This design comes from an exercise in tuning for a short achievable clock period and few clock cycles on the open sky130 flow, not from production work. Where RTL was checked, it was by simulation tests only, not by an equivalence proof against the original. Some runs may be left out. An edit can pass the tests and still lose a function that they never use. Function not checked in run 2: the RTL went through the layout flow alone. Power figures rest on the tool's default switching activity, not on a simulated workload.

==> design/flow/design.v <==
module Mux(Out,I0,I1,Sel);
output [31:0] Out;
input  [31:0] I0,I1;
input  Sel;
assign Out=(~Sel)?I0:I1;
endmodule
module Mux5(Out,I0,I1,Sel);
output [4:0] Out;
input  [4:0] I0,I1;
input  Sel;
assign Out=(~Sel)?I0:I1;
endmodule
module Mux6(Out,I0,I1,Sel);
output [5:0] Out;
input  [5:0] I0,I1;
input  Sel;
assign Out=(~Sel)?I0:I1;
endmodule
module SignExt(Out,In);
output [31:0] Out;
input  [15:0] In;
assign Out=In[15]?{16'hFFFF,In}:{16'h0000,In};
endmodule
module Shft2(Out,In);
output [31:0] Out;
input  [31:0] In;
assign Out={In[29:0],2'b00};
endmodule
module Shft2Jump(Out,In);
output [27:0] Out;
input  [25:0] In;
assign Out={In[25:0],2'b00};
endmodule
module ALU(Zero,ALUresult,A,B,Shamt,AluOp);
output			Zero;
output	reg	[31:0]	ALUresult; 
input  		[31:0]	A,B;
input  		[ 4:0]	Shamt;
input 		[ 3:0]	AluOp;
assign Zero = (ALUresult==0);
always@(*)
	begin
		case (AluOp)
			4'b0000 : ALUresult = A&B;   	 	 
			4'b0001 : ALUresult = A|B;		 
			4'b0010 : ALUresult = A+B;			 
			4'b0110 : ALUresult = A-B;		 
			4'b0111 : ALUresult = ($signed(A)<$signed(B))?32'd1:32'd0;	 
			4'b1100 : ALUresult = ~(A|B);	 
			4'b1101 : ALUresult = B<<Shamt; 	 
			4'b1110 : ALUresult = B>>Shamt;			 
			4'b1000 : ALUresult = $unsigned($signed(B)>>>Shamt);	 
			default : ALUresult = 32'd0;
		endcase
	end
endmodule
module Add(Result,A,B);
	output      [31:0] Result;
	input 		[31:0] A,B;
assign Result=A+B;
endmodule
module Control(Instruction,ALUsrc,RegWrite,MemWrite,ALUOp,MemtoReg,MemRead,RegDst,Branch,Jump);
output 	reg ALUsrc,RegWrite,MemWrite,MemtoReg,MemRead,RegDst,Branch,Jump;
output [1:0] ALUOp;
input  [5:0] Instruction;
reg ALUOp1,ALUOp0;
assign ALUOp= {ALUOp1,ALUOp0};
	always@(*)
	begin
		RegDst 		= 1'b1;
		ALUsrc 		= 1'b0;
		MemtoReg	= 1'b0;
		RegWrite 	= 1'b0;
		MemRead 	= 1'b0;
		MemWrite	= 1'b0;
		Branch		= 1'b0;
		Jump 		= 1'b0;
		ALUOp1		= 1'b1;
		ALUOp0		= 1'b0;
		case(Instruction)
			6'b000000 : 	 
				begin
					RegDst 		= 1'b1;	
					MemtoReg	= 1'b1;
					RegWrite 	= 1'b1;
				end
			6'b001000, 	 
			6'b001100, 	 
			6'b001101, 	 
			6'b001010 : 	 
				begin
					RegDst 		= 1'b0;		 
					ALUsrc 		= 1'b1;
					MemtoReg	= 1'b1;
					RegWrite 	= 1'b1;
					ALUOp1		= 1'b1;
					ALUOp0		= 1'b1;							
				end
			6'b000010 : 	 
				begin									
					Jump 		= 1'b1;
				end
			6'b100011 :	 
				begin
					RegDst 		= 1'b0;
					ALUsrc 		= 1'b1;
					MemtoReg	= 1'b0;
					RegWrite 	= 1'b1;
					MemRead 	= 1'b1;
					ALUOp1		= 1'b0;
					ALUOp0		= 1'b0;							
				end
			6'b101011 :  
				begin
					ALUsrc 		= 1'b1;
					MemWrite	= 1'b1;
					ALUOp1		= 1'b0;
					ALUOp0		= 1'b0;
				end
			6'b000100,  
			6'b000101 :  
				begin
					Branch		= 1'b1;
					ALUOp1		= 1'b0;
					ALUOp0		= 1'b1;
				end
			default: ;
		endcase		
	end			
endmodule
module ALUControl(ALUCnt,AluOp,Funct,Imm);		 
output reg 	[3:0] ALUCnt;
input  		[5:0] Funct,Imm;
input  		[1:0] AluOp;
	always@(*)
		begin
		case(AluOp)
			2'b00 :  
				ALUCnt = 4'b0010;
			2'b01 :  
				ALUCnt = 4'b0110;
			2'b10 :  
				begin
					case(Funct)
						6'b000000 :   
							ALUCnt = 4'b1101;
						6'b000010 :   
							ALUCnt = 4'b1110;
						6'b000011 :   
							ALUCnt = 4'b1000;
						6'b100000 :	 
							ALUCnt = 4'b0010;
						6'b100010 :  
							ALUCnt = 4'b0110;
						6'b100100 :  
							ALUCnt = 4'b0000;
						6'b100101 :  
							ALUCnt = 4'b0001;
						6'b100111 :  
							ALUCnt = 4'b1100;
						6'b101010 :  
							ALUCnt = 4'b0111;
						default: 
							ALUCnt = 4'b1111;	 
					endcase
				end
			default :  
				begin
					case(Imm)
						6'b001100 :  
							ALUCnt = 4'b0000;
						6'b001101 :  
							ALUCnt = 4'b0001;
						6'b001010 :  
							ALUCnt = 4'b0111;
						default:	 
							ALUCnt = 4'b0010;
					endcase
				end
			endcase
		end
endmodule
module HazardUnit(hazard,flush,EX_Rd,MEM_Rd,ID_Rt,ID_Rs,EX_regWen,EX_memRead,MEM_regWen,branch,jump);
	output	reg			hazard;
	output  reg 		flush;
	input 		[4:0] 	EX_Rd,MEM_Rd,ID_Rs,ID_Rt;
	input       		EX_regWen,MEM_regWen,EX_memRead;
	input				branch,jump;
always@(*)
	begin
		flush = (jump||branch);
	end
always@(*)
	begin	
		hazard = 1'b0;
		if(EX_regWen && (EX_Rd != 5'd0) && ((EX_Rd==ID_Rs)||(EX_Rd==ID_Rt)))		 
			hazard = 1'b1;
		if(MEM_regWen && (MEM_Rd != 5'd0) && ((MEM_Rd==ID_Rs)||(MEM_Rd==ID_Rt)))	 
			hazard = 1'b1;
		if(EX_memRead && (EX_Rd != 5'd0) && ((EX_Rd==ID_Rs)||(EX_Rd==ID_Rt)))		 
			hazard = 1'b1;
	end  
endmodule
module pipeRegControl(nop,stall,flushIF,hazard,flush);
	output 	reg 	[4:0] 	stall;			 
	output 	reg 			nop;			 
	output 					flushIF;		 
	input 					hazard;
	input					flush;		 
assign flushIF	= flush;
always@(*)
	begin 
		if(hazard)	 
			begin
				nop 		= 1'b1;
				stall[0]	= 1'b1; 	 
	 			stall[1]	= 1'b1;	 
	 			stall[2]	= 1'b0;	 
	 			stall[3]	= 1'b0;	 
	 			stall[4]	= 1'b0;	 
	 		end
		else	 
			begin
				nop 		= 1'b0;
				stall		= 5'b00000;
			end
	end
endmodule
module RegisterFile(data1,data2,read1,read2,writeReg,writeData,Clk,regWen);
	output      [31:0] data1,data2;
	input 		[31:0] writeData;
	input      	[ 4:0] read1,read2,writeReg;
	input 	    	  Clk,regWen;
	reg       	 [31:0] registerbank [1:31];
	assign data1 = (read1==5'd0) ? 32'd0 : (regWen && writeReg==read1) ? writeData : registerbank[read1];
	assign data2 = (read2==5'd0) ? 32'd0 : (regWen && writeReg==read2) ? writeData : registerbank[read2];
	always @(posedge Clk) 
	begin
		if(regWen && writeReg!=5'd0)
			registerbank[writeReg] <= writeData;
	end
endmodule
module PipelinedMIPS(Clk,Rst,imem_addr,imem_rdata,dmem_addr,dmem_wdata,dmem_we,dmem_rdata);
input Clk,Rst;
output [31:0] imem_addr;		 
input  [31:0] imem_rdata;		 
output [31:0] dmem_addr;		 
output [31:0] dmem_wdata;		 
output        dmem_we;			 
input  [31:0] dmem_rdata;		 
reg  [ 63:0] IF_ID_pipereg; 
reg  [119:0] ID_EX_pipereg;
reg  [ 72:0] EX_MEM_pipereg;
reg  [ 70:0] MEM_WB_pipereg;
reg  [ 31:0] PC_reg;
wire [ 31:0] Instruction,inc4_PC,PCout,DO,PCin;
wire [ 31:0] data1,data2,writeData,Extdata,SExtdata;
wire [ 31:0] ALUresult,B,ImOffset,Offset_add;
wire [ 31:0] JuOffset32,JA_BA; 
wire [ 27:0] JuOffset28;
wire [  7:0] ControlWire1;
wire [  3:0] ControlWire2;
wire [  5:0] opCode,opCode_nop;
wire [  4:0] writeReg,writeReg2,writeReg3;
wire [  4:0] rsSel,rtSel,rdSel,stall;
wire [  3:0] ALUCnt;
wire [  1:0] ALUOp;
wire [  1:0] ControlWire3;
wire 	     ALUsrc,regWrite,memWrite,memtoreg,memRead,regDst,branch,PCsrc,jump,zero_eqdet,branch_zero,Zero,zeroExt;
wire 		 MEM_memRead,MEM_memWrite;
wire 		 flush,flushIF; 
wire 		 nop,hazard;
	HazardUnit 			HazUnit 			(hazard,flush,writeReg ,writeReg2,rtSel,rsSel,ControlWire2[3],ControlWire2[0],ControlWire3[1],branch_zero,jump);
	pipeRegControl 		pipRegCntrl 		(nop,stall,flushIF,hazard,flush);
always @(posedge Clk)
 	begin
 		if(Rst)
 			PC_reg	<= 32'd0;				 
 		else if(stall[0]==1'b0)                    
			PC_reg	<= PCin ;				 
		else
			PC_reg	<= PC_reg;				 
end
assign PCout=PC_reg;						 
assign imem_addr=PC_reg;
assign Instruction=imem_rdata;
	Mux 					PCSelect 			(PCin,inc4_PC,JA_BA,PCsrc); 
	Add 			  		PCAddressIncrement	(inc4_PC,PCout,32'd4);		 
always@(posedge Clk)
	begin 
		if(Rst || flushIF==1'b1)
		 		IF_ID_pipereg 	<= {32'd0,6'd63,26'd0};	 
		else if(stall[1]==1'b0)					 
		 begin
			IF_ID_pipereg[31: 0] <= Instruction;		 
			IF_ID_pipereg[63:32] <= inc4_PC;			 
		 end
	 	else
	 		IF_ID_pipereg	<= IF_ID_pipereg;
	end
assign rsSel  	 = IF_ID_pipereg[25:21];    
assign rtSel  	 = IF_ID_pipereg[20:16];	 
assign rdSel  	 = IF_ID_pipereg[15:11];	 
assign opCode 	 = IF_ID_pipereg[31:26];	 
assign writeReg3 = MEM_WB_pipereg[68:64];    
assign JuOffset32={IF_ID_pipereg[63:60],JuOffset28};	 
assign PCsrc 	 = flush;   
assign ControlWire1	={ALUsrc,regWrite,memWrite,ALUOp,memtoreg,memRead,regDst};   
assign zero_eqdet= ~(|(data1^data2));
assign branch_zero= (branch&&(zero_eqdet^IF_ID_pipereg[26])); 
assign zeroExt   = (opCode==6'b001100) || (opCode==6'b001101);	 
assign Extdata   = zeroExt ? {16'd0,IF_ID_pipereg[15:0]} : SExtdata;
	RegisterFile		Registers 			(data1,data2,rsSel,rtSel,writeReg3,writeData,Clk,MEM_WB_pipereg[70]);
	SignExt 			SignExtend 			(SExtdata,IF_ID_pipereg[15:0]);
	Shft2Jump 			Shiftby2Jump		(JuOffset28,IF_ID_pipereg[25:0]);
	Shft2 				Shiftby2 			(ImOffset,SExtdata); 
	Add  				ImmAddressAdder		(Offset_add,IF_ID_pipereg[63:32],ImOffset);
	Mux 				JumpAddressSel 		(JA_BA,JuOffset32,Offset_add,branch);
	Control 			CUnit 				(opCode_nop ,ALUsrc,regWrite,memWrite,ALUOp,memtoreg,memRead,regDst,branch,jump);			 
	Mux6 				NOPinsert 			(opCode_nop,opCode,6'b111111,nop); 
always@(posedge Clk)
	begin 
		if(Rst)
		 		ID_EX_pipereg	<= {6'd63,8'd0,5'd0,5'd0,32'd0,32'd0,32'd0};  
		else if(stall[2]==1'b0)		 
		 begin
			ID_EX_pipereg[ 31:  0] <= data1;			 
			ID_EX_pipereg[ 63: 32] <= data2;			 
			ID_EX_pipereg[ 95: 64] <= Extdata;			 
			ID_EX_pipereg[105: 96] <= {rtSel,rdSel};	 
			ID_EX_pipereg[113:106] <= ControlWire1;		 
			ID_EX_pipereg[119:114] <= opCode_nop;		 
		 end
		else
		 		ID_EX_pipereg	<= ID_EX_pipereg;
	end
assign ControlWire2={ID_EX_pipereg[112:111],ID_EX_pipereg[108:107]}; 
	ALU 			ALU0 					(Zero,ALUresult,ID_EX_pipereg[31:0],B,ID_EX_pipereg[74:70],ALUCnt);		
	ALUControl 		ALU1 					(ALUCnt,ID_EX_pipereg[110:109],ID_EX_pipereg[69:64],ID_EX_pipereg[119:114]);
	Mux 			InputSelectALU 			(B,ID_EX_pipereg[63:32],ID_EX_pipereg[95:64],ID_EX_pipereg[113]); 	
	Mux5 			RdRtSelRF 				(writeReg,ID_EX_pipereg[105:101],ID_EX_pipereg[100:96],ID_EX_pipereg[106]); 
always@(posedge Clk)
	begin
		if(Rst)
				EX_MEM_pipereg			<= 73'd0;
		else if(stall[3]==1'b0)
		 begin
			EX_MEM_pipereg[ 31:  0] <= ALUresult;	 
			EX_MEM_pipereg[ 63: 32] <= ID_EX_pipereg[63:32];  
			EX_MEM_pipereg[ 67: 64] <= ControlWire2; 
			EX_MEM_pipereg[ 72: 68] <= writeReg;	 
		 end
		else
				EX_MEM_pipereg			<=EX_MEM_pipereg;
	end
assign MEM_memRead  = EX_MEM_pipereg[64];
assign MEM_memWrite = EX_MEM_pipereg[66];
assign ControlWire3 = {EX_MEM_pipereg[67],EX_MEM_pipereg[65]};  
assign writeReg2    =  EX_MEM_pipereg[72:68];
assign dmem_addr  = EX_MEM_pipereg[31:0];
assign dmem_wdata = EX_MEM_pipereg[63:32];
assign dmem_we    = MEM_memWrite;
assign DO         = dmem_rdata;
always@(posedge Clk)
	begin
		if(Rst)
			MEM_WB_pipereg		<= 71'd0;
		else if(stall[4]==1'b0)
		 begin
			MEM_WB_pipereg[ 31:  0]  <= DO;						 
			MEM_WB_pipereg[ 63: 32]  <= EX_MEM_pipereg[ 31: 0];	 
			MEM_WB_pipereg[ 68: 64]  <= writeReg2;   
			MEM_WB_pipereg[ 70: 69]  <= ControlWire3;			 
		end
		else
			MEM_WB_pipereg		<= MEM_WB_pipereg;
	end
	Mux 					MemorySelMux 			(writeData,MEM_WB_pipereg[31:0],MEM_WB_pipereg[63:32],MEM_WB_pipereg[69]);
endmodule
==> design/flow/run.sh <==
#!/bin/bash
# synth_recipe.tcl (not shown) runs the flow's synth.tcl, then flattens the netlist and writes it again
# the make line also repeats each setting of config.mk as NAME=value (left out here)
make -C /OpenROAD-flow-scripts/flow DESIGN_CONFIG=/design/flow/config.mk WORK_HOME=/design/flow/orfs CLKGATE_MAP_FILE= SYNTH_SCRIPT=/design/flow/synth_recipe.tcl finish
==> design/flow/config.mk <==
export PLATFORM = sky130hd
export DESIGN_NAME = PipelinedMIPS
export DESIGN_NICKNAME = PipelinedMIPS
export VERILOG_FILES = /design/flow/design.v
export SDC_FILE = /design/flow/constraint.sdc
export NUM_CORES = 4
export LEC_CHECK = 0
export CAP_MARGIN = 40
export CORE_MARGIN = 2
export CORE_UTILIZATION = 40
export SLEW_MARGIN = 40
==> design/flow/constraint.sdc <==
create_clock -name core_clock -period 10.0 [get_ports {Clk}]
set_input_delay 2.0000 -clock core_clock [delete_from_list [all_inputs] [get_ports {Clk}]]
set_output_delay 2.0000 -clock core_clock [all_outputs]
set_load 0.01 [all_outputs]
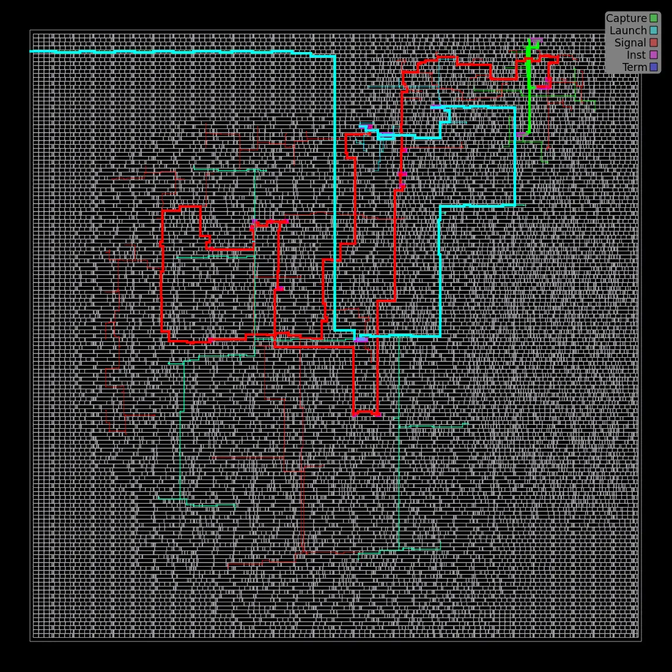
Run 1: worst path highlighted
min Tclk post-route: 6.76 ns
Final Util: 0.452
final cell count without fillers: 7932
Final WS setup: 3.24 ns
setup_tns: 0 ns

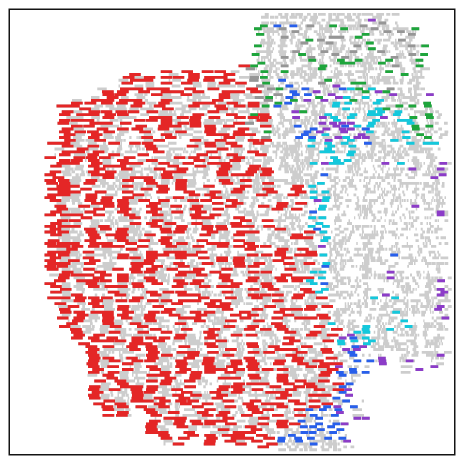
Run 1: where the registers sit
Other sequential cells in the stronger gray, the rest of the logic in the fainter gray.
color	signal	sequential cells
purple	EX_MEM_pipereg	72
blue	MEM_WB_pipereg	71
cyan	ID_EX_pipereg	100
red	Registers.registerbank	992
green	IF_ID_pipereg	64
not colored	42

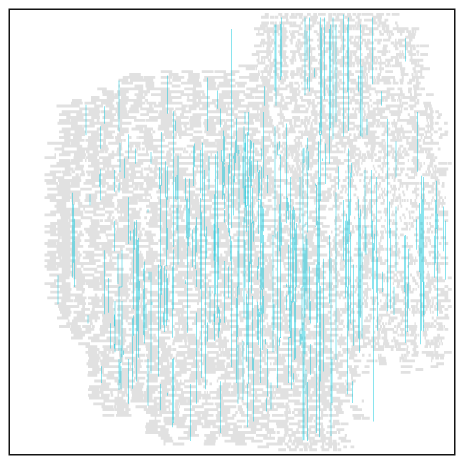
Run 1: M4 wires
share of all routed wire	7.0%
longest straight run	247 microns
nets with wire on the layer	204
main direction	vertical
wire length on this layer	18000 microns

[run 1: power groups by stage]
stage / clock network (mW) / logic (mW) / registers, mW
5_1_grt: 5.82 / 1.93 / 6.20
2_1_floorplan: 0 / 1.20 / 6.20
3_5_place_dp: 0 / 1.78 / 6.32
3_3_place_gp: 0 / 1.77 / 6.32
6_report: 5.56 / 1.84 / 6.20
4_1_cts: 5.60 / 1.79 / 6.20
[run 1: worst paths after layout]
check | to | slack (ns) | cells after the start
worst max-delay path | PC_reg[11] | 3.24 | 14
worst min-delay path | MEM_WB_pipereg[69] | 0.44 | 1
worst max register to register | PC_reg[11] | 3.24 | 14
worst min register to register | MEM_WB_pipereg[69] | 0.44 | 1
[run 1: metrics by stage]
step / power [mW] / hold slack [ns]
floorplan: 7.41 / 0.403
global placement: 8.09 / 0.428
detailed placement: 8.10 / 0.434
CTS: 13.6 / 0.444
global route: 14.0 / 0.456
finish: 13.6 / 0.443
[run 1: layout by cell type (no fill, tap or decap), types with 65 or more instances in the layout]
| cell | Yosys | final |
|---|---|---|
| nand2_1 | 250 | 250 |
| edfxtp_1 | 992 | 992 |
| nand3_1 | 77 | 77 |
| dfxtp_1 | 349 | 332 |
| o21ai_0 | 187 | 187 |
| clkdlybuf4s50_1 | 0 | 161 |
| nor2_1 | 495 | 461 |
| mux2i_1 | 266 | 263 |
| inv_1 | 153 | 144 |
| xnor2_1 | 77 | 77 |
| clkbuf_16 | 0 | 150 |
| o22ai_1 | 114 | 113 |
| a211oi_1 | 127 | 127 |
| nor2b_1 | 154 | 146 |
| buf_4 | 93 | 113 |
| mux4_2 | 407 | 407 |
| ha_1 | 126 | 126 |
| nor3_1 | 76 | 65 |
| a22oi_1 | 101 | 101 |
| a21oi_1 | 274 | 273 |
[run 1: worst reg2reg max path: stages, from the launching register on]
cell	delay, ns
dfxtp_4	0.75
buf_4	0.67
nand2_1	0.76
o22ai_1	0.33
o31ai_1	0.11
o21ai_0	0.68
xor2_1	0.26
nor4_2	0.77
nand4_1	0.23
nor3_2	0.56
mux2i_1	0.24
o21ai_4	0.23
buf_4	0.65
a41oi_1	0.30
o311ai_0	0.14
[run 1: cell type report]
type,instances,share of cell area
diodes,1,0.0000319
inverters,159,0.00761
well taps,2325,0.0371
multi-input cells,3531,0.385
clock buffers,186,0.0515
clock inverters,81,0.0110
flip-flops and latches,1341,0.469
repair buffers,308,0.0387
[run 1: cells by family after synthesis]
family          after synthesis  synth area share
simple gates               1283            0.0868
mux                         721             0.177
buf+inv                     644            0.0468
flops                      1341             0.527
fa+ha+maj                   129            0.0235
xor+xnor                    116            0.0146
compound gates             1282             0.124
[run 1: routing by layer]
layer	share of wire	global-route usage	up-vias
li1	-	-	21300
met1	0.37	0.359	25700
met2	0.45	0.436	3237
met3	0.11	0.0759	752
met4	0.070	0.172	12
met5	0.00034	0	-
==> key figures, run 1 <==
Layout
  – Top reg by flops: Registers.registerbank
  – Reg area: 0.0368 sq mm
  – Largest register FFs: 992
  – Area Growth Syn to Fin: 12.4%
  – Share of cells above drive strength 1: 0.171
  – Area occupied by multi-input gates: ~0.030 sq mm
  – Largest regs: Registers.registerbank: 992 flops, ID_EX_pipereg: 100 flops, EX_MEM_pipereg: 72 flops
  – Design Area, Final: 0.0784 sq mm
  – Final nets: 5682
  – # fillers: 15500

Clocking
  – Total CTS buffers: 146
  – CTS tree: done
  – Post-CTS Resized: 0
  – Skew-Pair Late Insertion Delay: 0.81 ns
  – Post-CTS Setup Bufs: 0
  – CTS Root Cell: clkbuf_16
  – Cts hold-fix bufs: 0
  – Maximum clock path buffer count: 3
  – Sink Count: 1341
  – H-tree depth: 4
  – Reg clk slew, reported paths: 0.06 ns

Floorplan
  – # rows: 153
  – Core ar.: 0.174 sq mm
  – Die width: between 400 and 500 microns
  – Die H: 422 microns
  – Die area: roughly 0.18 sq mm
  – Initial Util: 0.402

Power and ir drop
  – Int Pwr: 9.95 mW
  – Combinational Power Share: 0.135
  – Power Dens Cells: 173 mW/mm^2
  – P_leak: ~27 nW
  – Register share of total power: 0.456
  – Peak supply drop: 194 uV
  – Sw Ratio: 0.269
  – Clock power share: 0.409
  – Net Sw Power: 3.66 mW

Placed design
  – I/O Buffers: 162
  – Pre-CTS WS: 3.47 ns
  – Placed instance area: 0.0734 sq mm
  – GP Congestion: roughly 1.0
  – Final HPWL DP: 168 mm
  – Placed Cells: between 7000 and 8000

STA
  – Hold Fails Final Rpt: 0
  – Max Fclk: 148 MHz
  – Final Skew: slightly above 0.03 ns
  – Slew @ Worst Pin: 0.950 ns
  – Final Cycle Share: 0.676
  – Max_slew headroom: 0.367
  – Final Slew Violations: 0
  – RSZ-0062 raised after global routing: no

Route
  – DR iter-0 viols: around 7500
  – Post-DR wirelength/cell: about 33 microns
  – Vias: between 50000 and 60000
  – TritonRoute pass-1 iters: 9
  – Post-DRT Antenna Nets: 0
  – Residual DRC: 0
  – Routed vias/inst: 6.42
  – Wirelength, routed: between 200 and 300 mm

Setup path
  – WP data arrival: approximately 7.4 ns
  – Most used cell, CP: buf_4
  – Critical-path top delay cell: nor4_2
  – Critical-path cell list: buf_4, nand2_1, o22ai_1, o31ai_1, o21ai_0, xor2_1, nor4_2, nand4_1, nor3_2, mux2i_1, o21ai_4, buf_4, a41oi_1, o311ai_0
  – CP Max Fanout: 80
  – CP Capture Type: flop
  – Delay of the slowest critical-path stage: 0.76 ns
  – Cell family with most CP delay: simple AND/OR/NAND/NOR gates
  – Critical Path RT: 10.68 ns
  – WP buf/inv: 2
  – Setup CP Type: flop to flop

Synth
  – Number of synthesized flops with an enable pin: just under 1000
  – Area fraction of the dominant cell type after synthesis: 0.427
  – Most area-hungry cell type in the Yosys netlist: edfxtp_1
  – Unique cell type count in the Yosys netlist: 88
  – Register area share after synthesis: 0.527
  – Dominant synthesized flop cell: edfxtp_1
  – Synthesized area: 0.0698 sq mm
  – Post-Syn Area per Cell: 12.7 sq um
  – Post-synthesis instance total: 5516
  – Cell with the most instances after synthesis: edfxtp_1
  – FFs w/ async S/R, synth: 0
  – Seq cells post-synth: 1341

Global route
  – Largest net degree at the start of global routing: ~100
  – Aggregate global routing overflow: 0
  – Number of global-route vias before repair: 48900
  – Gr usage total: 0.284

Worst hold path
  – Hold Startpoint: EX_MEM_pipereg[65]
  – Hold/Removal Path Class: flop to flop

Run status
  – Status: timing/DRC/antenna clean

Job
  – Max Cap Viol: 0
Testbench counts for the RTL of run 1, summed over its fixed seeds: cycles 41,230.
--- run 2 (changed files replaced; the others as in run 1) ---
==> design/flow/design.v <==
module PipelinedMIPS(Clk,Rst,imem_addr,imem_rdata,dmem_addr,dmem_wdata,dmem_we,dmem_rdata);
input Clk,Rst;
output [31:0] imem_addr;
input  [31:0] imem_rdata;
output [31:0] dmem_addr;
output [31:0] dmem_wdata;
output        dmem_we;
input  [31:0] dmem_rdata;
localparam BI = 6;                  
localparam BN = 1 << BI;
reg  [31:2] pc;
reg  [BN-1:0] btb_v;
reg  [11:BI+2] btb_tag [0:BN-1];
reg  [11:2]    btb_tgt [0:BN-1];
reg  [1:0]     btb_ctr [0:BN-1];
reg         d_v;
reg  [31:0] d_ins;
reg  [31:2] d_pc4;
reg  [11:2] d_pcl;
reg         d_pt, d_hit;
reg  [1:0]  d_ctr;
reg  [31:2] d_ptgt;
reg         e_v;
reg  [31:0] e_a, e_b, e_sd;
reg         e_fa, e_fb, e_fs;
reg         e_add, e_sub, e_and, e_or, e_nor, e_slt, e_sll, e_srl, e_sra;
reg  [4:0]  e_sh;
reg  [4:0]  e_dst;
reg         e_rw, e_ld, e_st, e_beq, e_bne, e_j;
reg  [31:2] e_pc4, e_tgt;
reg  [11:2] e_pcl;
reg         e_pt, e_tmis, e_hit;
reg  [1:0]  e_ctr;
reg  [31:0] m_res, m_sd;
reg  [4:0]  m_dst;
reg         m_rw, m_ld, m_we;
reg  [31:0] rf [1:31];
wire [BI-1:0] f_idx = pc[BI+1:2];
wire          f_hit = btb_v[f_idx] && (btb_tag[f_idx] == pc[11:BI+2]);
wire [1:0]    f_ctr = btb_ctr[f_idx];
wire          f_pt  = f_hit && f_ctr[1];
wire [31:2]   f_ptgt = {pc[31:12], btb_tgt[f_idx]};
wire [31:2]   f_pc4 = pc + 30'd1;
assign imem_addr = {pc, 2'b00};
wire [5:0]  op  = d_ins[31:26];
wire [4:0]  rs  = d_ins[25:21];
wire [4:0]  rt  = d_ins[20:16];
wire [4:0]  rd  = d_ins[15:11];
wire [5:0]  fn  = d_ins[5:0];
wire [15:0] imm = d_ins[15:0];
wire is_r    = (op == 6'h00);
wire is_addi = (op == 6'h08);
wire is_slti = (op == 6'h0A);
wire is_andi = (op == 6'h0C);
wire is_ori  = (op == 6'h0D);
wire is_lw   = (op == 6'h23);
wire is_sw   = (op == 6'h2B);
wire is_beq  = (op == 6'h04);
wire is_bne  = (op == 6'h05);
wire is_j    = (op == 6'h02);
wire is_ialu = is_addi | is_slti | is_andi | is_ori;
wire is_shift = is_r && (fn == 6'h00 || fn == 6'h02 || fn == 6'h03);
wire uses_rs = (is_r && !is_shift) || is_ialu || is_lw || is_sw || is_beq || is_bne;
wire uses_rt = is_r || is_sw || is_beq || is_bne;
wire use_imm = is_ialu || is_lw || is_sw;
wire [4:0] d_dst = is_r ? rd : (is_ialu || is_lw) ? rt : 5'd0;
wire       d_rw  = (d_dst != 5'd0);
wire [31:0] sext = {{16{imm[15]}}, imm};
wire [31:0] zext = {16'd0, imm};
wire [31:0] d_imm = (is_andi || is_ori) ? zext : sext;
wire [31:0] m_val = m_ld ? dmem_rdata : m_res;
wire [31:0] rs_val = (rs == 5'd0) ? 32'd0 : (m_rw && m_dst == rs) ? m_val : rf[rs];
wire [31:0] rt_val = (rt == 5'd0) ? 32'd0 : (m_rw && m_dst == rt) ? m_val : rf[rt];
wire fwd_s = e_v && e_rw && (e_dst == rs);
wire fwd_t = e_v && e_rw && (e_dst == rt);
wire stall = d_v && e_ld && ((uses_rs && fwd_s) || (uses_rt && fwd_t));
wire [31:2] d_jtgt = {d_pc4[31:28], d_ins[25:0]};
wire [31:2] d_btgt = d_pc4 + {{14{imm[15]}}, imm};
wire [31:2] d_tgt  = is_j ? d_jtgt : d_btgt;
wire        d_tmis = d_pt && (d_ptgt != d_tgt);
wire        d_redir = d_v && is_j && (!d_pt || d_tmis);
wire [31:0] A  = e_fa ? m_res : e_a;
wire [31:0] B  = e_fb ? m_res : e_b;
wire [31:0] SD = e_fs ? m_res : e_sd;
wire [31:0] sum  = A + B;
wire [31:0] diff = A - B;
wire        lt   = (A[31] != B[31]) ? A[31] : diff[31];
wire [31:0] shl  = B << e_sh;
wire [63:0] shx  = {{32{e_sra & B[31]}}, B} >> e_sh;
wire [31:0] shr  = shx[31:0];
wire [31:0] res = ({32{e_add}} & sum) | ({32{e_sub}} & diff) | ({32{e_and}} & (A & B)) |
                  ({32{e_or}} & (A | B)) | ({32{e_nor}} & ~(A | B)) | ({32{e_slt}} & {31'd0, lt}) |
                  ({32{e_sll}} & shl) | ({32{e_srl | e_sra}} & shr);
wire        eq     = (A == B);
wire        taken  = e_j || (e_beq && eq) || (e_bne && !eq);
wire        e_mis  = e_v && (e_pt ? (!taken || e_tmis) : taken);
wire [31:2] e_rtgt = taken ? e_tgt : e_pc4;
wire        e_ctl  = e_v && (e_beq || e_bne || e_j);
assign dmem_addr  = m_res;
assign dmem_wdata = m_sd;
assign dmem_we    = m_we;
always @(posedge Clk) begin
  if (Rst)
    pc <= 30'd0;
  else if (e_mis)
    pc <= e_rtgt;
  else if (stall)
    pc <= pc;
  else if (d_redir)
    pc <= d_jtgt;
  else
    pc <= f_pt ? f_ptgt : f_pc4;
end
always @(posedge Clk) begin
  if (Rst || e_mis || (d_redir && !stall))
    d_v <= 1'b0;
  else if (!stall)
    d_v <= 1'b1;
  if (!stall) begin
    d_ins  <= imem_rdata;
    d_pc4  <= f_pc4;
    d_pcl  <= pc[11:2];
    d_pt   <= f_pt;
    d_hit  <= f_hit;
    d_ctr  <= f_ctr;
    d_ptgt <= f_ptgt;
  end
end
always @(posedge Clk) begin
  if (Rst || e_mis || stall)
    e_v <= 1'b0;
  else
    e_v <= d_v;
  e_a   <= rs_val;
  e_b   <= use_imm ? d_imm : rt_val;
  e_sd  <= rt_val;
  e_fa  <= fwd_s;
  e_fb  <= fwd_t && !use_imm;
  e_fs  <= fwd_t;
  e_add <= (is_r && fn == 6'h20) || is_addi || is_lw || is_sw;
  e_sub <= is_r && fn == 6'h22;
  e_and <= (is_r && fn == 6'h24) || is_andi;
  e_or  <= (is_r && fn == 6'h25) || is_ori;
  e_nor <= is_r && fn == 6'h27;
  e_slt <= (is_r && fn == 6'h2A) || is_slti;
  e_sll <= is_r && fn == 6'h00;
  e_srl <= is_r && fn == 6'h02;
  e_sra <= is_r && fn == 6'h03;
  e_sh  <= d_ins[10:6];
  e_dst <= d_dst;
  e_rw  <= d_rw;
  e_ld  <= is_lw;
  e_st  <= is_sw;
  e_beq <= is_beq;
  e_bne <= is_bne;
  e_j   <= is_j;
  e_pc4 <= d_pc4;
  e_tgt <= d_tgt;
  e_pcl <= d_pcl;
  e_pt  <= d_pt || d_redir;
  e_tmis <= d_tmis && !d_redir;
  e_hit <= d_hit;
  e_ctr <= d_ctr;
end
always @(posedge Clk) begin
  if (Rst) begin
    m_rw <= 1'b0;
    m_we <= 1'b0;
  end else begin
    m_rw <= e_v && e_rw;
    m_we <= e_v && e_st;
  end
  m_ld  <= e_ld;
  m_res <= res;
  m_sd  <= SD;
  m_dst <= e_dst;
end
always @(posedge Clk) begin
  if (m_rw)
    rf[m_dst] <= m_val;
end
wire [BI-1:0] u_idx = e_pcl[BI+1:2];
always @(posedge Clk) begin
  if (Rst)
    btb_v <= {BN{1'b0}};
  else if (e_ctl && (e_hit || taken))
    btb_v[u_idx] <= 1'b1;
end
always @(posedge Clk) begin
  if (e_ctl && (e_hit || taken)) begin
    btb_tag[u_idx] <= e_pcl[11:BI+2];
    btb_tgt[u_idx] <= e_tgt[11:2];
    if (e_j)
      btb_ctr[u_idx] <= 2'b11;
    else if (!e_hit)
      btb_ctr[u_idx] <= 2'b10;
    else if (taken)
      btb_ctr[u_idx] <= (e_ctr == 2'b11) ? 2'b11 : e_ctr + 2'd1;
    else
      btb_ctr[u_idx] <= (e_ctr == 2'b00) ? 2'b00 : e_ctr - 2'd1;
  end
end
endmodule
==> design/flow/config.mk <==
export PLATFORM = sky130hd
export DESIGN_NAME = PipelinedMIPS
export DESIGN_NICKNAME = PipelinedMIPS
export VERILOG_FILES = /design/flow/design.v
export SDC_FILE = /design/flow/constraint.sdc
export NUM_CORES = 4
export LEC_CHECK = 0
export ABC_CLOCK_PERIOD_IN_PS = 2500
export CAP_MARGIN = 40
export CORE_MARGIN = 2
export CORE_UTILIZATION = 40
export SETUP_SLACK_MARGIN = 5
export SLEW_MARGIN = 40
==> run 2 against run 1 <==
Against the previous run: still clean; worst hold slack got worse by 0.10 ns; sequential power increased by 94%; first-iteration DRC count increased by 18%; global-route usage decreased by 3.7 points; combinational power increased by 65%; final cell count increased by 42%; area after synthesis increased by 63%; sequential cell count increased by 1159; worst setup slack improved by 1.8 ns; via count increased by 37%.
==> key figures, run 2 <==
Setup path
  – CP startpoint: e_fb
  – CP Capture Type: flop (unchanged)
  – Reg-to-Reg Start: e_fb
  – Critical-path cell list: buf_12, buf_4, mux2_2, inv_1, ha_1, nor4_4, nand4_1, nor3_2, mux2i_1, nand2b_2, buf_6, o21a_4, nand4_1, buf_4, nor2_1, buf_4 (was buf_4, nand2_1, o22ai_1, o31ai_1, o21ai_0, xor2_1, nor4_2, nand4_1, nor3_2, mux2i_1, o21ai_4, buf_4, a41oi_1, o311ai_0)
  – Most used cell, CP: buf_4 (unchanged)
  – Cell family with most CP delay: simple AND/OR/NAND/NOR gates (unchanged)
  – Critical Path RT: 10.54 ns (was 10.68 ns)
  – Flop-to-flop setup slack: 5.03 ns (was 3.24 ns)
  – Crit start category: flop (unchanged)
  – Number of cells on the critical path: 16 (was 14)
  – Reg2reg path depth: 16 (was 14)
  – WP buf/inv: 6 (was 2)
  – Critical path endpoint: btb_tgt[41][1] (was PC_reg[11])
  – Delay of the slowest critical-path stage: 0.52 ns (was 0.76 ns)
  – CP Max Fanout: 19 (was 80)
  – R2R Path End: btb_tgt[41][1] (was PC_reg[11])
  – Setup CP Type: flop to flop (unchanged)
  – Critical-path top delay cell: nor4_4 (was nor4_2)
  – WP data arrival: 5.51 ns (was 7.44 ns)

Power and ir drop
  – Int Pwr: 18.9 mW (was 9.95 mW)
  – Register share of total power: 0.473 (was 0.456)
  – Combinational Power Share: 0.120 (was 0.135)
  – Peak supply drop: 159 uV (was 194 uV)
  – Sw Ratio: 0.255 (was 0.269)
  – Power Dens Cells: 194 mW/mm^2 (was 173 mW/mm^2)
  – Net Sw Power: 6.47 mW (was 3.66 mW)
  – P_leak: 44.1 nW (was 26.9 nW)
  – Clock power share: 0.408 (was 0.409)

STA
  – Final Skew: 0.0580 ns (was 0.0308 ns)
  – Setup_tns: 0 ns (unchanged)
  – Final Slew Violations: 0 (unchanged)
  – Slew @ Worst Pin: 0.976 ns (was 0.950 ns)
  – Max Fclk: 201 MHz (was 148 MHz)
  – Final Cycle Share: 0.497 (was 0.676)
  – Hold Fails Final Rpt: 0 (unchanged)
  – RSZ-0062 raised after global routing: yes (was no)
  – Max_slew headroom: 0.343 (was 0.367)
  – Setup violations, final: 0 (unchanged)

Clocking
  – Reg clk slew, reported paths: 0.06 ns (about the same)
  – CTS tree: done (unchanged)
  – H-tree depth: 5 (was 4)
  – Skew-Pair Late Insertion Delay: 0.91 ns (was 0.81 ns)
  – Total CTS buffers: 275 (was 146)
  – Sink Count: 2500 (was 1341)
  – Maximum clock path buffer count: 4 (was 3)
  – Cts hold-fix bufs: 0 (unchanged)
  – CTS Root Cell: clkbuf_16 (unchanged)

Global route
  – Antenna violations before repair: 21 (was 12)
  – Gr usage total: 0.247 (was 0.284)
  – Number of global-route vias before repair: 68400 (was 48900)
  – Largest net degree at the start of global routing: 112 (was 103)
  – Aggregate global routing overflow: 0 (unchanged)
  – First-pass GRT wire length: 512 mm (was 364 mm)

Synth
  – Ys Warns: 1 (was 7)
  – Unique cell type count in the Yosys netlist: 95 (was 88)
  – Number of synthesized flops with an enable pin: 2122 (was 992)
  – Ranking of synthesized cells by area: edfxtp_1, mux4_2, dfxtp_1 (unchanged)
  – Top cells by count, synth: edfxtp_1, mux4_2, nor2_1 (was edfxtp_1, nor2_1, mux4_2)
  – Register area share after synthesis: 0.627 (was 0.527)
  – Post-synthesis instance total: 7105 (was 5516)
  – FFs w/ async S/R, synth: 0 (unchanged)
  – Most area-hungry cell type in the Yosys netlist: edfxtp_1 (unchanged)
  – Cell with the most instances after synthesis: edfxtp_1 (unchanged)
  – Dominant synthesized flop cell: edfxtp_1 (unchanged)
  – Post-Syn Area per Cell: 16.0 sq um (was 12.7 sq um)
  – Synthesized area: 0.114 sq mm (was 0.0698 sq mm)
  – Area fraction of the dominant cell type after synthesis: 0.560 (was 0.427)
  – Seq cells post-synth: 2500 (was 1341)

Route
  – Post-DR wirelength/cell: 32.2 microns (was 32.6 microns)
  – DR iter-0 viols: 8842 (was 7486)
  – Residual DRC: 0 (unchanged)
  – Routed vias/inst: 6.18 (was 6.42)
  – TritonRoute pass-1 iters: 8 (was 9)
  – Post-DRT Antenna Nets: 0 (unchanged)

Layout
  – Share of cells above drive strength 1: 0.246 (was 0.171)
  – Largest regs: rf: 992 flops, btb_tgt: 640 flops, btb_tag: 256 flops (was Registers.registerbank: 992 flops, ID_EX_pipereg: 100 flops, EX_MEM_pipereg: 72 flops)
  – Most frequent cells in the layout: edfxtp_1, mux4_2, nor2_1, mux2i_1, nand2_1 (was edfxtp_1, nor2_1, mux4_2, dfxtp_1, a21oi_1)
  – Final nets: 7507 (was 5682)
  – Area Growth Syn to Fin: 15.1% (was 12.4%)
  – Final cell count without fillers: 11300 (was 7932)
  – Largest register FFs: 992 (unchanged)
  – Top reg by flops: rf (was Registers.registerbank)
  – Most common cell after layout, fill and taps aside: edfxtp_1 (unchanged)

Placed design
  – Pre-CTS WS: 3.71 ns (was 3.47 ns)
  – Final HPWL DP: 225 mm (was 168 mm)
  – GP Congestion: 0.948 (was 0.998)
  – Placed Cells: 10700 (was 7660)
  – I/O Buffers: 160 (was 162)

Floorplan
  – Core ar.: 0.283 sq mm (was 0.174 sq mm)
  – I/O pin cnt: 163 (unchanged)
  – Die H: 537 microns (was 422 microns)
  – Die area: 0.289 sq mm (was 0.178 sq mm)
  – Die width: 537 microns (was 422 microns)
  – Initial Util: 0.402 (about the same)
  – # rows: 195 (was 153)

Worst hold path
  – Hold/Removal Path Class: flop to flop (unchanged)

Job
  – Max Cap Viol: 0 (unchanged)

Run status
  – Status: timing/DRC/antenna clean (unchanged)
run 2: kinds of logic (layout without fill, tap and decap cells):
kind of cell	after synthesis	after routing	share of synthesized area
flops	2500	2500	0.627
mux	1385	1385	0.216
simple gates	1269	1269	0.0494
compound gates	1051	1051	0.0609
buf+inv	665	1089	0.0239
fa+ha+maj	133	133	0.0149
xor+xnor	101	101	0.00803
other cells	1	20	0.0000330
run 2: final cells by class:
cell class                 instances  area (sq um)
clock buffer                     365          7590
tap                             3743          4680
fill                           24200        152000
antenna                           18          45.0
timing repair buffer             454          4540
inverter                         136           517
multi-input combinational       3941         40500
clock inverter                   134          1590
sequential                      2500         71400
run 2: worst min-delay path by stage:
stage | slack, ns | cells after the start | start | end
final | 0.34 | 0 | d_pcl[9] | e_pcl[9]
after global routing | 0.35 | 0 | d_ctr[0] | e_ctr[0]
after CTS | 0.33 | 0 | d_pcl[9] | e_pcl[9]
after detailed placement | 0.33 | 0 | d_pcl[9] | e_pcl[9]
after global placement | 0.33 | 0 | d_pcl[5] | e_pcl[5]
after floorplan | 0.32 | 0 | d_ctr[0] | e_ctr[0]
run 2: power groups by stage:
stage | logic, mW | clock network [mW] | registers (mW)
final | 3.04 | 10.4 | 12.0
after CTS | 2.93 | 10.5 | 12.1
after global routing | 3.21 | 10.9 | 12.0
after global placement | 2.81 | 0 | 12.3
after detailed placement | 2.86 | 0 | 12.3
after floorplan | 1.76 | 0 | 12.1
run 2: what timing repair did:
item | CTS | global route
endpoints found under the setup margin | 1195 | 265
setup buffers | 26 | 7
cloned | 5 | 0
hold endpoints to repair | 0 | 0
resized for setup | 55 | 48
pin swaps | 5 | 4
run 2: metal layers:
layer / wire [microns] / GRT usage / part of all wire
met1: 145000 / 0.335 / 0.40
met4: 20300 / 0.124 / 0.056
met3: 28500 / 0.0359 / 0.078
met2: 170000 / 0.390 / 0.47
met5: 55 / 0 / 0.00015
run 2: through the flow:
stage               power, mW  area [sq um]  hold WS [ns]
global placement         15.1        120000         0.327
floorplan                13.9        114000         0.323
CTS                      25.5        130000         0.335
finish                   25.4        131000         0.340
detailed placement       15.1        121000         0.328
global route             26.2        131000         0.348
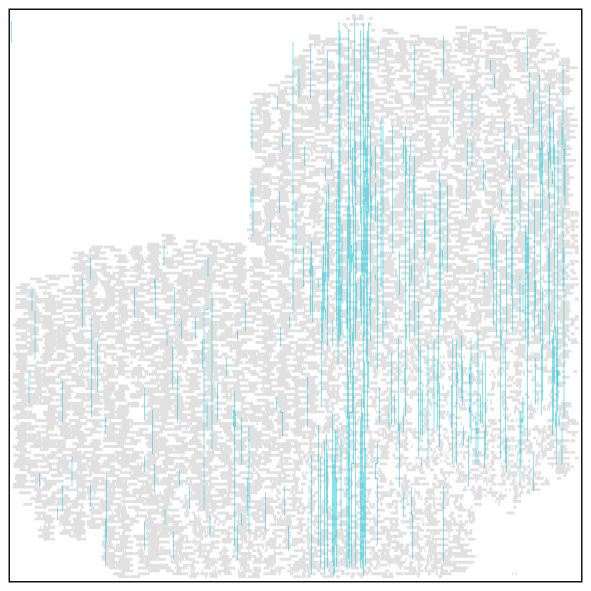
Run 2: M4 wires
share of all routed wire	5.6%
main direction	vertical
nets with wire on the layer	200
Vias: 69800
wirelength, routed: 364 mm

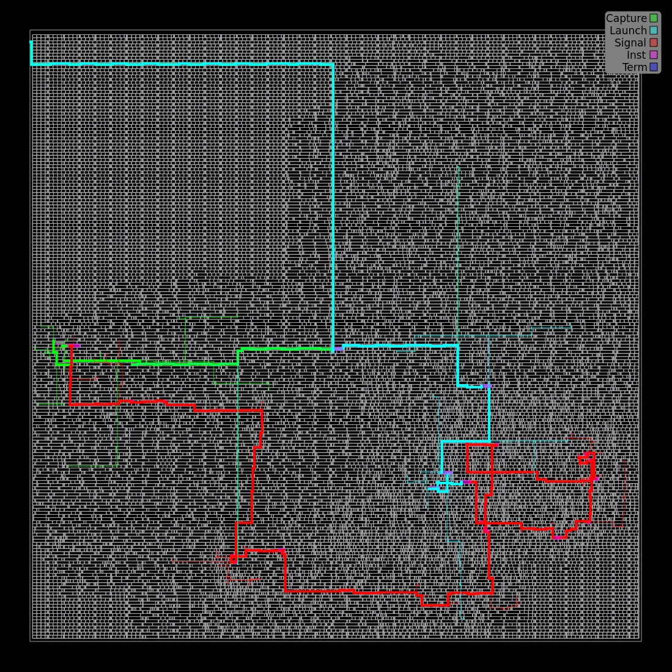
Run 2: worst path highlighted
min Tclk post-route: 4.97 ns
Final Util: 0.463
Final WS setup: 5.03 ns

## Run 3: files that changed since run 2, shown whole
removed: design/flow/run.sh
==> design/flow/design.v <==
module KSAdd #(parameter W = 32) (S, CO, A, B, CI);
output [W-1:0] S;
output         CO;
input  [W-1:0] A, B;
input          CI;
wire [W-1:0] p0 = A ^ B;
wire [W:0]   gl [0:6];
wire [W:0]   pl [0:6];
assign gl[0] = {A & B, CI};
assign pl[0] = {p0, 1'b0};
genvar l, i;
generate
  for (l = 0; l < 6; l = l + 1) begin : lev
    for (i = 0; i <= W; i = i + 1) begin : bit_
      if (i >= (1 << l)) begin : comb
        assign gl[l+1][i] = gl[l][i] | (pl[l][i] & gl[l][i - (1 << l)]);
        assign pl[l+1][i] = pl[l][i] & pl[l][i - (1 << l)];
      end else begin : pass
        assign gl[l+1][i] = gl[l][i];
        assign pl[l+1][i] = pl[l][i];
      end
    end
  end
endgenerate
assign S  = p0 ^ gl[6][W-1:0];
assign CO = gl[6][W];
endmodule
module PipelinedMIPS(Clk,Rst,imem_addr,imem_rdata,dmem_addr,dmem_wdata,dmem_we,dmem_rdata);
input Clk,Rst;
output [31:0] imem_addr;
input  [31:0] imem_rdata;
output [31:0] dmem_addr;
output [31:0] dmem_wdata;
output        dmem_we;
input  [31:0] dmem_rdata;
localparam BI = 6;                  
localparam BN = 1 << BI;
reg  [31:2] pc;
reg  [BN-1:0] bp_v;                 
reg  [BN-1:0] bp_t;                 
reg         d_v;
reg  [31:0] d_ins;
reg  [31:1] d_rso, d_rto;           
reg  [31:2] d_pc4;
reg  [BI-1:0] d_pci;
reg         d_pred;                 
reg         d_late;                 
reg         e_v;
reg  [31:0] e_a, e_b, e_sd;
reg         e_fa, e_fb, e_fs;
reg         e_add, e_sub, e_and, e_or, e_nor, e_slt, e_sll, e_srl, e_sra;
reg  [4:0]  e_sh;
reg  [4:0]  e_dst;
reg         e_rw, e_ld, e_st, e_br, e_beq, e_meq, e_mne;
reg  [31:2] e_rtgt;
reg  [BI-1:0] e_pci;
reg  [31:0] m_res, m_sd;
reg  [4:0]  m_dst;
reg         m_rw, m_ld, m_we;
reg  [31:0] rf [1:31];
integer k;
wire [31:0] fi = imem_rdata;
wire        f_j  = (fi[31:26] == 6'h02);
wire        f_br = (fi[31:27] == 5'b00010);           
wire [31:2] pc4  = pc + 30'd1;
wire [31:2] f_jtgt = {pc4[31:28], fi[25:0]};
reg  [31:2] f_near;
always @(*) begin
  f_near = pc4;
  for (k = 1; k < 8; k = k + 1)
    if (fi[2:0] == k) f_near = pc4 + k;
end
wire        f_short = (fi[15:3] == 13'd0);
wire [BI-1:0] f_pci = pc[BI+1:2];
wire        f_pred = f_br && (bp_v[f_pci] ? bp_t[f_pci] : fi[15]);
wire [31:2] f_npc = f_j ? f_jtgt : (f_pred && f_short) ? f_near : pc4;
reg  [31:1] f_rso, f_rto;
always @(*) begin
  for (k = 1; k < 32; k = k + 1) begin
    f_rso[k] = (fi[25:21] == k);
    f_rto[k] = (fi[20:16] == k);
  end
end
wire [5:0]  op  = d_ins[31:26];
wire [4:0]  rs  = d_ins[25:21];
wire [4:0]  rt  = d_ins[20:16];
wire [4:0]  rd  = d_ins[15:11];
wire [5:0]  fn  = d_ins[5:0];
wire [15:0] imm = d_ins[15:0];
wire is_r    = (op == 6'h00);
wire is_addi = (op == 6'h08);
wire is_slti = (op == 6'h0A);
wire is_andi = (op == 6'h0C);
wire is_ori  = (op == 6'h0D);
wire is_lw   = (op == 6'h23);
wire is_sw   = (op == 6'h2B);
wire is_beq  = (op == 6'h04);
wire is_bne  = (op == 6'h05);
wire is_br   = is_beq | is_bne;
wire is_ialu = is_addi | is_slti | is_andi | is_ori;
wire is_shift = is_r && (fn == 6'h00 || fn == 6'h02 || fn == 6'h03);
wire uses_rs = (is_r && !is_shift) || is_ialu || is_lw || is_sw || is_br;
wire uses_rt = is_r || is_sw || is_br;
wire use_imm = is_ialu || is_lw || is_sw;
wire [4:0] d_dst = is_r ? rd : (is_ialu || is_lw) ? rt : 5'd0;
wire [31:0] sext  = {{16{imm[15]}}, imm};
wire [31:0] d_imm = (is_andi || is_ori) ? {16'd0, imm} : sext;
wire [31:0] m_val = m_ld ? dmem_rdata : m_res;
reg  [31:0] rs_rf, rt_rf;
always @(*) begin
  rs_rf = 32'd0;
  rt_rf = 32'd0;
  for (k = 1; k < 32; k = k + 1) begin
    rs_rf = rs_rf | ({32{d_rso[k]}} & rf[k]);
    rt_rf = rt_rf | ({32{d_rto[k]}} & rf[k]);
  end
end
wire [31:0] rs_val = (m_rw && m_dst == rs) ? m_val : rs_rf;
wire [31:0] rt_val = (m_rw && m_dst == rt) ? m_val : rt_rf;
wire fwd_s = e_rw && (e_dst == rs);
wire fwd_t = e_rw && (e_dst == rt);
wire stall = d_v && e_ld && ((uses_rs && fwd_s) || (uses_rt && fwd_t));
wire [31:2] d_btgt = d_pc4 + {{14{imm[15]}}, imm};
wire        d_redir = d_v && d_late;
wire [31:0] A  = e_fa ? m_res : e_a;
wire [31:0] B  = e_fb ? m_res : e_b;
wire [31:0] SD = e_fs ? m_res : e_sd;
wire [31:0] sum, diff;
wire        sum_co, diff_co;
KSAdd #(32) add_u (sum, sum_co, A, B, 1'b0);
KSAdd #(32) sub_u (diff, diff_co, A, ~B, 1'b1);
wire        lt   = (A[31] != B[31]) ? A[31] : diff[31];
wire [31:0] shl  = B << e_sh;
wire [63:0] shx  = {{32{e_sra & B[31]}}, B} >> e_sh;
wire [31:0] shr  = shx[31:0];
wire [31:0] res = ({32{e_add}} & sum) | ({32{e_sub}} & diff) | ({32{e_and}} & (A & B)) |
                  ({32{e_or}} & (A | B)) | ({32{e_nor}} & ~(A | B)) | ({32{e_slt}} & {31'd0, lt}) |
                  ({32{e_sll}} & shl) | ({32{e_srl | e_sra}} & shr);
wire eq00  = (e_a == e_b);
wire eq10  = (m_res == e_b);
wire eq01  = (e_a == m_res);
wire eq    = e_fa ? (e_fb ? 1'b1 : eq10) : (e_fb ? eq01 : eq00);
wire e_mis = eq ? e_meq : e_mne;
wire taken = eq ? e_beq : !e_beq;
assign imem_addr  = {pc, 2'b00};
assign dmem_addr  = m_res;
assign dmem_wdata = m_sd;
assign dmem_we    = m_we;
always @(posedge Clk) begin
  if (Rst)
    pc <= 30'd0;
  else if (e_mis)
    pc <= e_rtgt;
  else if (stall)
    pc <= pc;
  else if (d_redir)
    pc <= d_btgt;
  else
    pc <= f_npc;
end
always @(posedge Clk) begin
  if (Rst || e_mis || (d_redir && !stall))
    d_v <= 1'b0;
  else if (!stall)
    d_v <= 1'b1;
  if (!stall) begin
    d_ins  <= fi;
    d_rso  <= f_rso;
    d_rto  <= f_rto;
    d_pc4  <= pc4;
    d_pci  <= f_pci;
    d_pred <= f_pred;
    d_late <= f_pred && !f_short;
  end
end
wire d_go = d_v && !e_mis && !stall && !Rst;
always @(posedge Clk) begin
  if (Rst)
    e_v <= 1'b0;
  else
    e_v <= d_go;
  e_rw  <= d_go && (d_dst != 5'd0);
  e_st  <= d_go && is_sw;
  e_br  <= d_go && is_br;
  e_meq <= d_go && is_br && (is_beq ^ d_pred);
  e_mne <= d_go && is_br && (is_bne ^ d_pred);
  e_a   <= rs_val;
  e_b   <= use_imm ? d_imm : rt_val;
  e_sd  <= rt_val;
  e_fa  <= fwd_s;
  e_fb  <= fwd_t && !use_imm;
  e_fs  <= fwd_t;
  e_add <= (is_r && fn == 6'h20) || is_addi || is_lw || is_sw;
  e_sub <= is_r && fn == 6'h22;
  e_and <= (is_r && fn == 6'h24) || is_andi;
  e_or  <= (is_r && fn == 6'h25) || is_ori;
  e_nor <= is_r && fn == 6'h27;
  e_slt <= (is_r && fn == 6'h2A) || is_slti;
  e_sll <= is_r && fn == 6'h00;
  e_srl <= is_r && fn == 6'h02;
  e_sra <= is_r && fn == 6'h03;
  e_sh  <= d_ins[10:6];
  e_dst <= d_dst;
  e_ld  <= is_lw;
  e_beq <= is_beq;
  e_rtgt <= d_pred ? d_pc4 : d_btgt;
  e_pci <= d_pci;
end
always @(posedge Clk) begin
  if (Rst) begin
    m_rw <= 1'b0;
    m_we <= 1'b0;
  end else begin
    m_rw <= e_rw;
    m_we <= e_st;
  end
  m_ld  <= e_ld;
  m_res <= res;
  m_sd  <= SD;
  m_dst <= e_dst;
end
always @(posedge Clk) begin
  if (m_rw)
    rf[m_dst] <= m_val;
end
reg          u_en, u_t;
reg [BI-1:0] u_i;
always @(posedge Clk) begin
  u_en <= !Rst && e_br;
  u_t  <= taken;
  u_i  <= e_pci;
end
always @(posedge Clk) begin
  if (Rst)
    bp_v <= {BN{1'b0}};
  else if (u_en)
    bp_v[u_i] <= 1'b1;
  if (u_en)
    bp_t[u_i] <= u_t;
end
endmodule
==> design/flow/flow/run.sh <==
#!/bin/bash
# Standard ORFS layout, with timing repair pushed past the 10 ns target (setup margin) and
# without the full-adder cell mapping, whose cells split the adders into slow ripple chains.
set -euo pipefail
bash standard.sh SETUP_SLACK_MARGIN=6.7 ADDER_MAP_FILE= finish > flow_make.log 2>&1
==> design/flow/standard.sh <==
#!/bin/bash
# synth_recipe.tcl (not shown) runs the flow's synth.tcl, then flattens the netlist and writes it again
# the make line also repeats each setting of config.mk as NAME=value (left out here)
make -C /OpenROAD-flow-scripts/flow DESIGN_CONFIG=/design/flow/config.mk WORK_HOME=/design/flow/orfs CLKGATE_MAP_FILE= SYNTH_SCRIPT=/design/flow/synth_recipe.tcl "${@:-finish}"
==> design/flow/config.mk <==
export PLATFORM = sky130hd
export DESIGN_NAME = PipelinedMIPS
export DESIGN_NICKNAME = PipelinedMIPS
export VERILOG_FILES = /design/flow/design.v
export SDC_FILE = /design/flow/constraint.sdc
export NUM_CORES = 4
export LEC_CHECK = 0
export CAP_MARGIN = 40
export CORE_MARGIN = 2
export CORE_UTILIZATION = 40
export SLEW_MARGIN = 40
==> run 3 against run 2 <==
Against the previous run: still clean; core utilization rose by 2.9 points; register-to-register slack improved by 0.90 ns; wire length fell by 2.3%; sequential share of layout area fell by 6.6 points; first-iteration DRC count rose by 54%; total power fell by 37%; critical endpoint is now pc[27].
==> key figures, run 3 <==
Setup path
  – CP Capture Type: flop (unchanged)
  – Delay of the slowest critical-path stage: 0.63 ns (was 0.52 ns)
  – CP Max Fanout: 6 (was 19)
  – Setup CP Type: flop to flop (unchanged)
  – Critical-path cell list: buf_12, buf_6, mux2_4, xnor2_4, nand4_1, nor4_2, nand4_1, o41a_1, mux2i_4, buf_12, and2_4, nand2b_4, o32ai_2, a31o_1 (was buf_12, buf_4, mux2_2, inv_1, ha_1, nor4_4, nand4_1, nor3_2, mux2i_1, nand2b_2, buf_6, o21a_4, nand4_1, buf_4, nor2_1, buf_4)
  – Cell family with most CP delay: simple AND/OR/NAND/NOR gates (unchanged)
  – Critical-path top delay cell: o41a_1 (was nor4_4)
  – Critical Path RT: 10.76 ns (was 10.54 ns)
  – WP data arrival: 4.83 ns (was 5.51 ns)

Route
  – Residual DRC: 0 (unchanged)
  – Post-DRT Antenna Nets: 0 (unchanged)
  – DR iter-0 viols: 13600 (was 8842)
  – TritonRoute pass-1 iters: 12 (was 8)
  – Routed vias/inst: 7.25 (was 6.18)
  – Vias: 64200 (was 69800)

Floorplan
  – Initial Util: 0.402 (about the same)
  – Core ar.: 0.181 sq mm (was 0.283 sq mm)
  – Die width: 430 microns (was 537 microns)
  – Die area: 0.185 sq mm (was 0.289 sq mm)

Layout
  – Largest register FFs: 992 (unchanged)
  – Share of cells above drive strength 1: 0.250 (was 0.246)
  – Area Growth Syn to Fin: 22.5% (was 15.1%)
  – Largest regs: rf: 992 flops, bp_t: 64 flops, bp_v: 64 flops (was rf: 992 flops, btb_tgt: 640 flops, btb_tag: 256 flops)
  – Most frequent cells in the layout: edfxtp_1, a221oi_1, a22o_1, buf_4, nor2_1 (was edfxtp_1, mux4_2, nor2_1, mux2i_1, nand2_1)
  – Top reg by flops: rf (unchanged)
  – Final nets: 6412 (was 7507)

STA
  – Max Fclk: 246 MHz (was 201 MHz)
  – Setup_tns: 0 ns (unchanged)
  – Final Cycle Share: 0.407 (was 0.497)
  – Slew @ Worst Pin: 1.07 ns (was 0.976 ns)
  – Max_slew headroom: 0.269 (was 0.343)
  – Setup violations, final: 0 (unchanged)
  – Final Skew: 0.0536 ns (was 0.0580 ns)

Placed design
  – Final HPWL DP: 208 mm (was 225 mm)
  – GP Congestion: 1.02 (was 0.948)

Synth
  – Ranking of synthesized cells by area: edfxtp_1, dfxtp_1, a221oi_1 (was edfxtp_1, mux4_2, dfxtp_1)
  – Cell with the most instances after synthesis: edfxtp_1 (unchanged)
  – Dominant synthesized flop cell: edfxtp_1 (unchanged)
  – Unique cell type count in the Yosys netlist: 109 (was 95)
  – Area fraction of the dominant cell type after synthesis: 0.491 (was 0.560)
  – Seq cells post-synth: 1524 (was 2500)
  – Most area-hungry cell type in the Yosys netlist: edfxtp_1 (unchanged)
  – Post-Syn Area per Cell: 12.3 sq um (was 16.0 sq um)
  – Register area share after synthesis: 0.583 (was 0.627)
  – FFs w/ async S/R, synth: 0 (unchanged)

Run status
  – Status: timing/DRC/antenna clean (unchanged)

Power and ir drop
  – Combinational Power Share: 0.168 (was 0.120)
  – Peak supply drop: 149 uV (was 159 uV)
  – Register share of total power: 0.447 (was 0.473)
  – Net Sw Power: 4.57 mW (was 6.47 mW)
  – Int Pwr: 11.5 mW (was 18.9 mW)
  – Clock power share: 0.385 (was 0.408)
  – Sw Ratio: 0.285 (was 0.255)

Clocking
  – Maximum clock path buffer count: 3 (was 4)
  – Skew-Pair Late Insertion Delay: 0.86 ns (was 0.91 ns)
  – Reg clk slew, reported paths: 0.07 ns (was 0.06 ns)

Job
  – Max Cap Viol: 0 (unchanged)

Global route
  – Largest net degree at the start of global routing: 86 (was 112)
  – Gr usage total: 0.368 (was 0.247)
  – Antenna violations before repair: 13 (was 21)
Testbench counts for the RTL of run 3, summed over its fixed seeds: cycles 30,107.
==> run 3: cell count changes after synthesis, moves of 59 or more <==
cell | before | now
edfxtp_1 | 2122 | 1188
mux4_2 | 844 | 50
a22o_1 | 6 | 463
a221oi_1 | 40 | 468
mux2i_1 | 434 | 172
nor2_1 | 552 | 386
xnor2_1 | 60 | 195
ha_1 | 129 | 0
nand4_1 | 33 | 158
a211oi_1 | 132 | 17
buf_1 | 113 | 45
a222oi_1 | 2 | 64
nor3_1 | 63 | 123
xor2_1 | 39 | 98
==> run 3: per-layer routing <==
layer,track usage,up-vias,routed length (microns)
li1,-,24700,-
met5,0.00416,-,151
met4,0.244,10,31400
met1,0.476,31200,126000
met2,0.514,6501,142000
met3,0.135,1736,55700
==> run 3: power by group through the flow <==
| stage | Sequential [mW] | Clock, mW | Combinational, mW |
|---|---|---|---|
| 2_1_floorplan | 7.21 | 0 | 1.33 |
| 3_3_place_gp | 7.31 | 0 | 2.12 |
| 3_5_place_dp | 7.31 | 0 | 2.12 |
| 4_1_cts | 7.16 | 6.16 | 2.43 |
| 5_1_grt | 7.17 | 6.40 | 2.77 |
| 6_report | 7.17 | 6.17 | 2.69 |
==> run 3: path summary, 6_finish.rpt <==
check / from / end / slack [ns] / cells after the start
setup reg to reg: e_fb / pc[27] / 5.93 / 14
hold / removal: e_pci[4] / u_i[4] / 0.33 / 0
hold reg to reg: e_pci[4] / u_i[4] / 0.33 / 0
setup / recovery: e_fb / pc[27] / 5.93 / 14
==> run 3: through the flow <==
stage | total power, mW | instance area (sq um) | hold slack [ns] | cells | worst slack, ns
after global placement | 9.43 | 77600 | 0.313 | 8207 | 4.50
after CTS | 15.8 | 87200 | 0.326 | 8769 | 6.18
after global routing | 16.3 | 89000 | 0.327 | 8844 | 5.97
final | 16.0 | 89000 | 0.327 | 8856 | 5.93
after detailed placement | 9.43 | 77900 | 0.312 | 8218 | 4.51
after floorplan | 8.55 | 73200 | 0.310 | 5922 | 5.77
==> run 3: layout make-up <==
type                            count  area, sq um
Sequential cell                  1524        42700
Tap cell                         2370         2970
Timing Repair Buffer              694         6780
Inverter                           83          369
Antenna cell                       13         32.5
Timing Repair inverter              8         58.8
Multi-Input combinational cell   3875        30800
Fill cell                       15600        91700
Clock buffer                      192         4220
Clock inverter                     97         1090
==> run 3: logic make-up (layout without fill, tap and decap cells) <==
logic type               after synthesis  in the layout  synth area share
AO/OA/AOI/OAI                       1832           1832             0.193
XOR/XNOR                             294            294            0.0355
adder cells (fa/ha/maj)               36             36           0.00510
buffers and inverters                525           1074            0.0291
flip-flops                          1524           1524             0.583
multiplexers                         395            395            0.0668
other                                  1             15         0.0000516
AND/OR/NAND/NOR                     1314           1316            0.0872
==> run 3: worst register-to-register path: stages, from the launching register on <==
cell      delay [ns]
dfxtp_4         0.39
buf_12          0.16
buf_6           0.19
mux2_4          0.39
xnor2_4         0.19
nand4_1         0.27
nor4_2          0.24
nand4_1         0.36
o41a_1          0.64
mux2i_4         0.27
buf_12          0.17
and2_4          0.20
nand2b_4        0.13
o32ai_2         0.29
a31o_1          0.12
==> run 3: timing repair <==
item,CTS,global route
buffers inserted,242,55
resized for setup,916,228
setup endpoints to repair,428,554
pin swaps,115,98
endpoints found under the hold margin,0,0
gates cloned,20,9
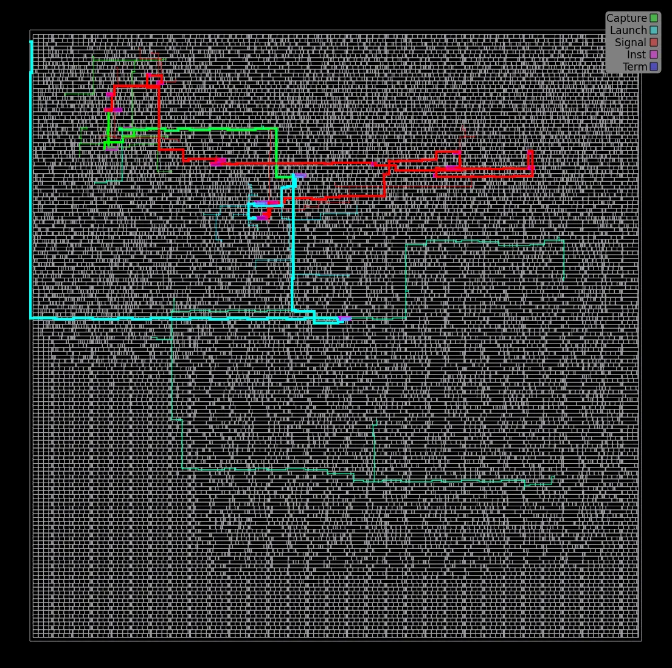
Run 3: worst path highlighted
Final WS setup: 5.93 ns
min Tclk post-route: 4.07 ns
final cell count without fillers: 8856
Final Util: 0.492

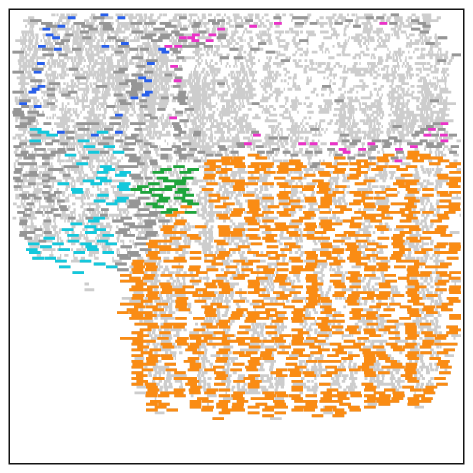
Run 3: where the registers sit
Other sequential cells in the stronger gray, the rest of the logic in the fainter gray.
color	signal	sequential cells
blue	e_rtgt	30
magenta	e_sd	32
cyan	bp_t	64
green	d_rto	31
orange	rf	992
Reg area: 0.0427 sq mm
Seq area share: 0.479

--- run 4 (changed files replaced; the others as in run 3) ---
==> design/flow/design.v <==
module KSAdd #(parameter W = 32) (S, CO, A, B, CI);
output [W-1:0] S;
output         CO;
input  [W-1:0] A, B;
input          CI;
wire [W-1:0] p0 = A ^ B;
wire [W:0]   gl [0:6];
wire [W:0]   pl [0:6];
assign gl[0] = {A & B, CI};
assign pl[0] = {p0, 1'b0};
genvar l, i;
generate
  for (l = 0; l < 6; l = l + 1) begin : lev
    for (i = 0; i <= W; i = i + 1) begin : bit_
      if (i >= (1 << l)) begin : comb
        PGCell pg (gl[l+1][i], pl[l+1][i], gl[l][i], pl[l][i], gl[l][i - (1 << l)], pl[l][i - (1 << l)]);
      end else begin : pass
        assign gl[l+1][i] = gl[l][i];
        assign pl[l+1][i] = pl[l][i];
      end
    end
  end
endgenerate
assign S  = p0 ^ gl[6][W-1:0];
assign CO = gl[6][W];
endmodule
module PGCell(g, p, gh, ph, gl, pl);
output g, p;
input  gh, ph, gl, pl;
assign g = gh | (ph & gl);
assign p = ph & pl;
endmodule
module PipelinedMIPS(Clk,Rst,imem_addr,imem_rdata,dmem_addr,dmem_wdata,dmem_we,dmem_rdata);
input Clk,Rst;
output [31:0] imem_addr;
input  [31:0] imem_rdata;
output [31:0] dmem_addr;
output [31:0] dmem_wdata;
output        dmem_we;
input  [31:0] dmem_rdata;
localparam BI = 6;                  
localparam BN = 1 << BI;
reg  [31:2] pc;
reg  [BN-1:0] bp_v;                 
reg  [BN-1:0] bp_t;                 
reg  [BN-1:0] bp_s;                 
reg         d_v;
reg  [31:0] d_ins;
reg  [31:1] d_rso, d_rto;           
reg  [31:2] d_pc4;
reg  [BI-1:0] d_pci;
reg         d_pred;                 
reg         d_near;                 
reg         e_v;
reg  [31:0] e_a, e_b, e_sd;
reg         e_fa, e_fb, e_fs;
reg         e_and, e_or, e_nor, e_sll, e_srl, e_sra;
reg         e_add_nn, e_add_fn, e_add_nf, e_add_ff, e_sub_nn, e_sub_fn, e_sub_nf;
reg         e_slt_nn, e_slt_fn, e_slt_nf;
reg  [4:0]  e_sh;
reg  [4:0]  e_dst;
reg         e_rw, e_ld, e_st, e_br, e_beq, e_meq, e_mne;
reg         e_fa2, e_fb2, e_short;
reg  [31:2] e_rtgt;
reg  [BI-1:0] e_pci;
reg  [31:0] m_res, m_sd;
reg  [4:0]  m_dst;
reg         m_rw, m_ld, m_we;
reg  [31:0] rf [1:31];
integer k;
wire [31:0] fi = imem_rdata;
wire        f_j  = (fi[31:26] == 6'h02);
wire        f_br = (fi[31:27] == 5'b00010);           
wire [31:5] pch  = pc[31:5];
wire [31:5] pchi = pc[31:5] + 27'd1;
wire [3:0]  pcl4 = {1'b0, pc[4:2]} + 4'd1;
wire [31:2] pc4  = {pcl4[3] ? pchi : pch, pcl4[2:0]};
wire [31:2] f_jtgt = {pc4[31:28], fi[25:0]};
wire [3:0]  nl4 = {1'b0, pc[4:2]} + {1'b0, fi[2:0]} + 4'd1;
wire [31:2] f_near = {nl4[3] ? pchi : pch, nl4[2:0]};
wire [BI-1:0] f_pci = pc[BI+1:2];
wire        f_pred = f_br && (bp_v[f_pci] ? bp_t[f_pci] : fi[15]);
wire        f_tnear = bp_v[f_pci] && bp_t[f_pci] && bp_s[f_pci];
wire [31:2] f_npc;
FetchSel fsel_u (f_npc, fi[31:26], f_jtgt, f_tnear, f_near, pc4);
reg  [31:1] f_rso, f_rto;
always @(*) begin
  for (k = 1; k < 32; k = k + 1) begin
    f_rso[k] = (fi[25:21] == k);
    f_rto[k] = (fi[20:16] == k);
  end
end
wire [5:0]  op  = d_ins[31:26];
wire [4:0]  rs  = d_ins[25:21];
wire [4:0]  rt  = d_ins[20:16];
wire [4:0]  rd  = d_ins[15:11];
wire [5:0]  fn  = d_ins[5:0];
wire [15:0] imm = d_ins[15:0];
wire is_r    = (op == 6'h00);
wire is_addi = (op == 6'h08);
wire is_slti = (op == 6'h0A);
wire is_andi = (op == 6'h0C);
wire is_ori  = (op == 6'h0D);
wire is_lw   = (op == 6'h23);
wire is_sw   = (op == 6'h2B);
wire is_beq  = (op == 6'h04);
wire is_bne  = (op == 6'h05);
wire is_br   = is_beq | is_bne;
wire is_ialu = is_addi | is_slti | is_andi | is_ori;
wire is_shift = is_r && (fn == 6'h00 || fn == 6'h02 || fn == 6'h03);
wire uses_rs = (is_r && !is_shift) || is_ialu || is_lw || is_sw || is_br;
wire uses_rt = is_r || is_sw || is_br;
wire use_imm = is_ialu || is_lw || is_sw;
wire [4:0] d_dst = is_r ? rd : (is_ialu || is_lw) ? rt : 5'd0;
wire [31:0] sext  = {{16{imm[15]}}, imm};
wire [31:0] d_imm = (is_andi || is_ori) ? {16'd0, imm} : sext;
wire [31:0] m_val = m_ld ? dmem_rdata : m_res;
reg  [31:0] rs_rf, rt_rf;
always @(*) begin
  rs_rf = 32'd0;
  rt_rf = 32'd0;
  for (k = 1; k < 32; k = k + 1) begin
    rs_rf = rs_rf | ({32{d_rso[k]}} & rf[k]);
    rt_rf = rt_rf | ({32{d_rto[k]}} & rf[k]);
  end
end
wire [31:0] rs_val = (m_rw && m_dst == rs) ? m_val : rs_rf;
wire [31:0] rt_val = (m_rw && m_dst == rt) ? m_val : rt_rf;
wire fwd_s = e_v && e_rw && (e_dst == rs);
wire fwd_t = e_v && e_rw && (e_dst == rt);
wire fwd_b = fwd_t && !use_imm;
wire d_add = (is_r && fn == 6'h20) || is_addi || is_lw || is_sw;
wire d_sub = is_r && fn == 6'h22;
wire d_slt = (is_r && fn == 6'h2A) || is_slti;
wire stall = d_v && e_ld && ((uses_rs && fwd_s) || (uses_rt && fwd_t));
wire [31:2] d_btgt;
wire        d_btgt_co;
KSAdd #(30) btgt_u (d_btgt, d_btgt_co, d_pc4, {{14{imm[15]}}, imm}, 1'b0);
wire        d_short = (imm[15:3] == 13'd0);
wire        d_redir = d_v && d_pred && !(d_near && d_short);
wire [31:0] A  = e_fa ? m_res : e_a;
wire [31:0] B  = e_fb ? m_res : e_b;
wire [31:0] SD = e_fs ? m_res : e_sd;
wire [31:0] s_nn, s_fn, s_nf, d_nn, d_fn, d_nf;
wire        c0, c1, c2, c3, c4, c5;
KSAdd #(32) add_nn (s_nn, c0, e_a,   e_b,    1'b0);
KSAdd #(32) add_fn (s_fn, c1, m_res, e_b,    1'b0);
KSAdd #(32) add_nf (s_nf, c2, e_a,   m_res,  1'b0);
KSAdd #(32) sub_nn (d_nn, c3, e_a,   ~e_b,   1'b1);
KSAdd #(32) sub_fn (d_fn, c4, m_res, ~e_b,   1'b1);
KSAdd #(32) sub_nf (d_nf, c5, e_a,   ~m_res, 1'b1);
wire lt_nn = (e_a[31]   != e_b[31])   ? e_a[31]   : d_nn[31];
wire lt_fn = (m_res[31] != e_b[31])   ? m_res[31] : d_fn[31];
wire lt_nf = (e_a[31]   != m_res[31]) ? e_a[31]   : d_nf[31];
wire [31:0] shl  = B << e_sh;
wire [63:0] shx  = {{32{e_sra & B[31]}}, B} >> e_sh;
wire [31:0] shr  = shx[31:0];
wire [31:0] res_o = ({32{e_add_ff}} & {m_res[30:0], 1'b0}) |
                    ({32{e_and}} & (A & B)) | ({32{e_or}} & (A | B)) | ({32{e_nor}} & ~(A | B)) |
                    ({32{e_sll}} & shl) | ({32{e_srl | e_sra}} & shr);
wire [31:0] res;
ResMux resmux_u (res, res_o,
                 e_add_nn, s_nn, e_add_fn, s_fn, e_add_nf, s_nf,
                 e_sub_nn, d_nn, e_sub_fn, d_fn, e_sub_nf, d_nf,
                 e_slt_nn, lt_nn, e_slt_fn, lt_fn, e_slt_nf, lt_nf);
wire eq00, eq10, eq01;
Eq32 eq00_u (eq00, e_a, e_b);
Eq32 eq10_u (eq10, m_res, e_b);
Eq32 eq01_u (eq01, e_a, m_res);
wire eq    = e_fa2 ? (e_fb2 ? 1'b1 : eq10) : (e_fb2 ? eq01 : eq00);
wire e_mis = e_v && (eq ? e_meq : e_mne);
wire taken = eq ? e_beq : !e_beq;
assign imem_addr  = {pc, 2'b00};
assign dmem_addr  = m_res;
assign dmem_wdata = m_sd;
assign dmem_we    = m_we;
wire [31:2] pc_next;
PcSel pcsel_u (pc_next, Rst, e_mis, e_rtgt, stall, pc, d_redir, d_btgt, f_npc);
always @(posedge Clk)
  pc <= pc_next;
always @(posedge Clk) begin
  if (Rst || e_mis || (d_redir && !stall))
    d_v <= 1'b0;
  else if (!stall)
    d_v <= 1'b1;
  if (!stall) begin
    d_ins  <= fi;
    d_rso  <= f_rso;
    d_rto  <= f_rto;
    d_pc4  <= pc4;
    d_pci  <= f_pci;
    d_pred <= f_pred;
    d_near <= f_tnear && f_br;
  end
end
always @(posedge Clk) begin
  if (Rst || e_mis || stall)
    e_v <= 1'b0;
  else
    e_v <= d_v;
  e_rw  <= (d_dst != 5'd0);
  e_st  <= is_sw;
  e_br  <= is_br;
  e_meq <= is_br && (is_beq ^ d_pred);
  e_mne <= is_br && (is_bne ^ d_pred);
  e_fa2 <= fwd_s && is_br;
  e_fb2 <= fwd_t && is_br;
  e_a   <= rs_val;
  e_b   <= use_imm ? d_imm : rt_val;
  e_sd  <= rt_val;
  e_fa  <= fwd_s;
  e_fb  <= fwd_b;
  e_fs  <= fwd_t;
  e_add_nn <= d_add && !fwd_s && !fwd_b;
  e_add_fn <= d_add &&  fwd_s && !fwd_b;
  e_add_nf <= d_add && !fwd_s &&  fwd_b;
  e_add_ff <= d_add &&  fwd_s &&  fwd_b;
  e_sub_nn <= d_sub && !fwd_s && !fwd_b;
  e_sub_fn <= d_sub &&  fwd_s && !fwd_b;
  e_sub_nf <= d_sub && !fwd_s &&  fwd_b;
  e_slt_nn <= d_slt && !fwd_s && !fwd_b;
  e_slt_fn <= d_slt &&  fwd_s && !fwd_b;
  e_slt_nf <= d_slt && !fwd_s &&  fwd_b;
  e_and <= (is_r && fn == 6'h24) || is_andi;
  e_or  <= (is_r && fn == 6'h25) || is_ori;
  e_nor <= is_r && fn == 6'h27;
  e_sll <= is_r && fn == 6'h00;
  e_srl <= is_r && fn == 6'h02;
  e_sra <= is_r && fn == 6'h03;
  e_sh  <= d_ins[10:6];
  e_dst <= d_dst;
  e_ld  <= is_lw;
  e_beq <= is_beq;
  e_rtgt <= d_pred ? d_pc4 : d_btgt;
  e_short <= d_short;
  e_pci <= d_pci;
end
always @(posedge Clk) begin
  if (Rst) begin
    m_rw <= 1'b0;
    m_we <= 1'b0;
  end else begin
    m_rw <= e_v && e_rw;
    m_we <= e_v && e_st;
  end
  m_ld  <= e_ld;
  m_res <= res;
  m_sd  <= SD;
  m_dst <= e_dst;
end
always @(posedge Clk) begin
  if (m_rw)
    rf[m_dst] <= m_val;
end
reg          u_en, u_t, u_s;
reg [BI-1:0] u_i;
always @(posedge Clk) begin
  u_en <= !Rst && e_v && e_br;
  u_t  <= taken;
  u_s  <= e_short;
  u_i  <= e_pci;
end
always @(posedge Clk) begin
  if (Rst)
    bp_v <= {BN{1'b0}};
  else if (u_en)
    bp_v[u_i] <= 1'b1;
  if (u_en) begin
    bp_t[u_i] <= u_t;
    bp_s[u_i] <= u_s;
  end
end
endmodule
module FetchSel(npc, op, jtgt, tnear, near, pc4);
output [31:2] npc;
input  [5:0]  op;
input  [31:2] jtgt, near, pc4;
input         tnear;
wire j  = (op == 6'h02);
wire br = (op[5:1] == 5'b00010);
assign npc = j ? jtgt : (br && tnear) ? near : pc4;
endmodule
module PcSel(npc, rst, emis, etgt, stall, pc, dredir, dtgt, fnpc);
output [31:2] npc;
input         rst, emis, stall, dredir;
input  [31:2] etgt, pc, dtgt, fnpc;
assign npc = rst ? 30'd0 : emis ? etgt : stall ? pc : dredir ? dtgt : fnpc;
endmodule
module Eq32(eq, a, b);
output eq;
input [31:0] a, b;
assign eq = (a == b);
endmodule
module ResMux(res, other, a0, s0, a1, s1, a2, s2, b0, d0, b1, d1, b2, d2, c0, l0, c1, l1, c2, l2);
output [31:0] res;
input  [31:0] other, s0, s1, s2, d0, d1, d2;
input         a0, a1, a2, b0, b1, b2, c0, c1, c2, l0, l1, l2;
assign res = other | ({32{a0}} & s0) | ({32{a1}} & s1) | ({32{a2}} & s2) |
             ({32{b0}} & d0) | ({32{b1}} & d1) | ({32{b2}} & d2) |
             {31'd0, (c0 & l0) | (c1 & l1) | (c2 & l2)};
endmodule
==> design/flow/config.mk <==
export PLATFORM = sky130hd
export DESIGN_NAME = PipelinedMIPS
export DESIGN_NICKNAME = PipelinedMIPS
export VERILOG_FILES = /design/flow/design.v
export SDC_FILE = /design/flow/constraint.sdc
export NUM_CORES = 4
export LEC_CHECK = 0
export CAP_MARGIN = 40
export CORE_MARGIN = 2
export CORE_UTILIZATION = 40
export SLEW_MARGIN = 40
export SYNTH_HIERARCHICAL = 1
==> run 4 against run 3 <==
Against the previous run: non-clock buffer count rose by 14; critical path depth rose by 3; critical endpoint is now pc[18]; register-to-register slack improved by 0.45 ns; total power rose by 21%; critical path type unchanged; core utilization fell by 1.7 points.
==> key figures, run 4 <==
STA
  – Setup violations, final: 0 (unchanged)
  – Slew @ Worst Pin: 1.05 ns (was 1.07 ns)
  – Final Skew: 0.0330 ns (was 0.0536 ns)
  – Max_slew headroom: 0.297 (was 0.269)
  – Final Slew Violations: 0 (unchanged)
  – Setup_tns: 0 ns (unchanged)
  – Hold Fails Final Rpt: 0 (unchanged)
  – RSZ-0062 raised after global routing: yes (unchanged)

Setup path
  – WP buf/inv: 6 (was 3)
  – Crit start category: flop (unchanged)
  – Delay of the slowest critical-path stage: 0.44 ns (was 0.63 ns)
  – Setup CP Type: flop to flop (unchanged)
  – Flop-to-flop setup slack: 6.38 ns (was 5.93 ns)
  – Critical Path RT: 10.72 ns (was 10.76 ns)
  – Critical-path cell list: buf_4, inv_1, nor2_1, a41oi_2, a22oi_2, o211ai_1, or3_4, nor2b_4, buf_12, nand3b_1, buf_6, buf_12, buf_16, o21ai_2, a31oi_1, mux2i_1, o221ai_2 (was buf_12, buf_6, mux2_4, xnor2_4, nand4_1, nor4_2, nand4_1, o41a_1, mux2i_4, buf_12, and2_4, nand2b_4, o32ai_2, a31o_1)
  – Cell family with most CP delay: simple AND/OR/NAND/NOR gates (unchanged)
  – CP Max Fanout: 8 (was 6)
  – WP data arrival: 4.33 ns (was 4.83 ns)
  – R2R Path End: pc[18] (was pc[27])
  – Reg-to-Reg Start: pc[6] (was e_fb)
  – Reg2reg path depth: 17 (was 14)
  – Critical-path top delay cell: or3_4 (was o41a_1)

Synth
  – Post-Syn Area per Cell: 11.8 sq um (was 12.3 sq um)
  – Synthesized area: 0.0933 sq mm (was 0.0727 sq mm)
  – Ys Warns: 9 (was 2)

Placed design
  – Final HPWL DP: 287 mm (was 208 mm)

Job
  – Max Cap Viol: 0 (unchanged)

Clocking
  – Reg clk slew, reported paths: 0.06 ns (was 0.07 ns)
  – CTS Root Cell: clkbuf_16 (unchanged)
  – Skew-Pair Late Insertion Delay: 0.86 ns (about the same)
  – Cts hold-fix bufs: 0 (unchanged)
  – H-tree depth: 4 (unchanged)
  – Sink Count: 1600 (was 1524)
  – Total CTS buffers: 169 (was 160)

Floorplan
  – Core ar.: 0.232 sq mm (was 0.181 sq mm)
  – Die width: 487 microns (was 430 microns)

Layout
  – Largest register FFs: 992 (unchanged)
  – Most common cell after layout, fill and taps aside: edfxtp_1 (unchanged)
  – Share of cells above drive strength 1: 0.215 (was 0.250)
  – Final nets: 8452 (was 6412)
  – # fillers: 20600 (was 15600)

Route
  – Routed vias/inst: 7.14 (was 7.25)
  – Vias: 82800 (was 64200)
  – Post-DR wirelength/cell: 40.8 microns (was 40.1 microns)
  – Wirelength, routed: 473 mm (was 355 mm)

Global route
  – First-pass GRT wire length: 633 mm (was 479 mm)
  – Gr usage total: 0.383 (was 0.368)
  – Number of global-route vias before repair: 78100 (was 60100)
  – Largest net degree at the start of global routing: 80 (was 86)
  – Antenna violations before repair: 24 (was 13)

Power and ir drop
  – Pwr Total: 19.3 mW (was 16.0 mW)
  – P_leak: 45.8 nW (was 30.5 nW)

Worst hold path
  – Hold/Removal Path Class: flop to flop (unchanged)
  – Hold Startpoint: e_short (was e_pci[4])

Run status
  – Status: timing/DRC/antenna clean (unchanged)
Testbench counts for the RTL of run 4, summed over its fixed seeds: cycles 30,107.
## run 4: how the worst max path moves through the flow
stage,to,slack [ns],cells after the start
4_1_cts,imem_addr[2],6.48,2
6_report,pc[18],6.38,17
3_5_place_dp,pc[17],5.16,11
5_1_grt,pc[18],6.28,19
3_3_place_gp,pc[18],5.16,11
2_1_floorplan,pc[17],6.05,11
## run 4: power breakdown
part | switching, mW | total [mW] | leakage [nW] | internal [mW]
Sequential | 0.199 | 7.51 | 14.8 | 7.31
Combinational | 3.04 | 5.13 | 28.1 | 2.09
Clock | 2.85 | 6.70 | 2.85 | 3.85
## run 4: area by class of cell
class | count | area share
inverters | 122 | 0.00545
diodes | 26 | 0.000589
clock inverters | 90 | 0.0101
clock buffers | 224 | 0.0426
flip-flops and latches | 1600 | 0.407
repair buffers | 708 | 0.0673
multi-input cells | 5776 | 0.432
well taps | 3043 | 0.0345
repair inverters | 9 | 0.000612
## run 4: metrics by stage
step	cell area [sq um]	setup slack, ns	cells	utilization
final	110000	6.38	11600	0.475
after global routing	110000	6.28	11600	0.475
after CTS	109000	6.48	11500	0.469
after detailed placement	99500	5.16	11000	0.428
after global placement	99100	5.16	10900	0.427
after floorplan	93600	6.05	7949	-
## run 4: layer usage
metal / track usage / share of wire / up-vias
li1: - / - / 32000
met5: 0.00551 / 0.00038 / -
met2: 0.550 / 0.41 / 8206
met4: 0.283 / 0.097 / 12
met3: 0.149 / 0.15 / 2476
met1: 0.464 / 0.34 / 40100
## run 4: worst register-to-register path, stage by stage (launching register included)
cell,delay [ns]
dfxtp_4,0.40
buf_4,0.16
inv_1,0.17
nor2_1,0.41
a41oi_2,0.23
a22oi_2,0.21
o211ai_1,0.15
or3_4,0.44
nor2b_4,0.16
buf_12,0.13
nand3b_1,0.10
buf_6,0.16
buf_12,0.14
buf_16,0.15
o21ai_2,0.10
a31oi_1,0.08
mux2i_1,0.18
o221ai_2,0.13
## run 4: timing repair
item                       4_1_cts  5_1_grt
setup endpoints to repair      393      554
resized for setup              952      207
setup buffers                  217       28
gates cloned                    23       10
pin swaps                       28       44
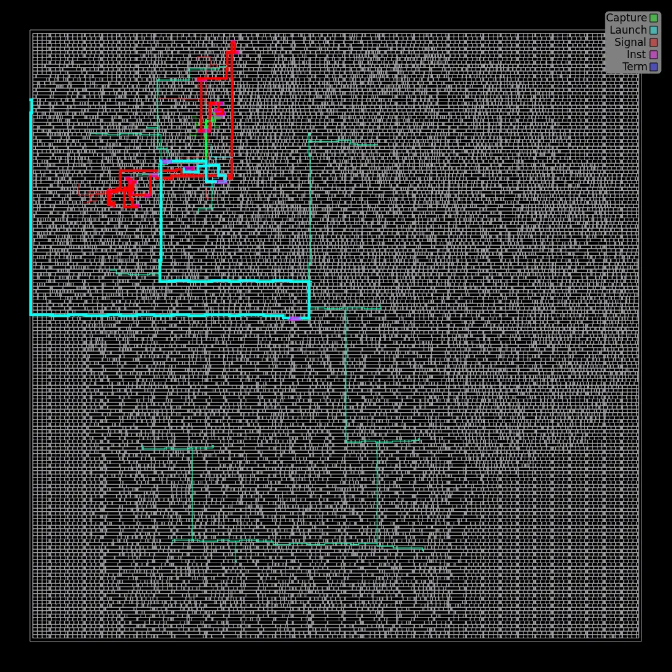
Run 4: worst path highlighted
final cell count without fillers: 11600
min Tclk post-route: 3.62 ns
Final Util: 0.475
Final WS setup: 6.38 ns

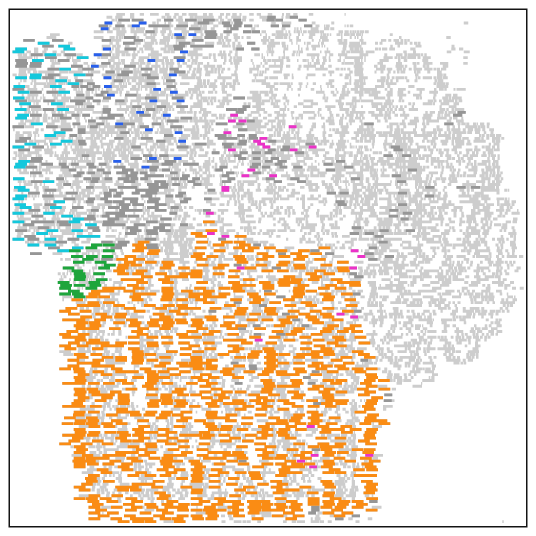
Run 4: where the registers sit
Other sequential cells in the stronger gray, the rest of the logic in the fainter gray.
color	signal	sequential cells
cyan	bp_t	64
green	d_rto	31
blue	e_rtgt	30
orange	rf	992
magenta	e_sd	32
Reg area: 0.0449 sq mm
sequential power: 7.51 mW
Seq area share: 0.407

--- run 5 (changed files replaced; the others as in run 4) ---
==> design/flow/design.v <==
module KSAdd #(parameter W = 32) (S, CM, A, B, CI);
output [W-1:0] S;
output         CM;                 
input  [W-1:0] A, B;
input          CI;
localparam L = (W > 32) ? 6 : (W > 16) ? 5 : (W > 8) ? 4 : 3;
wire [W-1:0] p0 = A ^ B;
wire [W-1:0] gl [0:L];
wire [W-1:0] pl [0:L];
assign gl[0] = {A[W-2:0] & B[W-2:0], CI};
assign pl[0] = {p0[W-2:0], 1'b0};
genvar l, i;
generate
  for (l = 0; l < L; l = l + 1) begin : lev
    for (i = 0; i < W; i = i + 1) begin : bit_
      if (i >= (1 << l)) begin : comb
        if (l % 2 == 0) begin : n
          PGCellN pg (gl[l+1][i], pl[l+1][i], gl[l][i], pl[l][i], gl[l][i - (1 << l)], pl[l][i - (1 << l)]);
        end else begin : p
          PGCellP pg (gl[l+1][i], pl[l+1][i], gl[l][i], pl[l][i], gl[l][i - (1 << l)], pl[l][i - (1 << l)]);
        end
      end else begin : pass
        assign gl[l+1][i] = ~gl[l][i];
        assign pl[l+1][i] = ~pl[l][i];
      end
    end
  end
endgenerate
wire [W-1:0] c = (L % 2 == 1) ? ~gl[L] : gl[L];
assign S  = p0 ^ c;
assign CM = c[W-1];
endmodule
module PGCellN(gn, pn, gh, ph, gl, pl);
output gn, pn;
input  gh, ph, gl, pl;
assign gn = ~(gh | (ph & gl));
assign pn = ~(ph & pl);
endmodule
module PGCellP(g, p, ghn, phn, gln, pln);
output g, p;
input  ghn, phn, gln, pln;
assign g = ~(ghn & (phn | gln));
assign p = ~(phn | pln);
endmodule
module PipelinedMIPS(Clk,Rst,imem_addr,imem_rdata,dmem_addr,dmem_wdata,dmem_we,dmem_rdata);
input Clk,Rst;
output [31:0] imem_addr;
input  [31:0] imem_rdata;
output [31:0] dmem_addr;
output [31:0] dmem_wdata;
output        dmem_we;
input  [31:0] dmem_rdata;
localparam BI = 6;                  
localparam BN = 1 << BI;
reg  [31:2] pc;
reg  [BN-1:0] bp_v;                 
reg  [BN-1:0] bp_t;                 
reg  [BN-1:0] bp_s;                 
reg  [4*BN-1:0] bp_n;               
reg         d_v;
reg  [31:0] d_ins;
reg  [31:1] d_rso, d_rto;           
reg  [31:2] d_pc4;
reg  [BI-1:0] d_pci;
reg         d_pred;                 
reg         d_near;                 
reg  [3:0]  d_nl;
reg         e_v;
reg  [31:0] e_a, e_b, e_sd;
reg         e_fa, e_fb, e_fs;
reg         e_and, e_or, e_nor, e_sll, e_srl, e_sra;
reg         e_add_nn, e_add_fn, e_add_nf, e_add_ff, e_sub_nn, e_sub_fn, e_sub_nf;
reg         e_slt_nn, e_slt_fn, e_slt_nf;
reg  [4:0]  e_sh;
reg  [4:0]  e_dst;
reg         e_rw, e_ld, e_st, e_br, e_beq, e_meq, e_mne;
reg         e_fa2, e_fb2, e_short;
reg  [3:0]  e_t4;
reg  [31:2] e_rtgt;
reg  [BI-1:0] e_pci;
reg  [31:0] m_res, m_sd;
reg  [4:0]  m_dst;
reg         m_rw, m_ld, m_we;
reg  [31:0] rf [1:31];
integer k;
wire [31:0] fi = imem_rdata;
wire        f_j  = (fi[31:26] == 6'h02);
wire        f_br = (fi[31:27] == 5'b00010);           
wire [31:5] pch  = pc[31:5];
wire [31:5] pchi = pc[31:5] + 27'd1;
wire [3:0]  pcl4 = {1'b0, pc[4:2]} + 4'd1;
wire [31:2] pc4  = {pcl4[3] ? pchi : pch, pcl4[2:0]};
wire [31:2] f_jtgt = {pc4[31:28], fi[25:0]};
wire [BI-1:0] f_pci = pc[BI+1:2];
wire        f_pred = f_br && (bp_v[f_pci] ? bp_t[f_pci] : fi[15]);
wire        f_tnear = bp_v[f_pci] && bp_t[f_pci] && bp_s[f_pci];
wire [3:0]  f_nl = bp_n[4*f_pci +: 4];
wire [31:2] f_npc;
wire [31:2] f_near = {f_nl[3] ? pchi : pch, f_nl[2:0]};
FetchSel #(10) fsel_h (f_npc[31:22], fi[31:26], f_tnear, f_jtgt[31:22], f_near[31:22], pc4[31:22]);
FetchSel #(10) fsel_m (f_npc[21:12], fi[31:26], f_tnear, f_jtgt[21:12], f_near[21:12], pc4[21:12]);
FetchSel #(10) fsel_l (f_npc[11:2],  fi[31:26], f_tnear, f_jtgt[11:2],  f_near[11:2],  pc4[11:2]);
reg  [31:1] f_rso, f_rto;
always @(*) begin
  for (k = 1; k < 32; k = k + 1) begin
    f_rso[k] = (fi[25:21] == k);
    f_rto[k] = (fi[20:16] == k);
  end
end
wire [5:0]  op  = d_ins[31:26];
wire [4:0]  rs  = d_ins[25:21];
wire [4:0]  rt  = d_ins[20:16];
wire [4:0]  rd  = d_ins[15:11];
wire [5:0]  fn  = d_ins[5:0];
wire [15:0] imm = d_ins[15:0];
wire is_r    = (op == 6'h00);
wire is_addi = (op == 6'h08);
wire is_slti = (op == 6'h0A);
wire is_andi = (op == 6'h0C);
wire is_ori  = (op == 6'h0D);
wire is_lw   = (op == 6'h23);
wire is_sw   = (op == 6'h2B);
wire is_beq  = (op == 6'h04);
wire is_bne  = (op == 6'h05);
wire is_br   = is_beq | is_bne;
wire is_ialu = is_addi | is_slti | is_andi | is_ori;
wire is_shift = is_r && (fn == 6'h00 || fn == 6'h02 || fn == 6'h03);
wire uses_rs = (is_r && !is_shift) || is_ialu || is_lw || is_sw || is_br;
wire uses_rt = is_r || is_sw || is_br;
wire use_imm = is_ialu || is_lw || is_sw;
wire [4:0] d_dst = is_r ? rd : (is_ialu || is_lw) ? rt : 5'd0;
wire [31:0] sext  = {{16{imm[15]}}, imm};
wire [31:0] d_imm = (is_andi || is_ori) ? {16'd0, imm} : sext;
wire [31:0] m_val = m_ld ? dmem_rdata : m_res;
reg  [31:0] rs_rf, rt_rf;
always @(*) begin
  rs_rf = 32'd0;
  rt_rf = 32'd0;
  for (k = 1; k < 32; k = k + 1) begin
    rs_rf = rs_rf | ({32{d_rso[k]}} & rf[k]);
    rt_rf = rt_rf | ({32{d_rto[k]}} & rf[k]);
  end
end
wire [31:0] rs_val = (m_rw && m_dst == rs) ? m_val : rs_rf;
wire [31:0] rt_val = (m_rw && m_dst == rt) ? m_val : rt_rf;
wire fwd_s = e_v && e_rw && (e_dst == rs);
wire fwd_t = e_v && e_rw && (e_dst == rt);
wire fwd_b = fwd_t && !use_imm;
wire d_add = (is_r && fn == 6'h20) || is_addi || is_lw || is_sw;
wire d_sub = is_r && fn == 6'h22;
wire d_slt = (is_r && fn == 6'h2A) || is_slti;
wire stall = d_v && e_ld && ((uses_rs && fwd_s) || (uses_rt && fwd_t));
wire [31:2] d_btgt;
wire        d_btgt_cm;
KSAdd #(30) btgt_u (d_btgt, d_btgt_cm, d_pc4, {{14{imm[15]}}, imm}, 1'b0);
wire        d_short = (imm[15:3] == 13'd0);
wire [3:0]  d_t4 = {1'b0, d_pci[2:0]} + {1'b0, imm[2:0]} + 4'd1;
wire        d_redir = d_v && d_pred && !(d_near && d_short && d_nl == d_t4);
wire [31:0] A  = e_fa ? m_res : e_a;
wire [31:0] B  = e_fb ? m_res : e_b;
wire [31:0] SD = e_fs ? m_res : e_sd;
wire [31:0] s_nn, s_fn, s_nf, d_nn, d_fn, d_nf;
wire        m0, m1, m2, m3, m4, m5;
KSAdd #(32) add_nn (s_nn, m0, e_a,   e_b,    1'b0);
KSAdd #(32) add_fn (s_fn, m1, m_res, e_b,    1'b0);
KSAdd #(32) add_nf (s_nf, m2, e_a,   m_res,  1'b0);
KSAdd #(32) sub_nn (d_nn, m3, e_a,   ~e_b,   1'b1);
KSAdd #(32) sub_fn (d_fn, m4, m_res, ~e_b,   1'b1);
KSAdd #(32) sub_nf (d_nf, m5, e_a,   ~m_res, 1'b1);
wire lt_nn = (e_a[31]   != e_b[31])   ? e_a[31]   : !m3;
wire lt_fn = (m_res[31] != e_b[31])   ? m_res[31] : !m4;
wire lt_nf = (e_a[31]   != m_res[31]) ? e_a[31]   : !m5;
wire [31:0] shl  = B << e_sh;
wire [63:0] shx  = {{32{e_sra & B[31]}}, B} >> e_sh;
wire [31:0] shr  = shx[31:0];
wire [31:0] res_o = ({32{e_add_ff}} & {m_res[30:0], 1'b0}) |
                    ({32{e_and}} & (A & B)) | ({32{e_or}} & (A | B)) | ({32{e_nor}} & ~(A | B)) |
                    ({32{e_sll}} & shl) | ({32{e_srl | e_sra}} & shr);
wire [31:0] res;
ResMux resmux_u (res, res_o,
                 e_add_nn, s_nn, e_add_fn, s_fn, e_add_nf, s_nf,
                 e_sub_nn, d_nn, e_sub_fn, d_fn, e_sub_nf, d_nf,
                 e_slt_nn, lt_nn, e_slt_fn, lt_fn, e_slt_nf, lt_nf);
wire eq00, eq10, eq01;
Eq32 eq00_u (eq00, e_a, e_b);
Eq32 eq10_u (eq10, m_res, e_b);
Eq32 eq01_u (eq01, e_a, m_res);
wire eq    = e_fa2 ? (e_fb2 ? 1'b1 : eq10) : (e_fb2 ? eq01 : eq00);
wire e_mis = e_v && (eq ? e_meq : e_mne);
wire taken = eq ? e_beq : !e_beq;
assign imem_addr  = {pc, 2'b00};
assign dmem_addr  = m_res;
assign dmem_wdata = m_sd;
assign dmem_we    = m_we;
wire [31:2] pc_next;
PcSel #(10) pcsel_h (pc_next[31:22], Rst, e_mis, e_rtgt[31:22], stall, pc[31:22], d_redir, d_btgt[31:22], f_npc[31:22]);
PcSel #(10) pcsel_m (pc_next[21:12], Rst, e_mis, e_rtgt[21:12], stall, pc[21:12], d_redir, d_btgt[21:12], f_npc[21:12]);
PcSel #(10) pcsel_l (pc_next[11:2],  Rst, e_mis, e_rtgt[11:2],  stall, pc[11:2],  d_redir, d_btgt[11:2],  f_npc[11:2]);
always @(posedge Clk)
  pc <= pc_next;
always @(posedge Clk) begin
  if (Rst || e_mis || (d_redir && !stall))
    d_v <= 1'b0;
  else if (!stall)
    d_v <= 1'b1;
  if (!stall) begin
    d_ins  <= fi;
    d_rso  <= f_rso;
    d_rto  <= f_rto;
    d_pc4  <= pc4;
    d_pci  <= f_pci;
    d_pred <= f_pred;
    d_near <= f_tnear && f_br;
    d_nl   <= f_nl;
  end
end
always @(posedge Clk) begin
  if (Rst || e_mis || stall)
    e_v <= 1'b0;
  else
    e_v <= d_v;
  e_rw  <= (d_dst != 5'd0);
  e_st  <= is_sw;
  e_br  <= is_br;
  e_meq <= is_br && (is_beq ^ d_pred);
  e_mne <= is_br && (is_bne ^ d_pred);
  e_fa2 <= fwd_s && is_br;
  e_fb2 <= fwd_t && is_br;
  e_a   <= rs_val;
  e_b   <= use_imm ? d_imm : rt_val;
  e_sd  <= rt_val;
  e_fa  <= fwd_s;
  e_fb  <= fwd_b;
  e_fs  <= fwd_t;
  e_add_nn <= d_add && !fwd_s && !fwd_b;
  e_add_fn <= d_add &&  fwd_s && !fwd_b;
  e_add_nf <= d_add && !fwd_s &&  fwd_b;
  e_add_ff <= d_add &&  fwd_s &&  fwd_b;
  e_sub_nn <= d_sub && !fwd_s && !fwd_b;
  e_sub_fn <= d_sub &&  fwd_s && !fwd_b;
  e_sub_nf <= d_sub && !fwd_s &&  fwd_b;
  e_slt_nn <= d_slt && !fwd_s && !fwd_b;
  e_slt_fn <= d_slt &&  fwd_s && !fwd_b;
  e_slt_nf <= d_slt && !fwd_s &&  fwd_b;
  e_and <= (is_r && fn == 6'h24) || is_andi;
  e_or  <= (is_r && fn == 6'h25) || is_ori;
  e_nor <= is_r && fn == 6'h27;
  e_sll <= is_r && fn == 6'h00;
  e_srl <= is_r && fn == 6'h02;
  e_sra <= is_r && fn == 6'h03;
  e_sh  <= d_ins[10:6];
  e_dst <= d_dst;
  e_ld  <= is_lw;
  e_beq <= is_beq;
  e_rtgt <= d_pred ? d_pc4 : d_btgt;
  e_short <= d_short;
  e_t4 <= d_t4;
  e_pci <= d_pci;
end
always @(posedge Clk) begin
  if (Rst) begin
    m_rw <= 1'b0;
    m_we <= 1'b0;
  end else begin
    m_rw <= e_v && e_rw;
    m_we <= e_v && e_st;
  end
  m_ld  <= e_ld;
  m_res <= res;
  m_sd  <= SD;
  m_dst <= e_dst;
end
always @(posedge Clk) begin
  if (m_rw)
    rf[m_dst] <= m_val;
end
reg          u_en, u_t, u_s;
reg [3:0]    u_t4;
reg [BI-1:0] u_i;
always @(posedge Clk) begin
  u_en <= !Rst && e_v && e_br;
  u_t  <= taken;
  u_s  <= e_short;
  u_t4 <= e_t4;
  u_i  <= e_pci;
end
always @(posedge Clk) begin
  if (Rst)
    bp_v <= {BN{1'b0}};
  else if (u_en)
    bp_v[u_i] <= 1'b1;
  if (u_en) begin
    bp_t[u_i] <= u_t;
    bp_s[u_i] <= u_s;
    bp_n[4*u_i +: 4] <= u_t4;
  end
end
endmodule
module FetchSel #(parameter W = 30) (npc, op, tnear, jtgt, near, pc4);
output [W-1:0] npc;
input  [5:0]   op;
input          tnear;
input  [W-1:0] jtgt, near, pc4;
wire j  = (op == 6'h02);
wire br = (op[5:1] == 5'b00010);
assign npc = j ? jtgt : (br && tnear) ? near : pc4;
endmodule
module PcSel #(parameter W = 30) (npc, rst, emis, etgt, stall, pc, dredir, dtgt, fnpc);
output [W-1:0] npc;
input          rst, emis, stall, dredir;
input  [W-1:0] etgt, pc, dtgt, fnpc;
assign npc = rst ? {W{1'b0}} : emis ? etgt : stall ? pc : dredir ? dtgt : fnpc;
endmodule
module Eq32(eq, a, b);
output eq;
input [31:0] a, b;
assign eq = (a == b);
endmodule
module ResMux(res, other, a0, s0, a1, s1, a2, s2, b0, d0, b1, d1, b2, d2, c0, l0, c1, l1, c2, l2);
output [31:0] res;
input  [31:0] other, s0, s1, s2, d0, d1, d2;
input         a0, a1, a2, b0, b1, b2, c0, c1, c2, l0, l1, l2;
assign res = other | ({32{a0}} & s0) | ({32{a1}} & s1) | ({32{a2}} & s2) |
             ({32{b0}} & d0) | ({32{b1}} & d1) | ({32{b2}} & d2) |
             {31'd0, (c0 & l0) | (c1 & l1) | (c2 & l2)};
endmodule
==> design/flow/flow/run.sh <==
#!/bin/bash
set -euo pipefail
bash standard.sh SETUP_SLACK_MARGIN=6.7 ADDER_MAP_FILE= \
  "BUFFER_PORTS_ARGS=-buffer_cell sky130_fd_sc_hd__buf_6" finish > flow_make.log 2>&1
==> run 5 against run 4 <==
Against the previous run: core utilization barely moved; critical endpoint is now pc[11]; worst hold slack got worse by 0.0088 ns; wire length increased by 5.6%; critical path depth stayed put.
==> key figures, run 5 <==
Run status
  – Status: timing/DRC/antenna clean (unchanged)

STA
  – Max Fclk: 272 MHz (was 277 MHz)
  – Max_slew headroom: 0.248 (was 0.297)
  – Setup violations, final: 0 (unchanged)
  – Hold WS: 0.319 ns (was 0.328 ns)
  – Final Skew: 0.105 ns (was 0.0330 ns)
  – RSZ-0062 raised after global routing: yes (unchanged)

Floorplan
  – I/O pin cnt: 163 (unchanged)
  – # rows: 189 (was 177)
  – Core ar.: 0.265 sq mm (was 0.232 sq mm)
  – Die area: 0.271 sq mm (was 0.237 sq mm)

Layout
  – Largest regs: rf: 992 flops, bp_n: 256 flops
  – Top reg by flops: rf (unchanged)
  – Final nets: 9271 (was 8452)
  – Largest register FFs: 992 (unchanged)
  – Share of cells above drive strength 1: 0.341 (was 0.215)
  – Final cell count without fillers: 12900 (was 11600)
  – Most common cell after layout, fill and taps aside: edfxtp_1 (unchanged)
  – Final Util: 0.476 (was 0.475)

Route
  – Residual DRC: 0 (unchanged)
  – Routed vias/inst: 6.98 (was 7.14)
  – Post-DR wirelength/cell: 38.6 microns (was 40.8 microns)
  – DR iter-0 viols: 16400 (was 16600)

Clocking
  – Total CTS buffers: 205 (was 169)
  – Skew-Pair Late Insertion Delay: 0.93 ns (was 0.86 ns)
  – Sink Count: 1868 (was 1600)
  – CTS Root Cell: clkbuf_16 (unchanged)

Placed design
  – Pre-CTS WS: 5.09 ns (was 5.16 ns)
  – GP Congestion: 1.04 (was 1.02)
  – Final HPWL DP: 297 mm (was 287 mm)
  – I/O Buffers: 160 (unchanged)

Global route
  – Antenna violations before repair: 35 (was 24)
  – Gr usage total: 0.353 (was 0.383)

Setup path
  – WP data arrival: 4.43 ns (was 4.33 ns)
  – Critical Path RT: 10.75 ns (was 10.72 ns)
  – Crit start category: flop (unchanged)
  – CP startpoint: pc[2] (was pc[6])

Synth
  – Ys Warns: 9 (unchanged)

Worst hold path
  – Hold Startpoint: e_pci[5] (was e_short)
  – Hold/Removal Path Class: flop to flop (unchanged)

Job
  – Max Cap Viol: 0 (unchanged)

Power and ir drop
  – Power Dens Cells: 174 mW/mm^2 (was 175 mW/mm^2)
Testbench counts for the RTL of run 5, summed over its fixed seeds: cycles 30,119.
run 5: changes by cell type in the layout (fill, tap and decap cells not counted), sizes merged, moves of 209 or more:
| cell | before | now |
|---|---|---|
| nand2 | 278 | 676 |
| a21o | 913 | 50 |
| nor2 | 298 | 581 |
| a21oi | 214 | 701 |
| edfxtp | 1252 | 1512 |
| o21ai | 171 | 589 |
| and2 | 908 | 232 |
| mux2 | 182 | 391 |
run 5: final cells by class:
| cell class | count | area (sq um) |
|---|---|---|
| Antenna cell | 22 | 55.1 |
| Clock buffer | 278 | 5600 |
| Clock inverter | 96 | 898 |
| Fill cell | 23600 | 139000 |
| Inverter | 199 | 891 |
| Multi-Input combinational cell | 6150 | 53000 |
| Sequential cell | 1868 | 52900 |
| Tap cell | 3533 | 4420 |
| Timing Repair Buffer | 780 | 8450 |
| Timing Repair inverter | 1 | 5.00 |
run 5: worst max-delay path, cell delays in order, from the launching register on:
cell and delay [ns]:
dfxtp_4 0.42, buf_16 0.18, buf_8 0.13, buf_6 0.11
mux2i_1 0.11, a221o_1 0.38, a31oi_2 0.22, a211oi_2 0.15
or4_4 0.57, nor3_4 0.17, buf_12 0.14, buf_12 0.13
nand3b_1 0.13, buf_6 0.18, o21ai_2 0.15, a2bb2oi_2 0.06
mux2i_1 0.17, o221ai_2 0.13
run 5: final timing paths:
check / cells past startpoint / to
max: 17 / pc[11]
max reg2reg: 17 / pc[11]
min: 0 / u_i[5]
min reg2reg: 0 / u_i[5]
run 5: power breakdown:
part | total [mW] | switching (mW) | internal (mW)
registers | 8.72 | 0.179 | 8.54
logic | 5.67 | 3.57 | 2.10
clock network | 7.52 | 3.28 | 4.24
run 5: repair_timing:
item / in CTS / in global routing
buffers inserted: 213 / 92
gates resized for setup: 428 / 271
cloned: 17 / 5
endpoints found under the setup margin: 273 / 390
pin swaps: 60 / 99
run 5: per-layer routing:
metal,vias up,global-route usage,share of wire
li1,35300,-,-
met1,44300,0.436,0.35
met2,8239,0.521,0.42
met3,2335,0.120,0.14
met4,28,0.242,0.088
met5,-,0.000878,0.00067
run 5: stage by stage:
stage          total power [mW]  area [sq um]
2_1_floorplan              12.0        107000
3_3_place_gp               13.8        113000
3_5_place_dp               13.8        114000
4_1_cts                    21.4        124000
5_1_grt                    22.3        126000
6_report                   21.9        126000
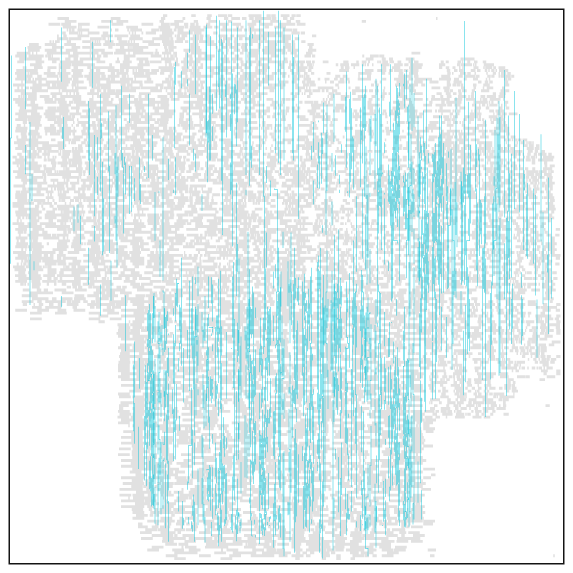
Run 5: M4 wires
wire length on this layer	44.1 mm
share of all routed wire	8.8%
nets with wire on the layer	519
main direction	vertical
longest straight run	181 microns
wirelength, routed: 500 mm
Vias: 90200

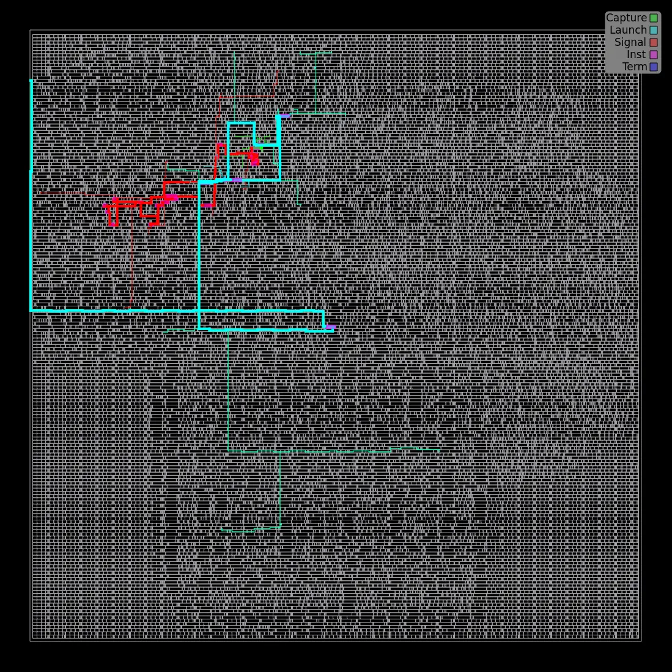
Run 5: worst path highlighted
min Tclk post-route: 3.68 ns
Final WS setup: 6.32 ns

==> run 5 -> run 6 <==
--- a/design/flow/design.v
+++ b/design/flow/design.v
@@ -54,11 +54,13 @@
 localparam BN = 1 << BI;
 reg  [31:2] pc;
+reg  [BI+1:2] pcx;                  
 reg  [BN-1:0] bp_v;                 
 reg  [BN-1:0] bp_t;                 
-reg  [BN-1:0] bp_s;                 
+reg  [BN-1:0] bp_tn;                
 reg  [4*BN-1:0] bp_n;               
 reg         d_v;
 reg  [31:0] d_ins;
 reg  [31:1] d_rso, d_rto;           
+reg         d_wts, d_wtt;           
 reg  [31:2] d_pc4;
 reg  [BI-1:0] d_pci;
@@ -93,7 +95,8 @@
 wire [31:2] f_jtgt = {pc4[31:28], fi[25:0]};
 wire [BI-1:0] f_pci = pc[BI+1:2];
-wire        f_pred = f_br && (bp_v[f_pci] ? bp_t[f_pci] : fi[15]);
-wire        f_tnear = bp_v[f_pci] && bp_t[f_pci] && bp_s[f_pci];
-wire [3:0]  f_nl = bp_n[4*f_pci +: 4];
+wire [BI-1:0] f_tix = pcx;          
+wire        f_pred = f_br && (bp_v[f_tix] ? bp_t[f_tix] : fi[15]);
+wire        f_tnear = bp_tn[f_tix];
+wire [3:0]  f_nl = bp_n[4*f_tix +: 4];
 wire [31:2] f_npc;
 wire [31:2] f_near = {f_nl[3] ? pchi : pch, f_nl[2:0]};
@@ -142,6 +145,6 @@
   end
 end
-wire [31:0] rs_val = (m_rw && m_dst == rs) ? m_val : rs_rf;
-wire [31:0] rt_val = (m_rw && m_dst == rt) ? m_val : rt_rf;
+wire [31:0] rs_val = d_wts ? m_val : rs_rf;
+wire [31:0] rt_val = d_wtt ? m_val : rt_rf;
 wire fwd_s = e_v && e_rw && (e_dst == rs);
 wire fwd_t = e_v && e_rw && (e_dst == rt);
@@ -197,6 +200,10 @@
 PcSel #(10) pcsel_m (pc_next[21:12], Rst, e_mis, e_rtgt[21:12], stall, pc[21:12], d_redir, d_btgt[21:12], f_npc[21:12]);
 PcSel #(10) pcsel_l (pc_next[11:2],  Rst, e_mis, e_rtgt[11:2],  stall, pc[11:2],  d_redir, d_btgt[11:2],  f_npc[11:2]);
-always @(posedge Clk)
-  pc <= pc_next;
+wire [BI+1:2] pcx_next;
+PcSel #(BI) pcsel_x (pcx_next, 1'b0, e_mis, e_rtgt[BI+1:2], stall, pcx, d_redir, d_btgt[BI+1:2], f_npc[BI+1:2]);
+always @(posedge Clk) begin
+  pc  <= pc_next;
+  pcx <= pcx_next;
+end
 always @(posedge Clk) begin
   if (Rst || e_mis || (d_redir && !stall))
@@ -204,4 +211,11 @@
   else if (!stall)
     d_v <= 1'b1;
+  if (stall) begin
+    d_wts <= !Rst && e_v && e_rw && (e_dst == rs);
+    d_wtt <= !Rst && e_v && e_rw && (e_dst == rt);
+  end else begin
+    d_wts <= !Rst && e_v && e_rw && (e_dst == fi[25:21]);
+    d_wtt <= !Rst && e_v && e_rw && (e_dst == fi[20:16]);
+  end
   if (!stall) begin
     d_ins  <= fi;
@@ -210,5 +224,5 @@
     d_pc4  <= pc4;
     d_pci  <= f_pci;
-    d_pred <= f_pred;
+    d_pred <= f_pred || (f_tnear && f_br);
     d_near <= f_tnear && f_br;
     d_nl   <= f_nl;
@@ -286,11 +300,13 @@
 end
 always @(posedge Clk) begin
-  if (Rst)
-    bp_v <= {BN{1'b0}};
-  else if (u_en)
-    bp_v[u_i] <= 1'b1;
+  if (Rst) begin
+    bp_v  <= {BN{1'b0}};
+    bp_tn <= {BN{1'b0}};
+  end else if (u_en) begin
+    bp_v[u_i]  <= 1'b1;
+    bp_tn[u_i] <= u_t && u_s;
+  end
   if (u_en) begin
     bp_t[u_i] <= u_t;
-    bp_s[u_i] <= u_s;
     bp_n[4*u_i +: 4] <= u_t4;
   end
==> run 6 against run 5 <==
Against the previous run: wire length is 4.5% higher; clock power increased by 5.7%; sequential power barely moved; largest cell class unchanged.
==> key figures, run 6 <==
Clocking
  – Reg clk slew, reported paths: 0.07 ns (was 0.06 ns)
  – Skew-Pair Late Insertion Delay: 0.94 ns (was 0.93 ns)
  – CTS Root Cell: clkbuf_16 (unchanged)
  – Maximum clock path buffer count: 4 (unchanged)
  – Total CTS buffers: 204 (was 205)
  – CTS tree: done (unchanged)
  – H-tree depth: 4 (unchanged)
  – Sink Count: 1876 (was 1868)

Global route
  – Largest net degree at the start of global routing: 96 (was 105)
  – Gr usage total: 0.367 (was 0.353)
  – Aggregate global routing overflow: 0 (unchanged)
  – Antenna violations before repair: 29 (was 35)
  – First-pass GRT wire length: 702 mm (was 677 mm)
  – Number of global-route vias before repair: 87200 (was 84500)

Synth
  – Ys Warns: 9 (unchanged)
  – Post-Syn Area per Cell: 11.8 sq um (was 12.3 sq um)
  – Synthesized area: 0.107 sq mm (about the same)
  – Post-synthesis instance total: 9073 (was 8706)

Worst hold path
  – Hold Startpoint: e_t4[0] (was e_pci[5])
  – Worst Hold End: u_t4[0] (was u_i[5])
  – Hold path cells: 0 (unchanged)
  – Hold/Removal Path Class: flop to flop (unchanged)

Floorplan
  – Die width: 522 microns (was 521 microns)
  – # rows: 190 (was 189)
  – I/O pin cnt: 163 (unchanged)
  – Die area: 0.272 sq mm (was 0.271 sq mm)
  – Core ar.: 0.267 sq mm (was 0.265 sq mm)
  – Die H: 522 microns (was 521 microns)
  – Initial Util: 0.401 (was 0.403)

Route
  – Post-DRT Antenna Nets: 0 (unchanged)
  – Post-DR wirelength/cell: 39.2 microns (was 38.6 microns)
  – Routed vias/inst: 6.98 (about the same)
  – Residual DRC: 0 (unchanged)
  – Wirelength, routed: 522 mm (was 500 mm)
  – TritonRoute pass-1 iters: 13 (was 11)
  – Vias: 93000 (was 90200)
  – DR iter-0 viols: 17600 (was 16400)

STA
  – Min Tclk post-route: 3.55 ns (was 3.68 ns)
  – Slew @ Worst Pin: 1.07 ns (was 1.13 ns)
  – Setup_tns: 0 ns (unchanged)
  – Max_slew headroom: 0.284 (was 0.248)
  – Hold Fails Final Rpt: 0 (unchanged)
  – Final Slew Violations: 0 (unchanged)
  – Final Cycle Share: 0.355 (was 0.368)
  – Final Skew: 0.123 ns (was 0.105 ns)
  – Max Fclk: 282 MHz (was 272 MHz)
  – Setup violations, final: 0 (unchanged)
  – RSZ-0062 raised after global routing: yes (unchanged)

Setup path
  – CP Max Fanout: 2 (was 8)
  – Delay of the slowest critical-path stage: 0.37 ns (was 0.57 ns)
  – Reg2reg path depth: 7 (was 17)
  – Critical-path top delay cell: dfxtp_4 (was or4_4)
  – CP Capture Type: output pin (was flop)
  – Cell family with most CP delay: flip-flops (was compound AO/OA/AOI/OAI gates)
  – Reg-to-Reg Start: d_rto[7] (was pc[2])
  – Setup CP Type: flop to output pin (was flop to flop)
  – WP data arrival: 1.55 ns (was 4.43 ns)
  – Critical Path RT: 8.00 ns (was 10.75 ns)
  – Flop-to-flop setup slack: 6.46 ns (was 6.32 ns)
  – WP buf/inv: 2 (was 6)
  – Critical-path cell list: buf_12, buf_6 (was buf_16, buf_8, buf_6, mux2i_1, a221o_1, a31oi_2, a211oi_2, or4_4, nor3_4, buf_12, buf_12, nand3b_1, buf_6, o21ai_2, a2bb2oi_2, mux2i_1, o221ai_2)
  – R2R Path End: e_b[15] (was pc[11])
  – Crit start category: flop (unchanged)

Layout
  – Largest regs: rf: 992 flops, bp_n: 256 flops (unchanged)
  – Final cell count without fillers: 13300 (was 12900)
  – Largest register FFs: 992 (unchanged)
  – Area Growth Syn to Fin: 18.8% (was 18.2%)
  – # fillers: 23800 (was 23600)
  – Most common cell after layout, fill and taps aside: edfxtp_1 (unchanged)
  – Final nets: 9651 (was 9271)
  – Design Area, Final: 0.127 sq mm (was 0.126 sq mm)
  – Share of cells above drive strength 1: 0.330 (was 0.341)
  – Most frequent cells in the layout: edfxtp_1, nand2_1, nor2_1, a21oi_2, buf_4 (was edfxtp_1, nand2_1, nor2_1, a21oi_2, a22o_1)
  – Top reg by flops: rf (unchanged)

Job
  – Max Cap Viol: 0 (unchanged)

Power and ir drop
  – P_leak: 44.3 nW (was 44.0 nW)
  – Peak supply drop: 172 uV (was 162 uV)
  – Power Dens Cells: 177 mW/mm^2 (was 174 mW/mm^2)
  – Pwr Total: 22.5 mW (was 21.9 mW)

Run status
  – Status: timing/DRC/antenna clean (unchanged)

Placed design
  – Placed Cells: 12600 (was 12200)
  – GP Congestion: 1.04 (about the same)
  – Final HPWL DP: 316 mm (was 297 mm)
  – I/O Buffers: 160 (unchanged)
  – Placed instance area: 0.114 sq mm (about the same)
Testbench counts for the RTL of run 6, summed over its fixed seeds: cycles 30,119.
==> run 6: worst register-to-register path, cell delays in order (launching register included) <==
cell and delay [ns]:
edfxtp_1 0.79, buf_4 0.60, a22o_1 0.34, a221oi_1 0.37, nand4_1 0.19, nor3_1 0.55, a21oi_1 0.25, mux2_2 0.35
==> run 6: power breakdown <==
| group | internal [mW] | switching, mW | total (mW) |
|---|---|---|---|
| clock network | 4.62 | 3.33 | 7.95 |
| registers | 8.54 | 0.196 | 8.74 |
| logic | 2.13 | 3.72 | 5.85 |
| total | 15.3 | 7.24 | 22.5 |
==> run 6: cell type report <==
class / instances / area (sq um) / area share
clock buffers: 281 / 5840 / 0.0458
multi-input cells: 6528 / 54300 / 0.426
well taps: 3552 / 4440 / 0.0349
diodes: 18 / 45.0 / 0.000353
repair buffers: 776 / 8550 / 0.0670
flip-flops and latches: 1876 / 52400 / 0.411
clock inverters: 89 / 1050 / 0.00827
inverters: 199 / 858 / 0.00673
==> run 6: per-stage QoR <==
step	hold slack, ns	utilization	setup slack, ns
3_5_place_dp	0.312	0.428	4.98
2_1_floorplan	0.310	-	6.23
3_3_place_gp	0.312	0.426	4.75
6_report	0.327	0.477	6.45
5_1_grt	0.338	0.477	6.44
4_1_cts	0.327	0.469	6.44
==> run 6: worst max path at each step <==
stage	startpoint	to	slack, ns	cells past startpoint
CTS	m_res[17]	dmem_addr[17]	6.44	2
floorplan	u_en	bp_tn[13]	6.23	6
global placement	pcx[2]	pc[17]	4.75	14
finish	m_res[17]	dmem_addr[17]	6.45	2
global route	m_res[17]	dmem_addr[17]	6.44	2
detailed placement	pcx[2]	pc[30]	4.98	14
==> run 6: repair_timing <==
action / CTS / global route
resized for setup: 476 / 232
hold buffers: 0 / 0
endpoints found under the setup margin: 255 / 165
gates cloned: 19 / 11
pin swaps: 30 / 118
setup buffers: 212 / 58
==> run 6: routing by layer <==
layer | global-route usage | routed length, microns | vias up
met5 | 0 | 246 | -
met4 | 0.241 | 43600 | 22
met3 | 0.130 | 78600 | 2244
met2 | 0.512 | 211000 | 8750
met1 | 0.476 | 189000 | 45700
li1 | - | - | 36300
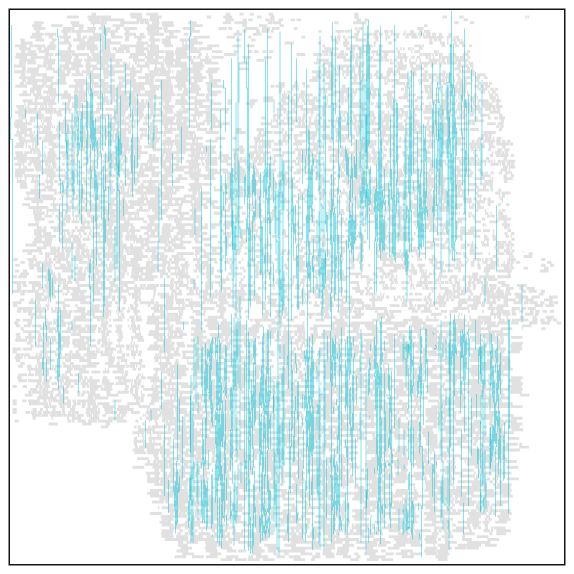
Run 6: M4 wires
longest straight run	276 microns
main direction	vertical
wire length on this layer	43.6 mm
nets with wire on the layer	582

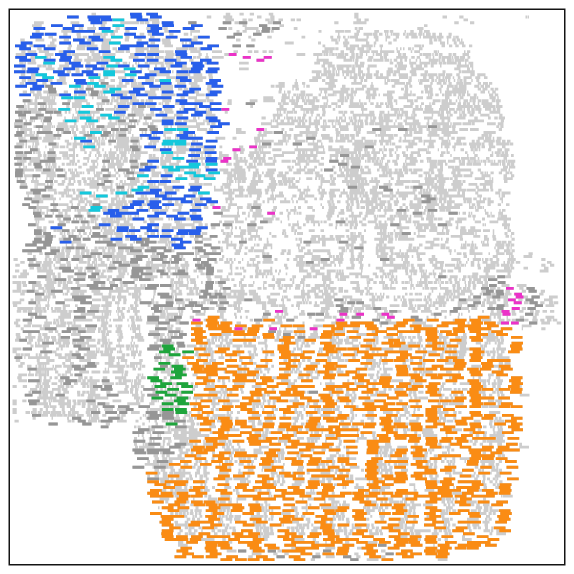
Run 6: where the registers sit
Other sequential cells in the stronger gray, the rest of the logic in the fainter gray.
color	signal	sequential cells
orange	rf	992
cyan	bp_t	64
green	d_rto	31
blue	bp_n	256
magenta	e_sd	32
not colored	501
Final Util: 0.477
Reg area: 0.0524 sq mm
sequential power: 8.74 mW
Seq area share: 0.411


==> notes/layouts.md <==
Pictures saved along the way, in no particular order.

Cell density map.
panel A
26 x 26 tiles, from white (low) to dark blue (high), 0 to 100% covered.
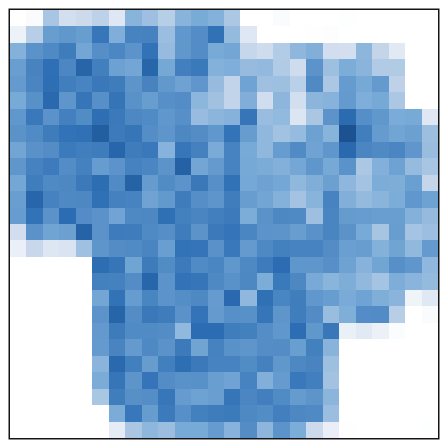
panel B
27 x 27 tiles, from white (low) to dark blue (high), 0 to 100% covered.
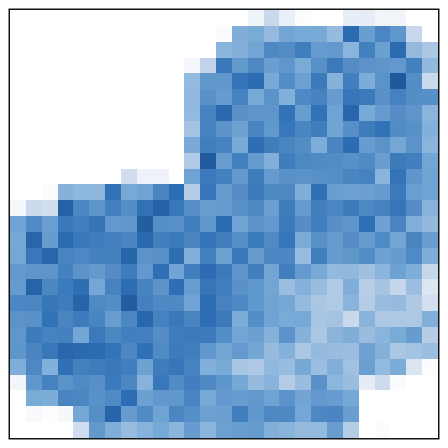
panel C
26 x 26 tiles, from white (low) to dark blue (high), 0 to 100% covered.
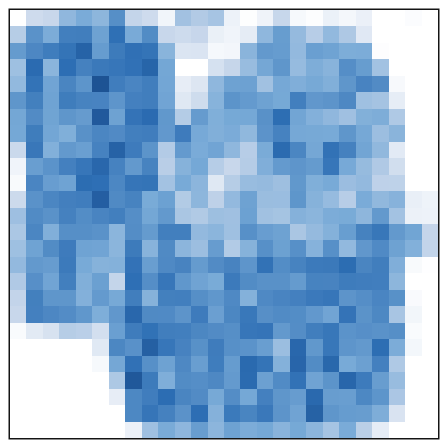
panel D
22 x 22 tiles, from white (low) to dark blue (high), 0 to 100% covered.
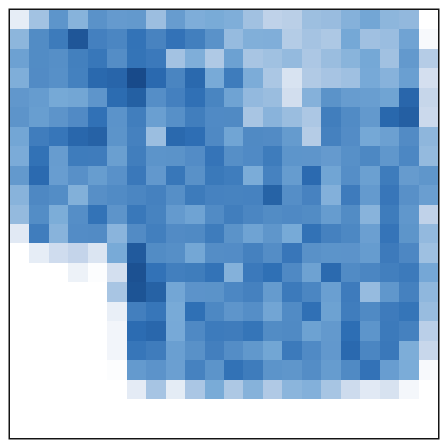
panel E
21 x 21 tiles, from white (low) to dark blue (high), 0 to 100% covered.
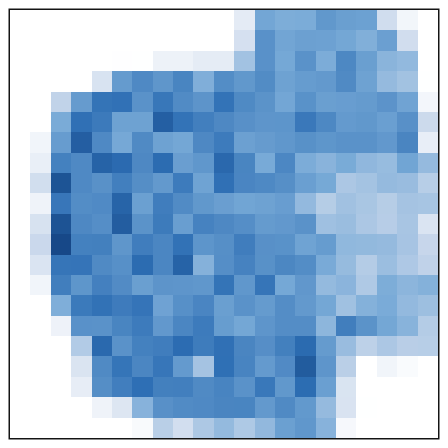
Run 5 is panel A.
Run 2 is panel B.
Run 3 is panel D.
Run 1 is panel E.
Run 6 is panel C.

[static timing again, ports no longer ideal]
How much do the figures lean on ideal ports? The routed layouts below were timed once more, with nothing changed but the port constraints.
Step 1: set_driving_cell puts a clkbuf_16 on Clk and a buf_2 on each other input, an assumption about the parent block.
Step 2 also shifts input and output timing later by t, the mid clock arrival at the registers, as if the neighbouring blocks saw the same clock.
Three values: ideal ports, drivers, drivers and shift; two values: the first two.
run	shift t [ns]	slack for setup (ns)	worst setup path after step 2	pins driven straight from the clock port
run 1	0.877	3.238 / 3.238 / 3.238	register to register	1
run 2	0.981	5.031 / 5.031 / 5.031	register to register	1
run 3	0.915	5.930 / 5.930 / 5.312	input to register	1
run 4	0.921	6.385 / 6.385 / 5.654	input to register	1
run 5	0.966	6.324 / 6.249 / 5.811	input to register	1
run 6	0.973	6.450 / 6.352 / 5.743	input to register	1
After both steps every run listed still meets setup and hold. For run 4, which loses most, drivers alone change the setup slack by 0.000 ns; drivers and shift together by -0.731 ns.
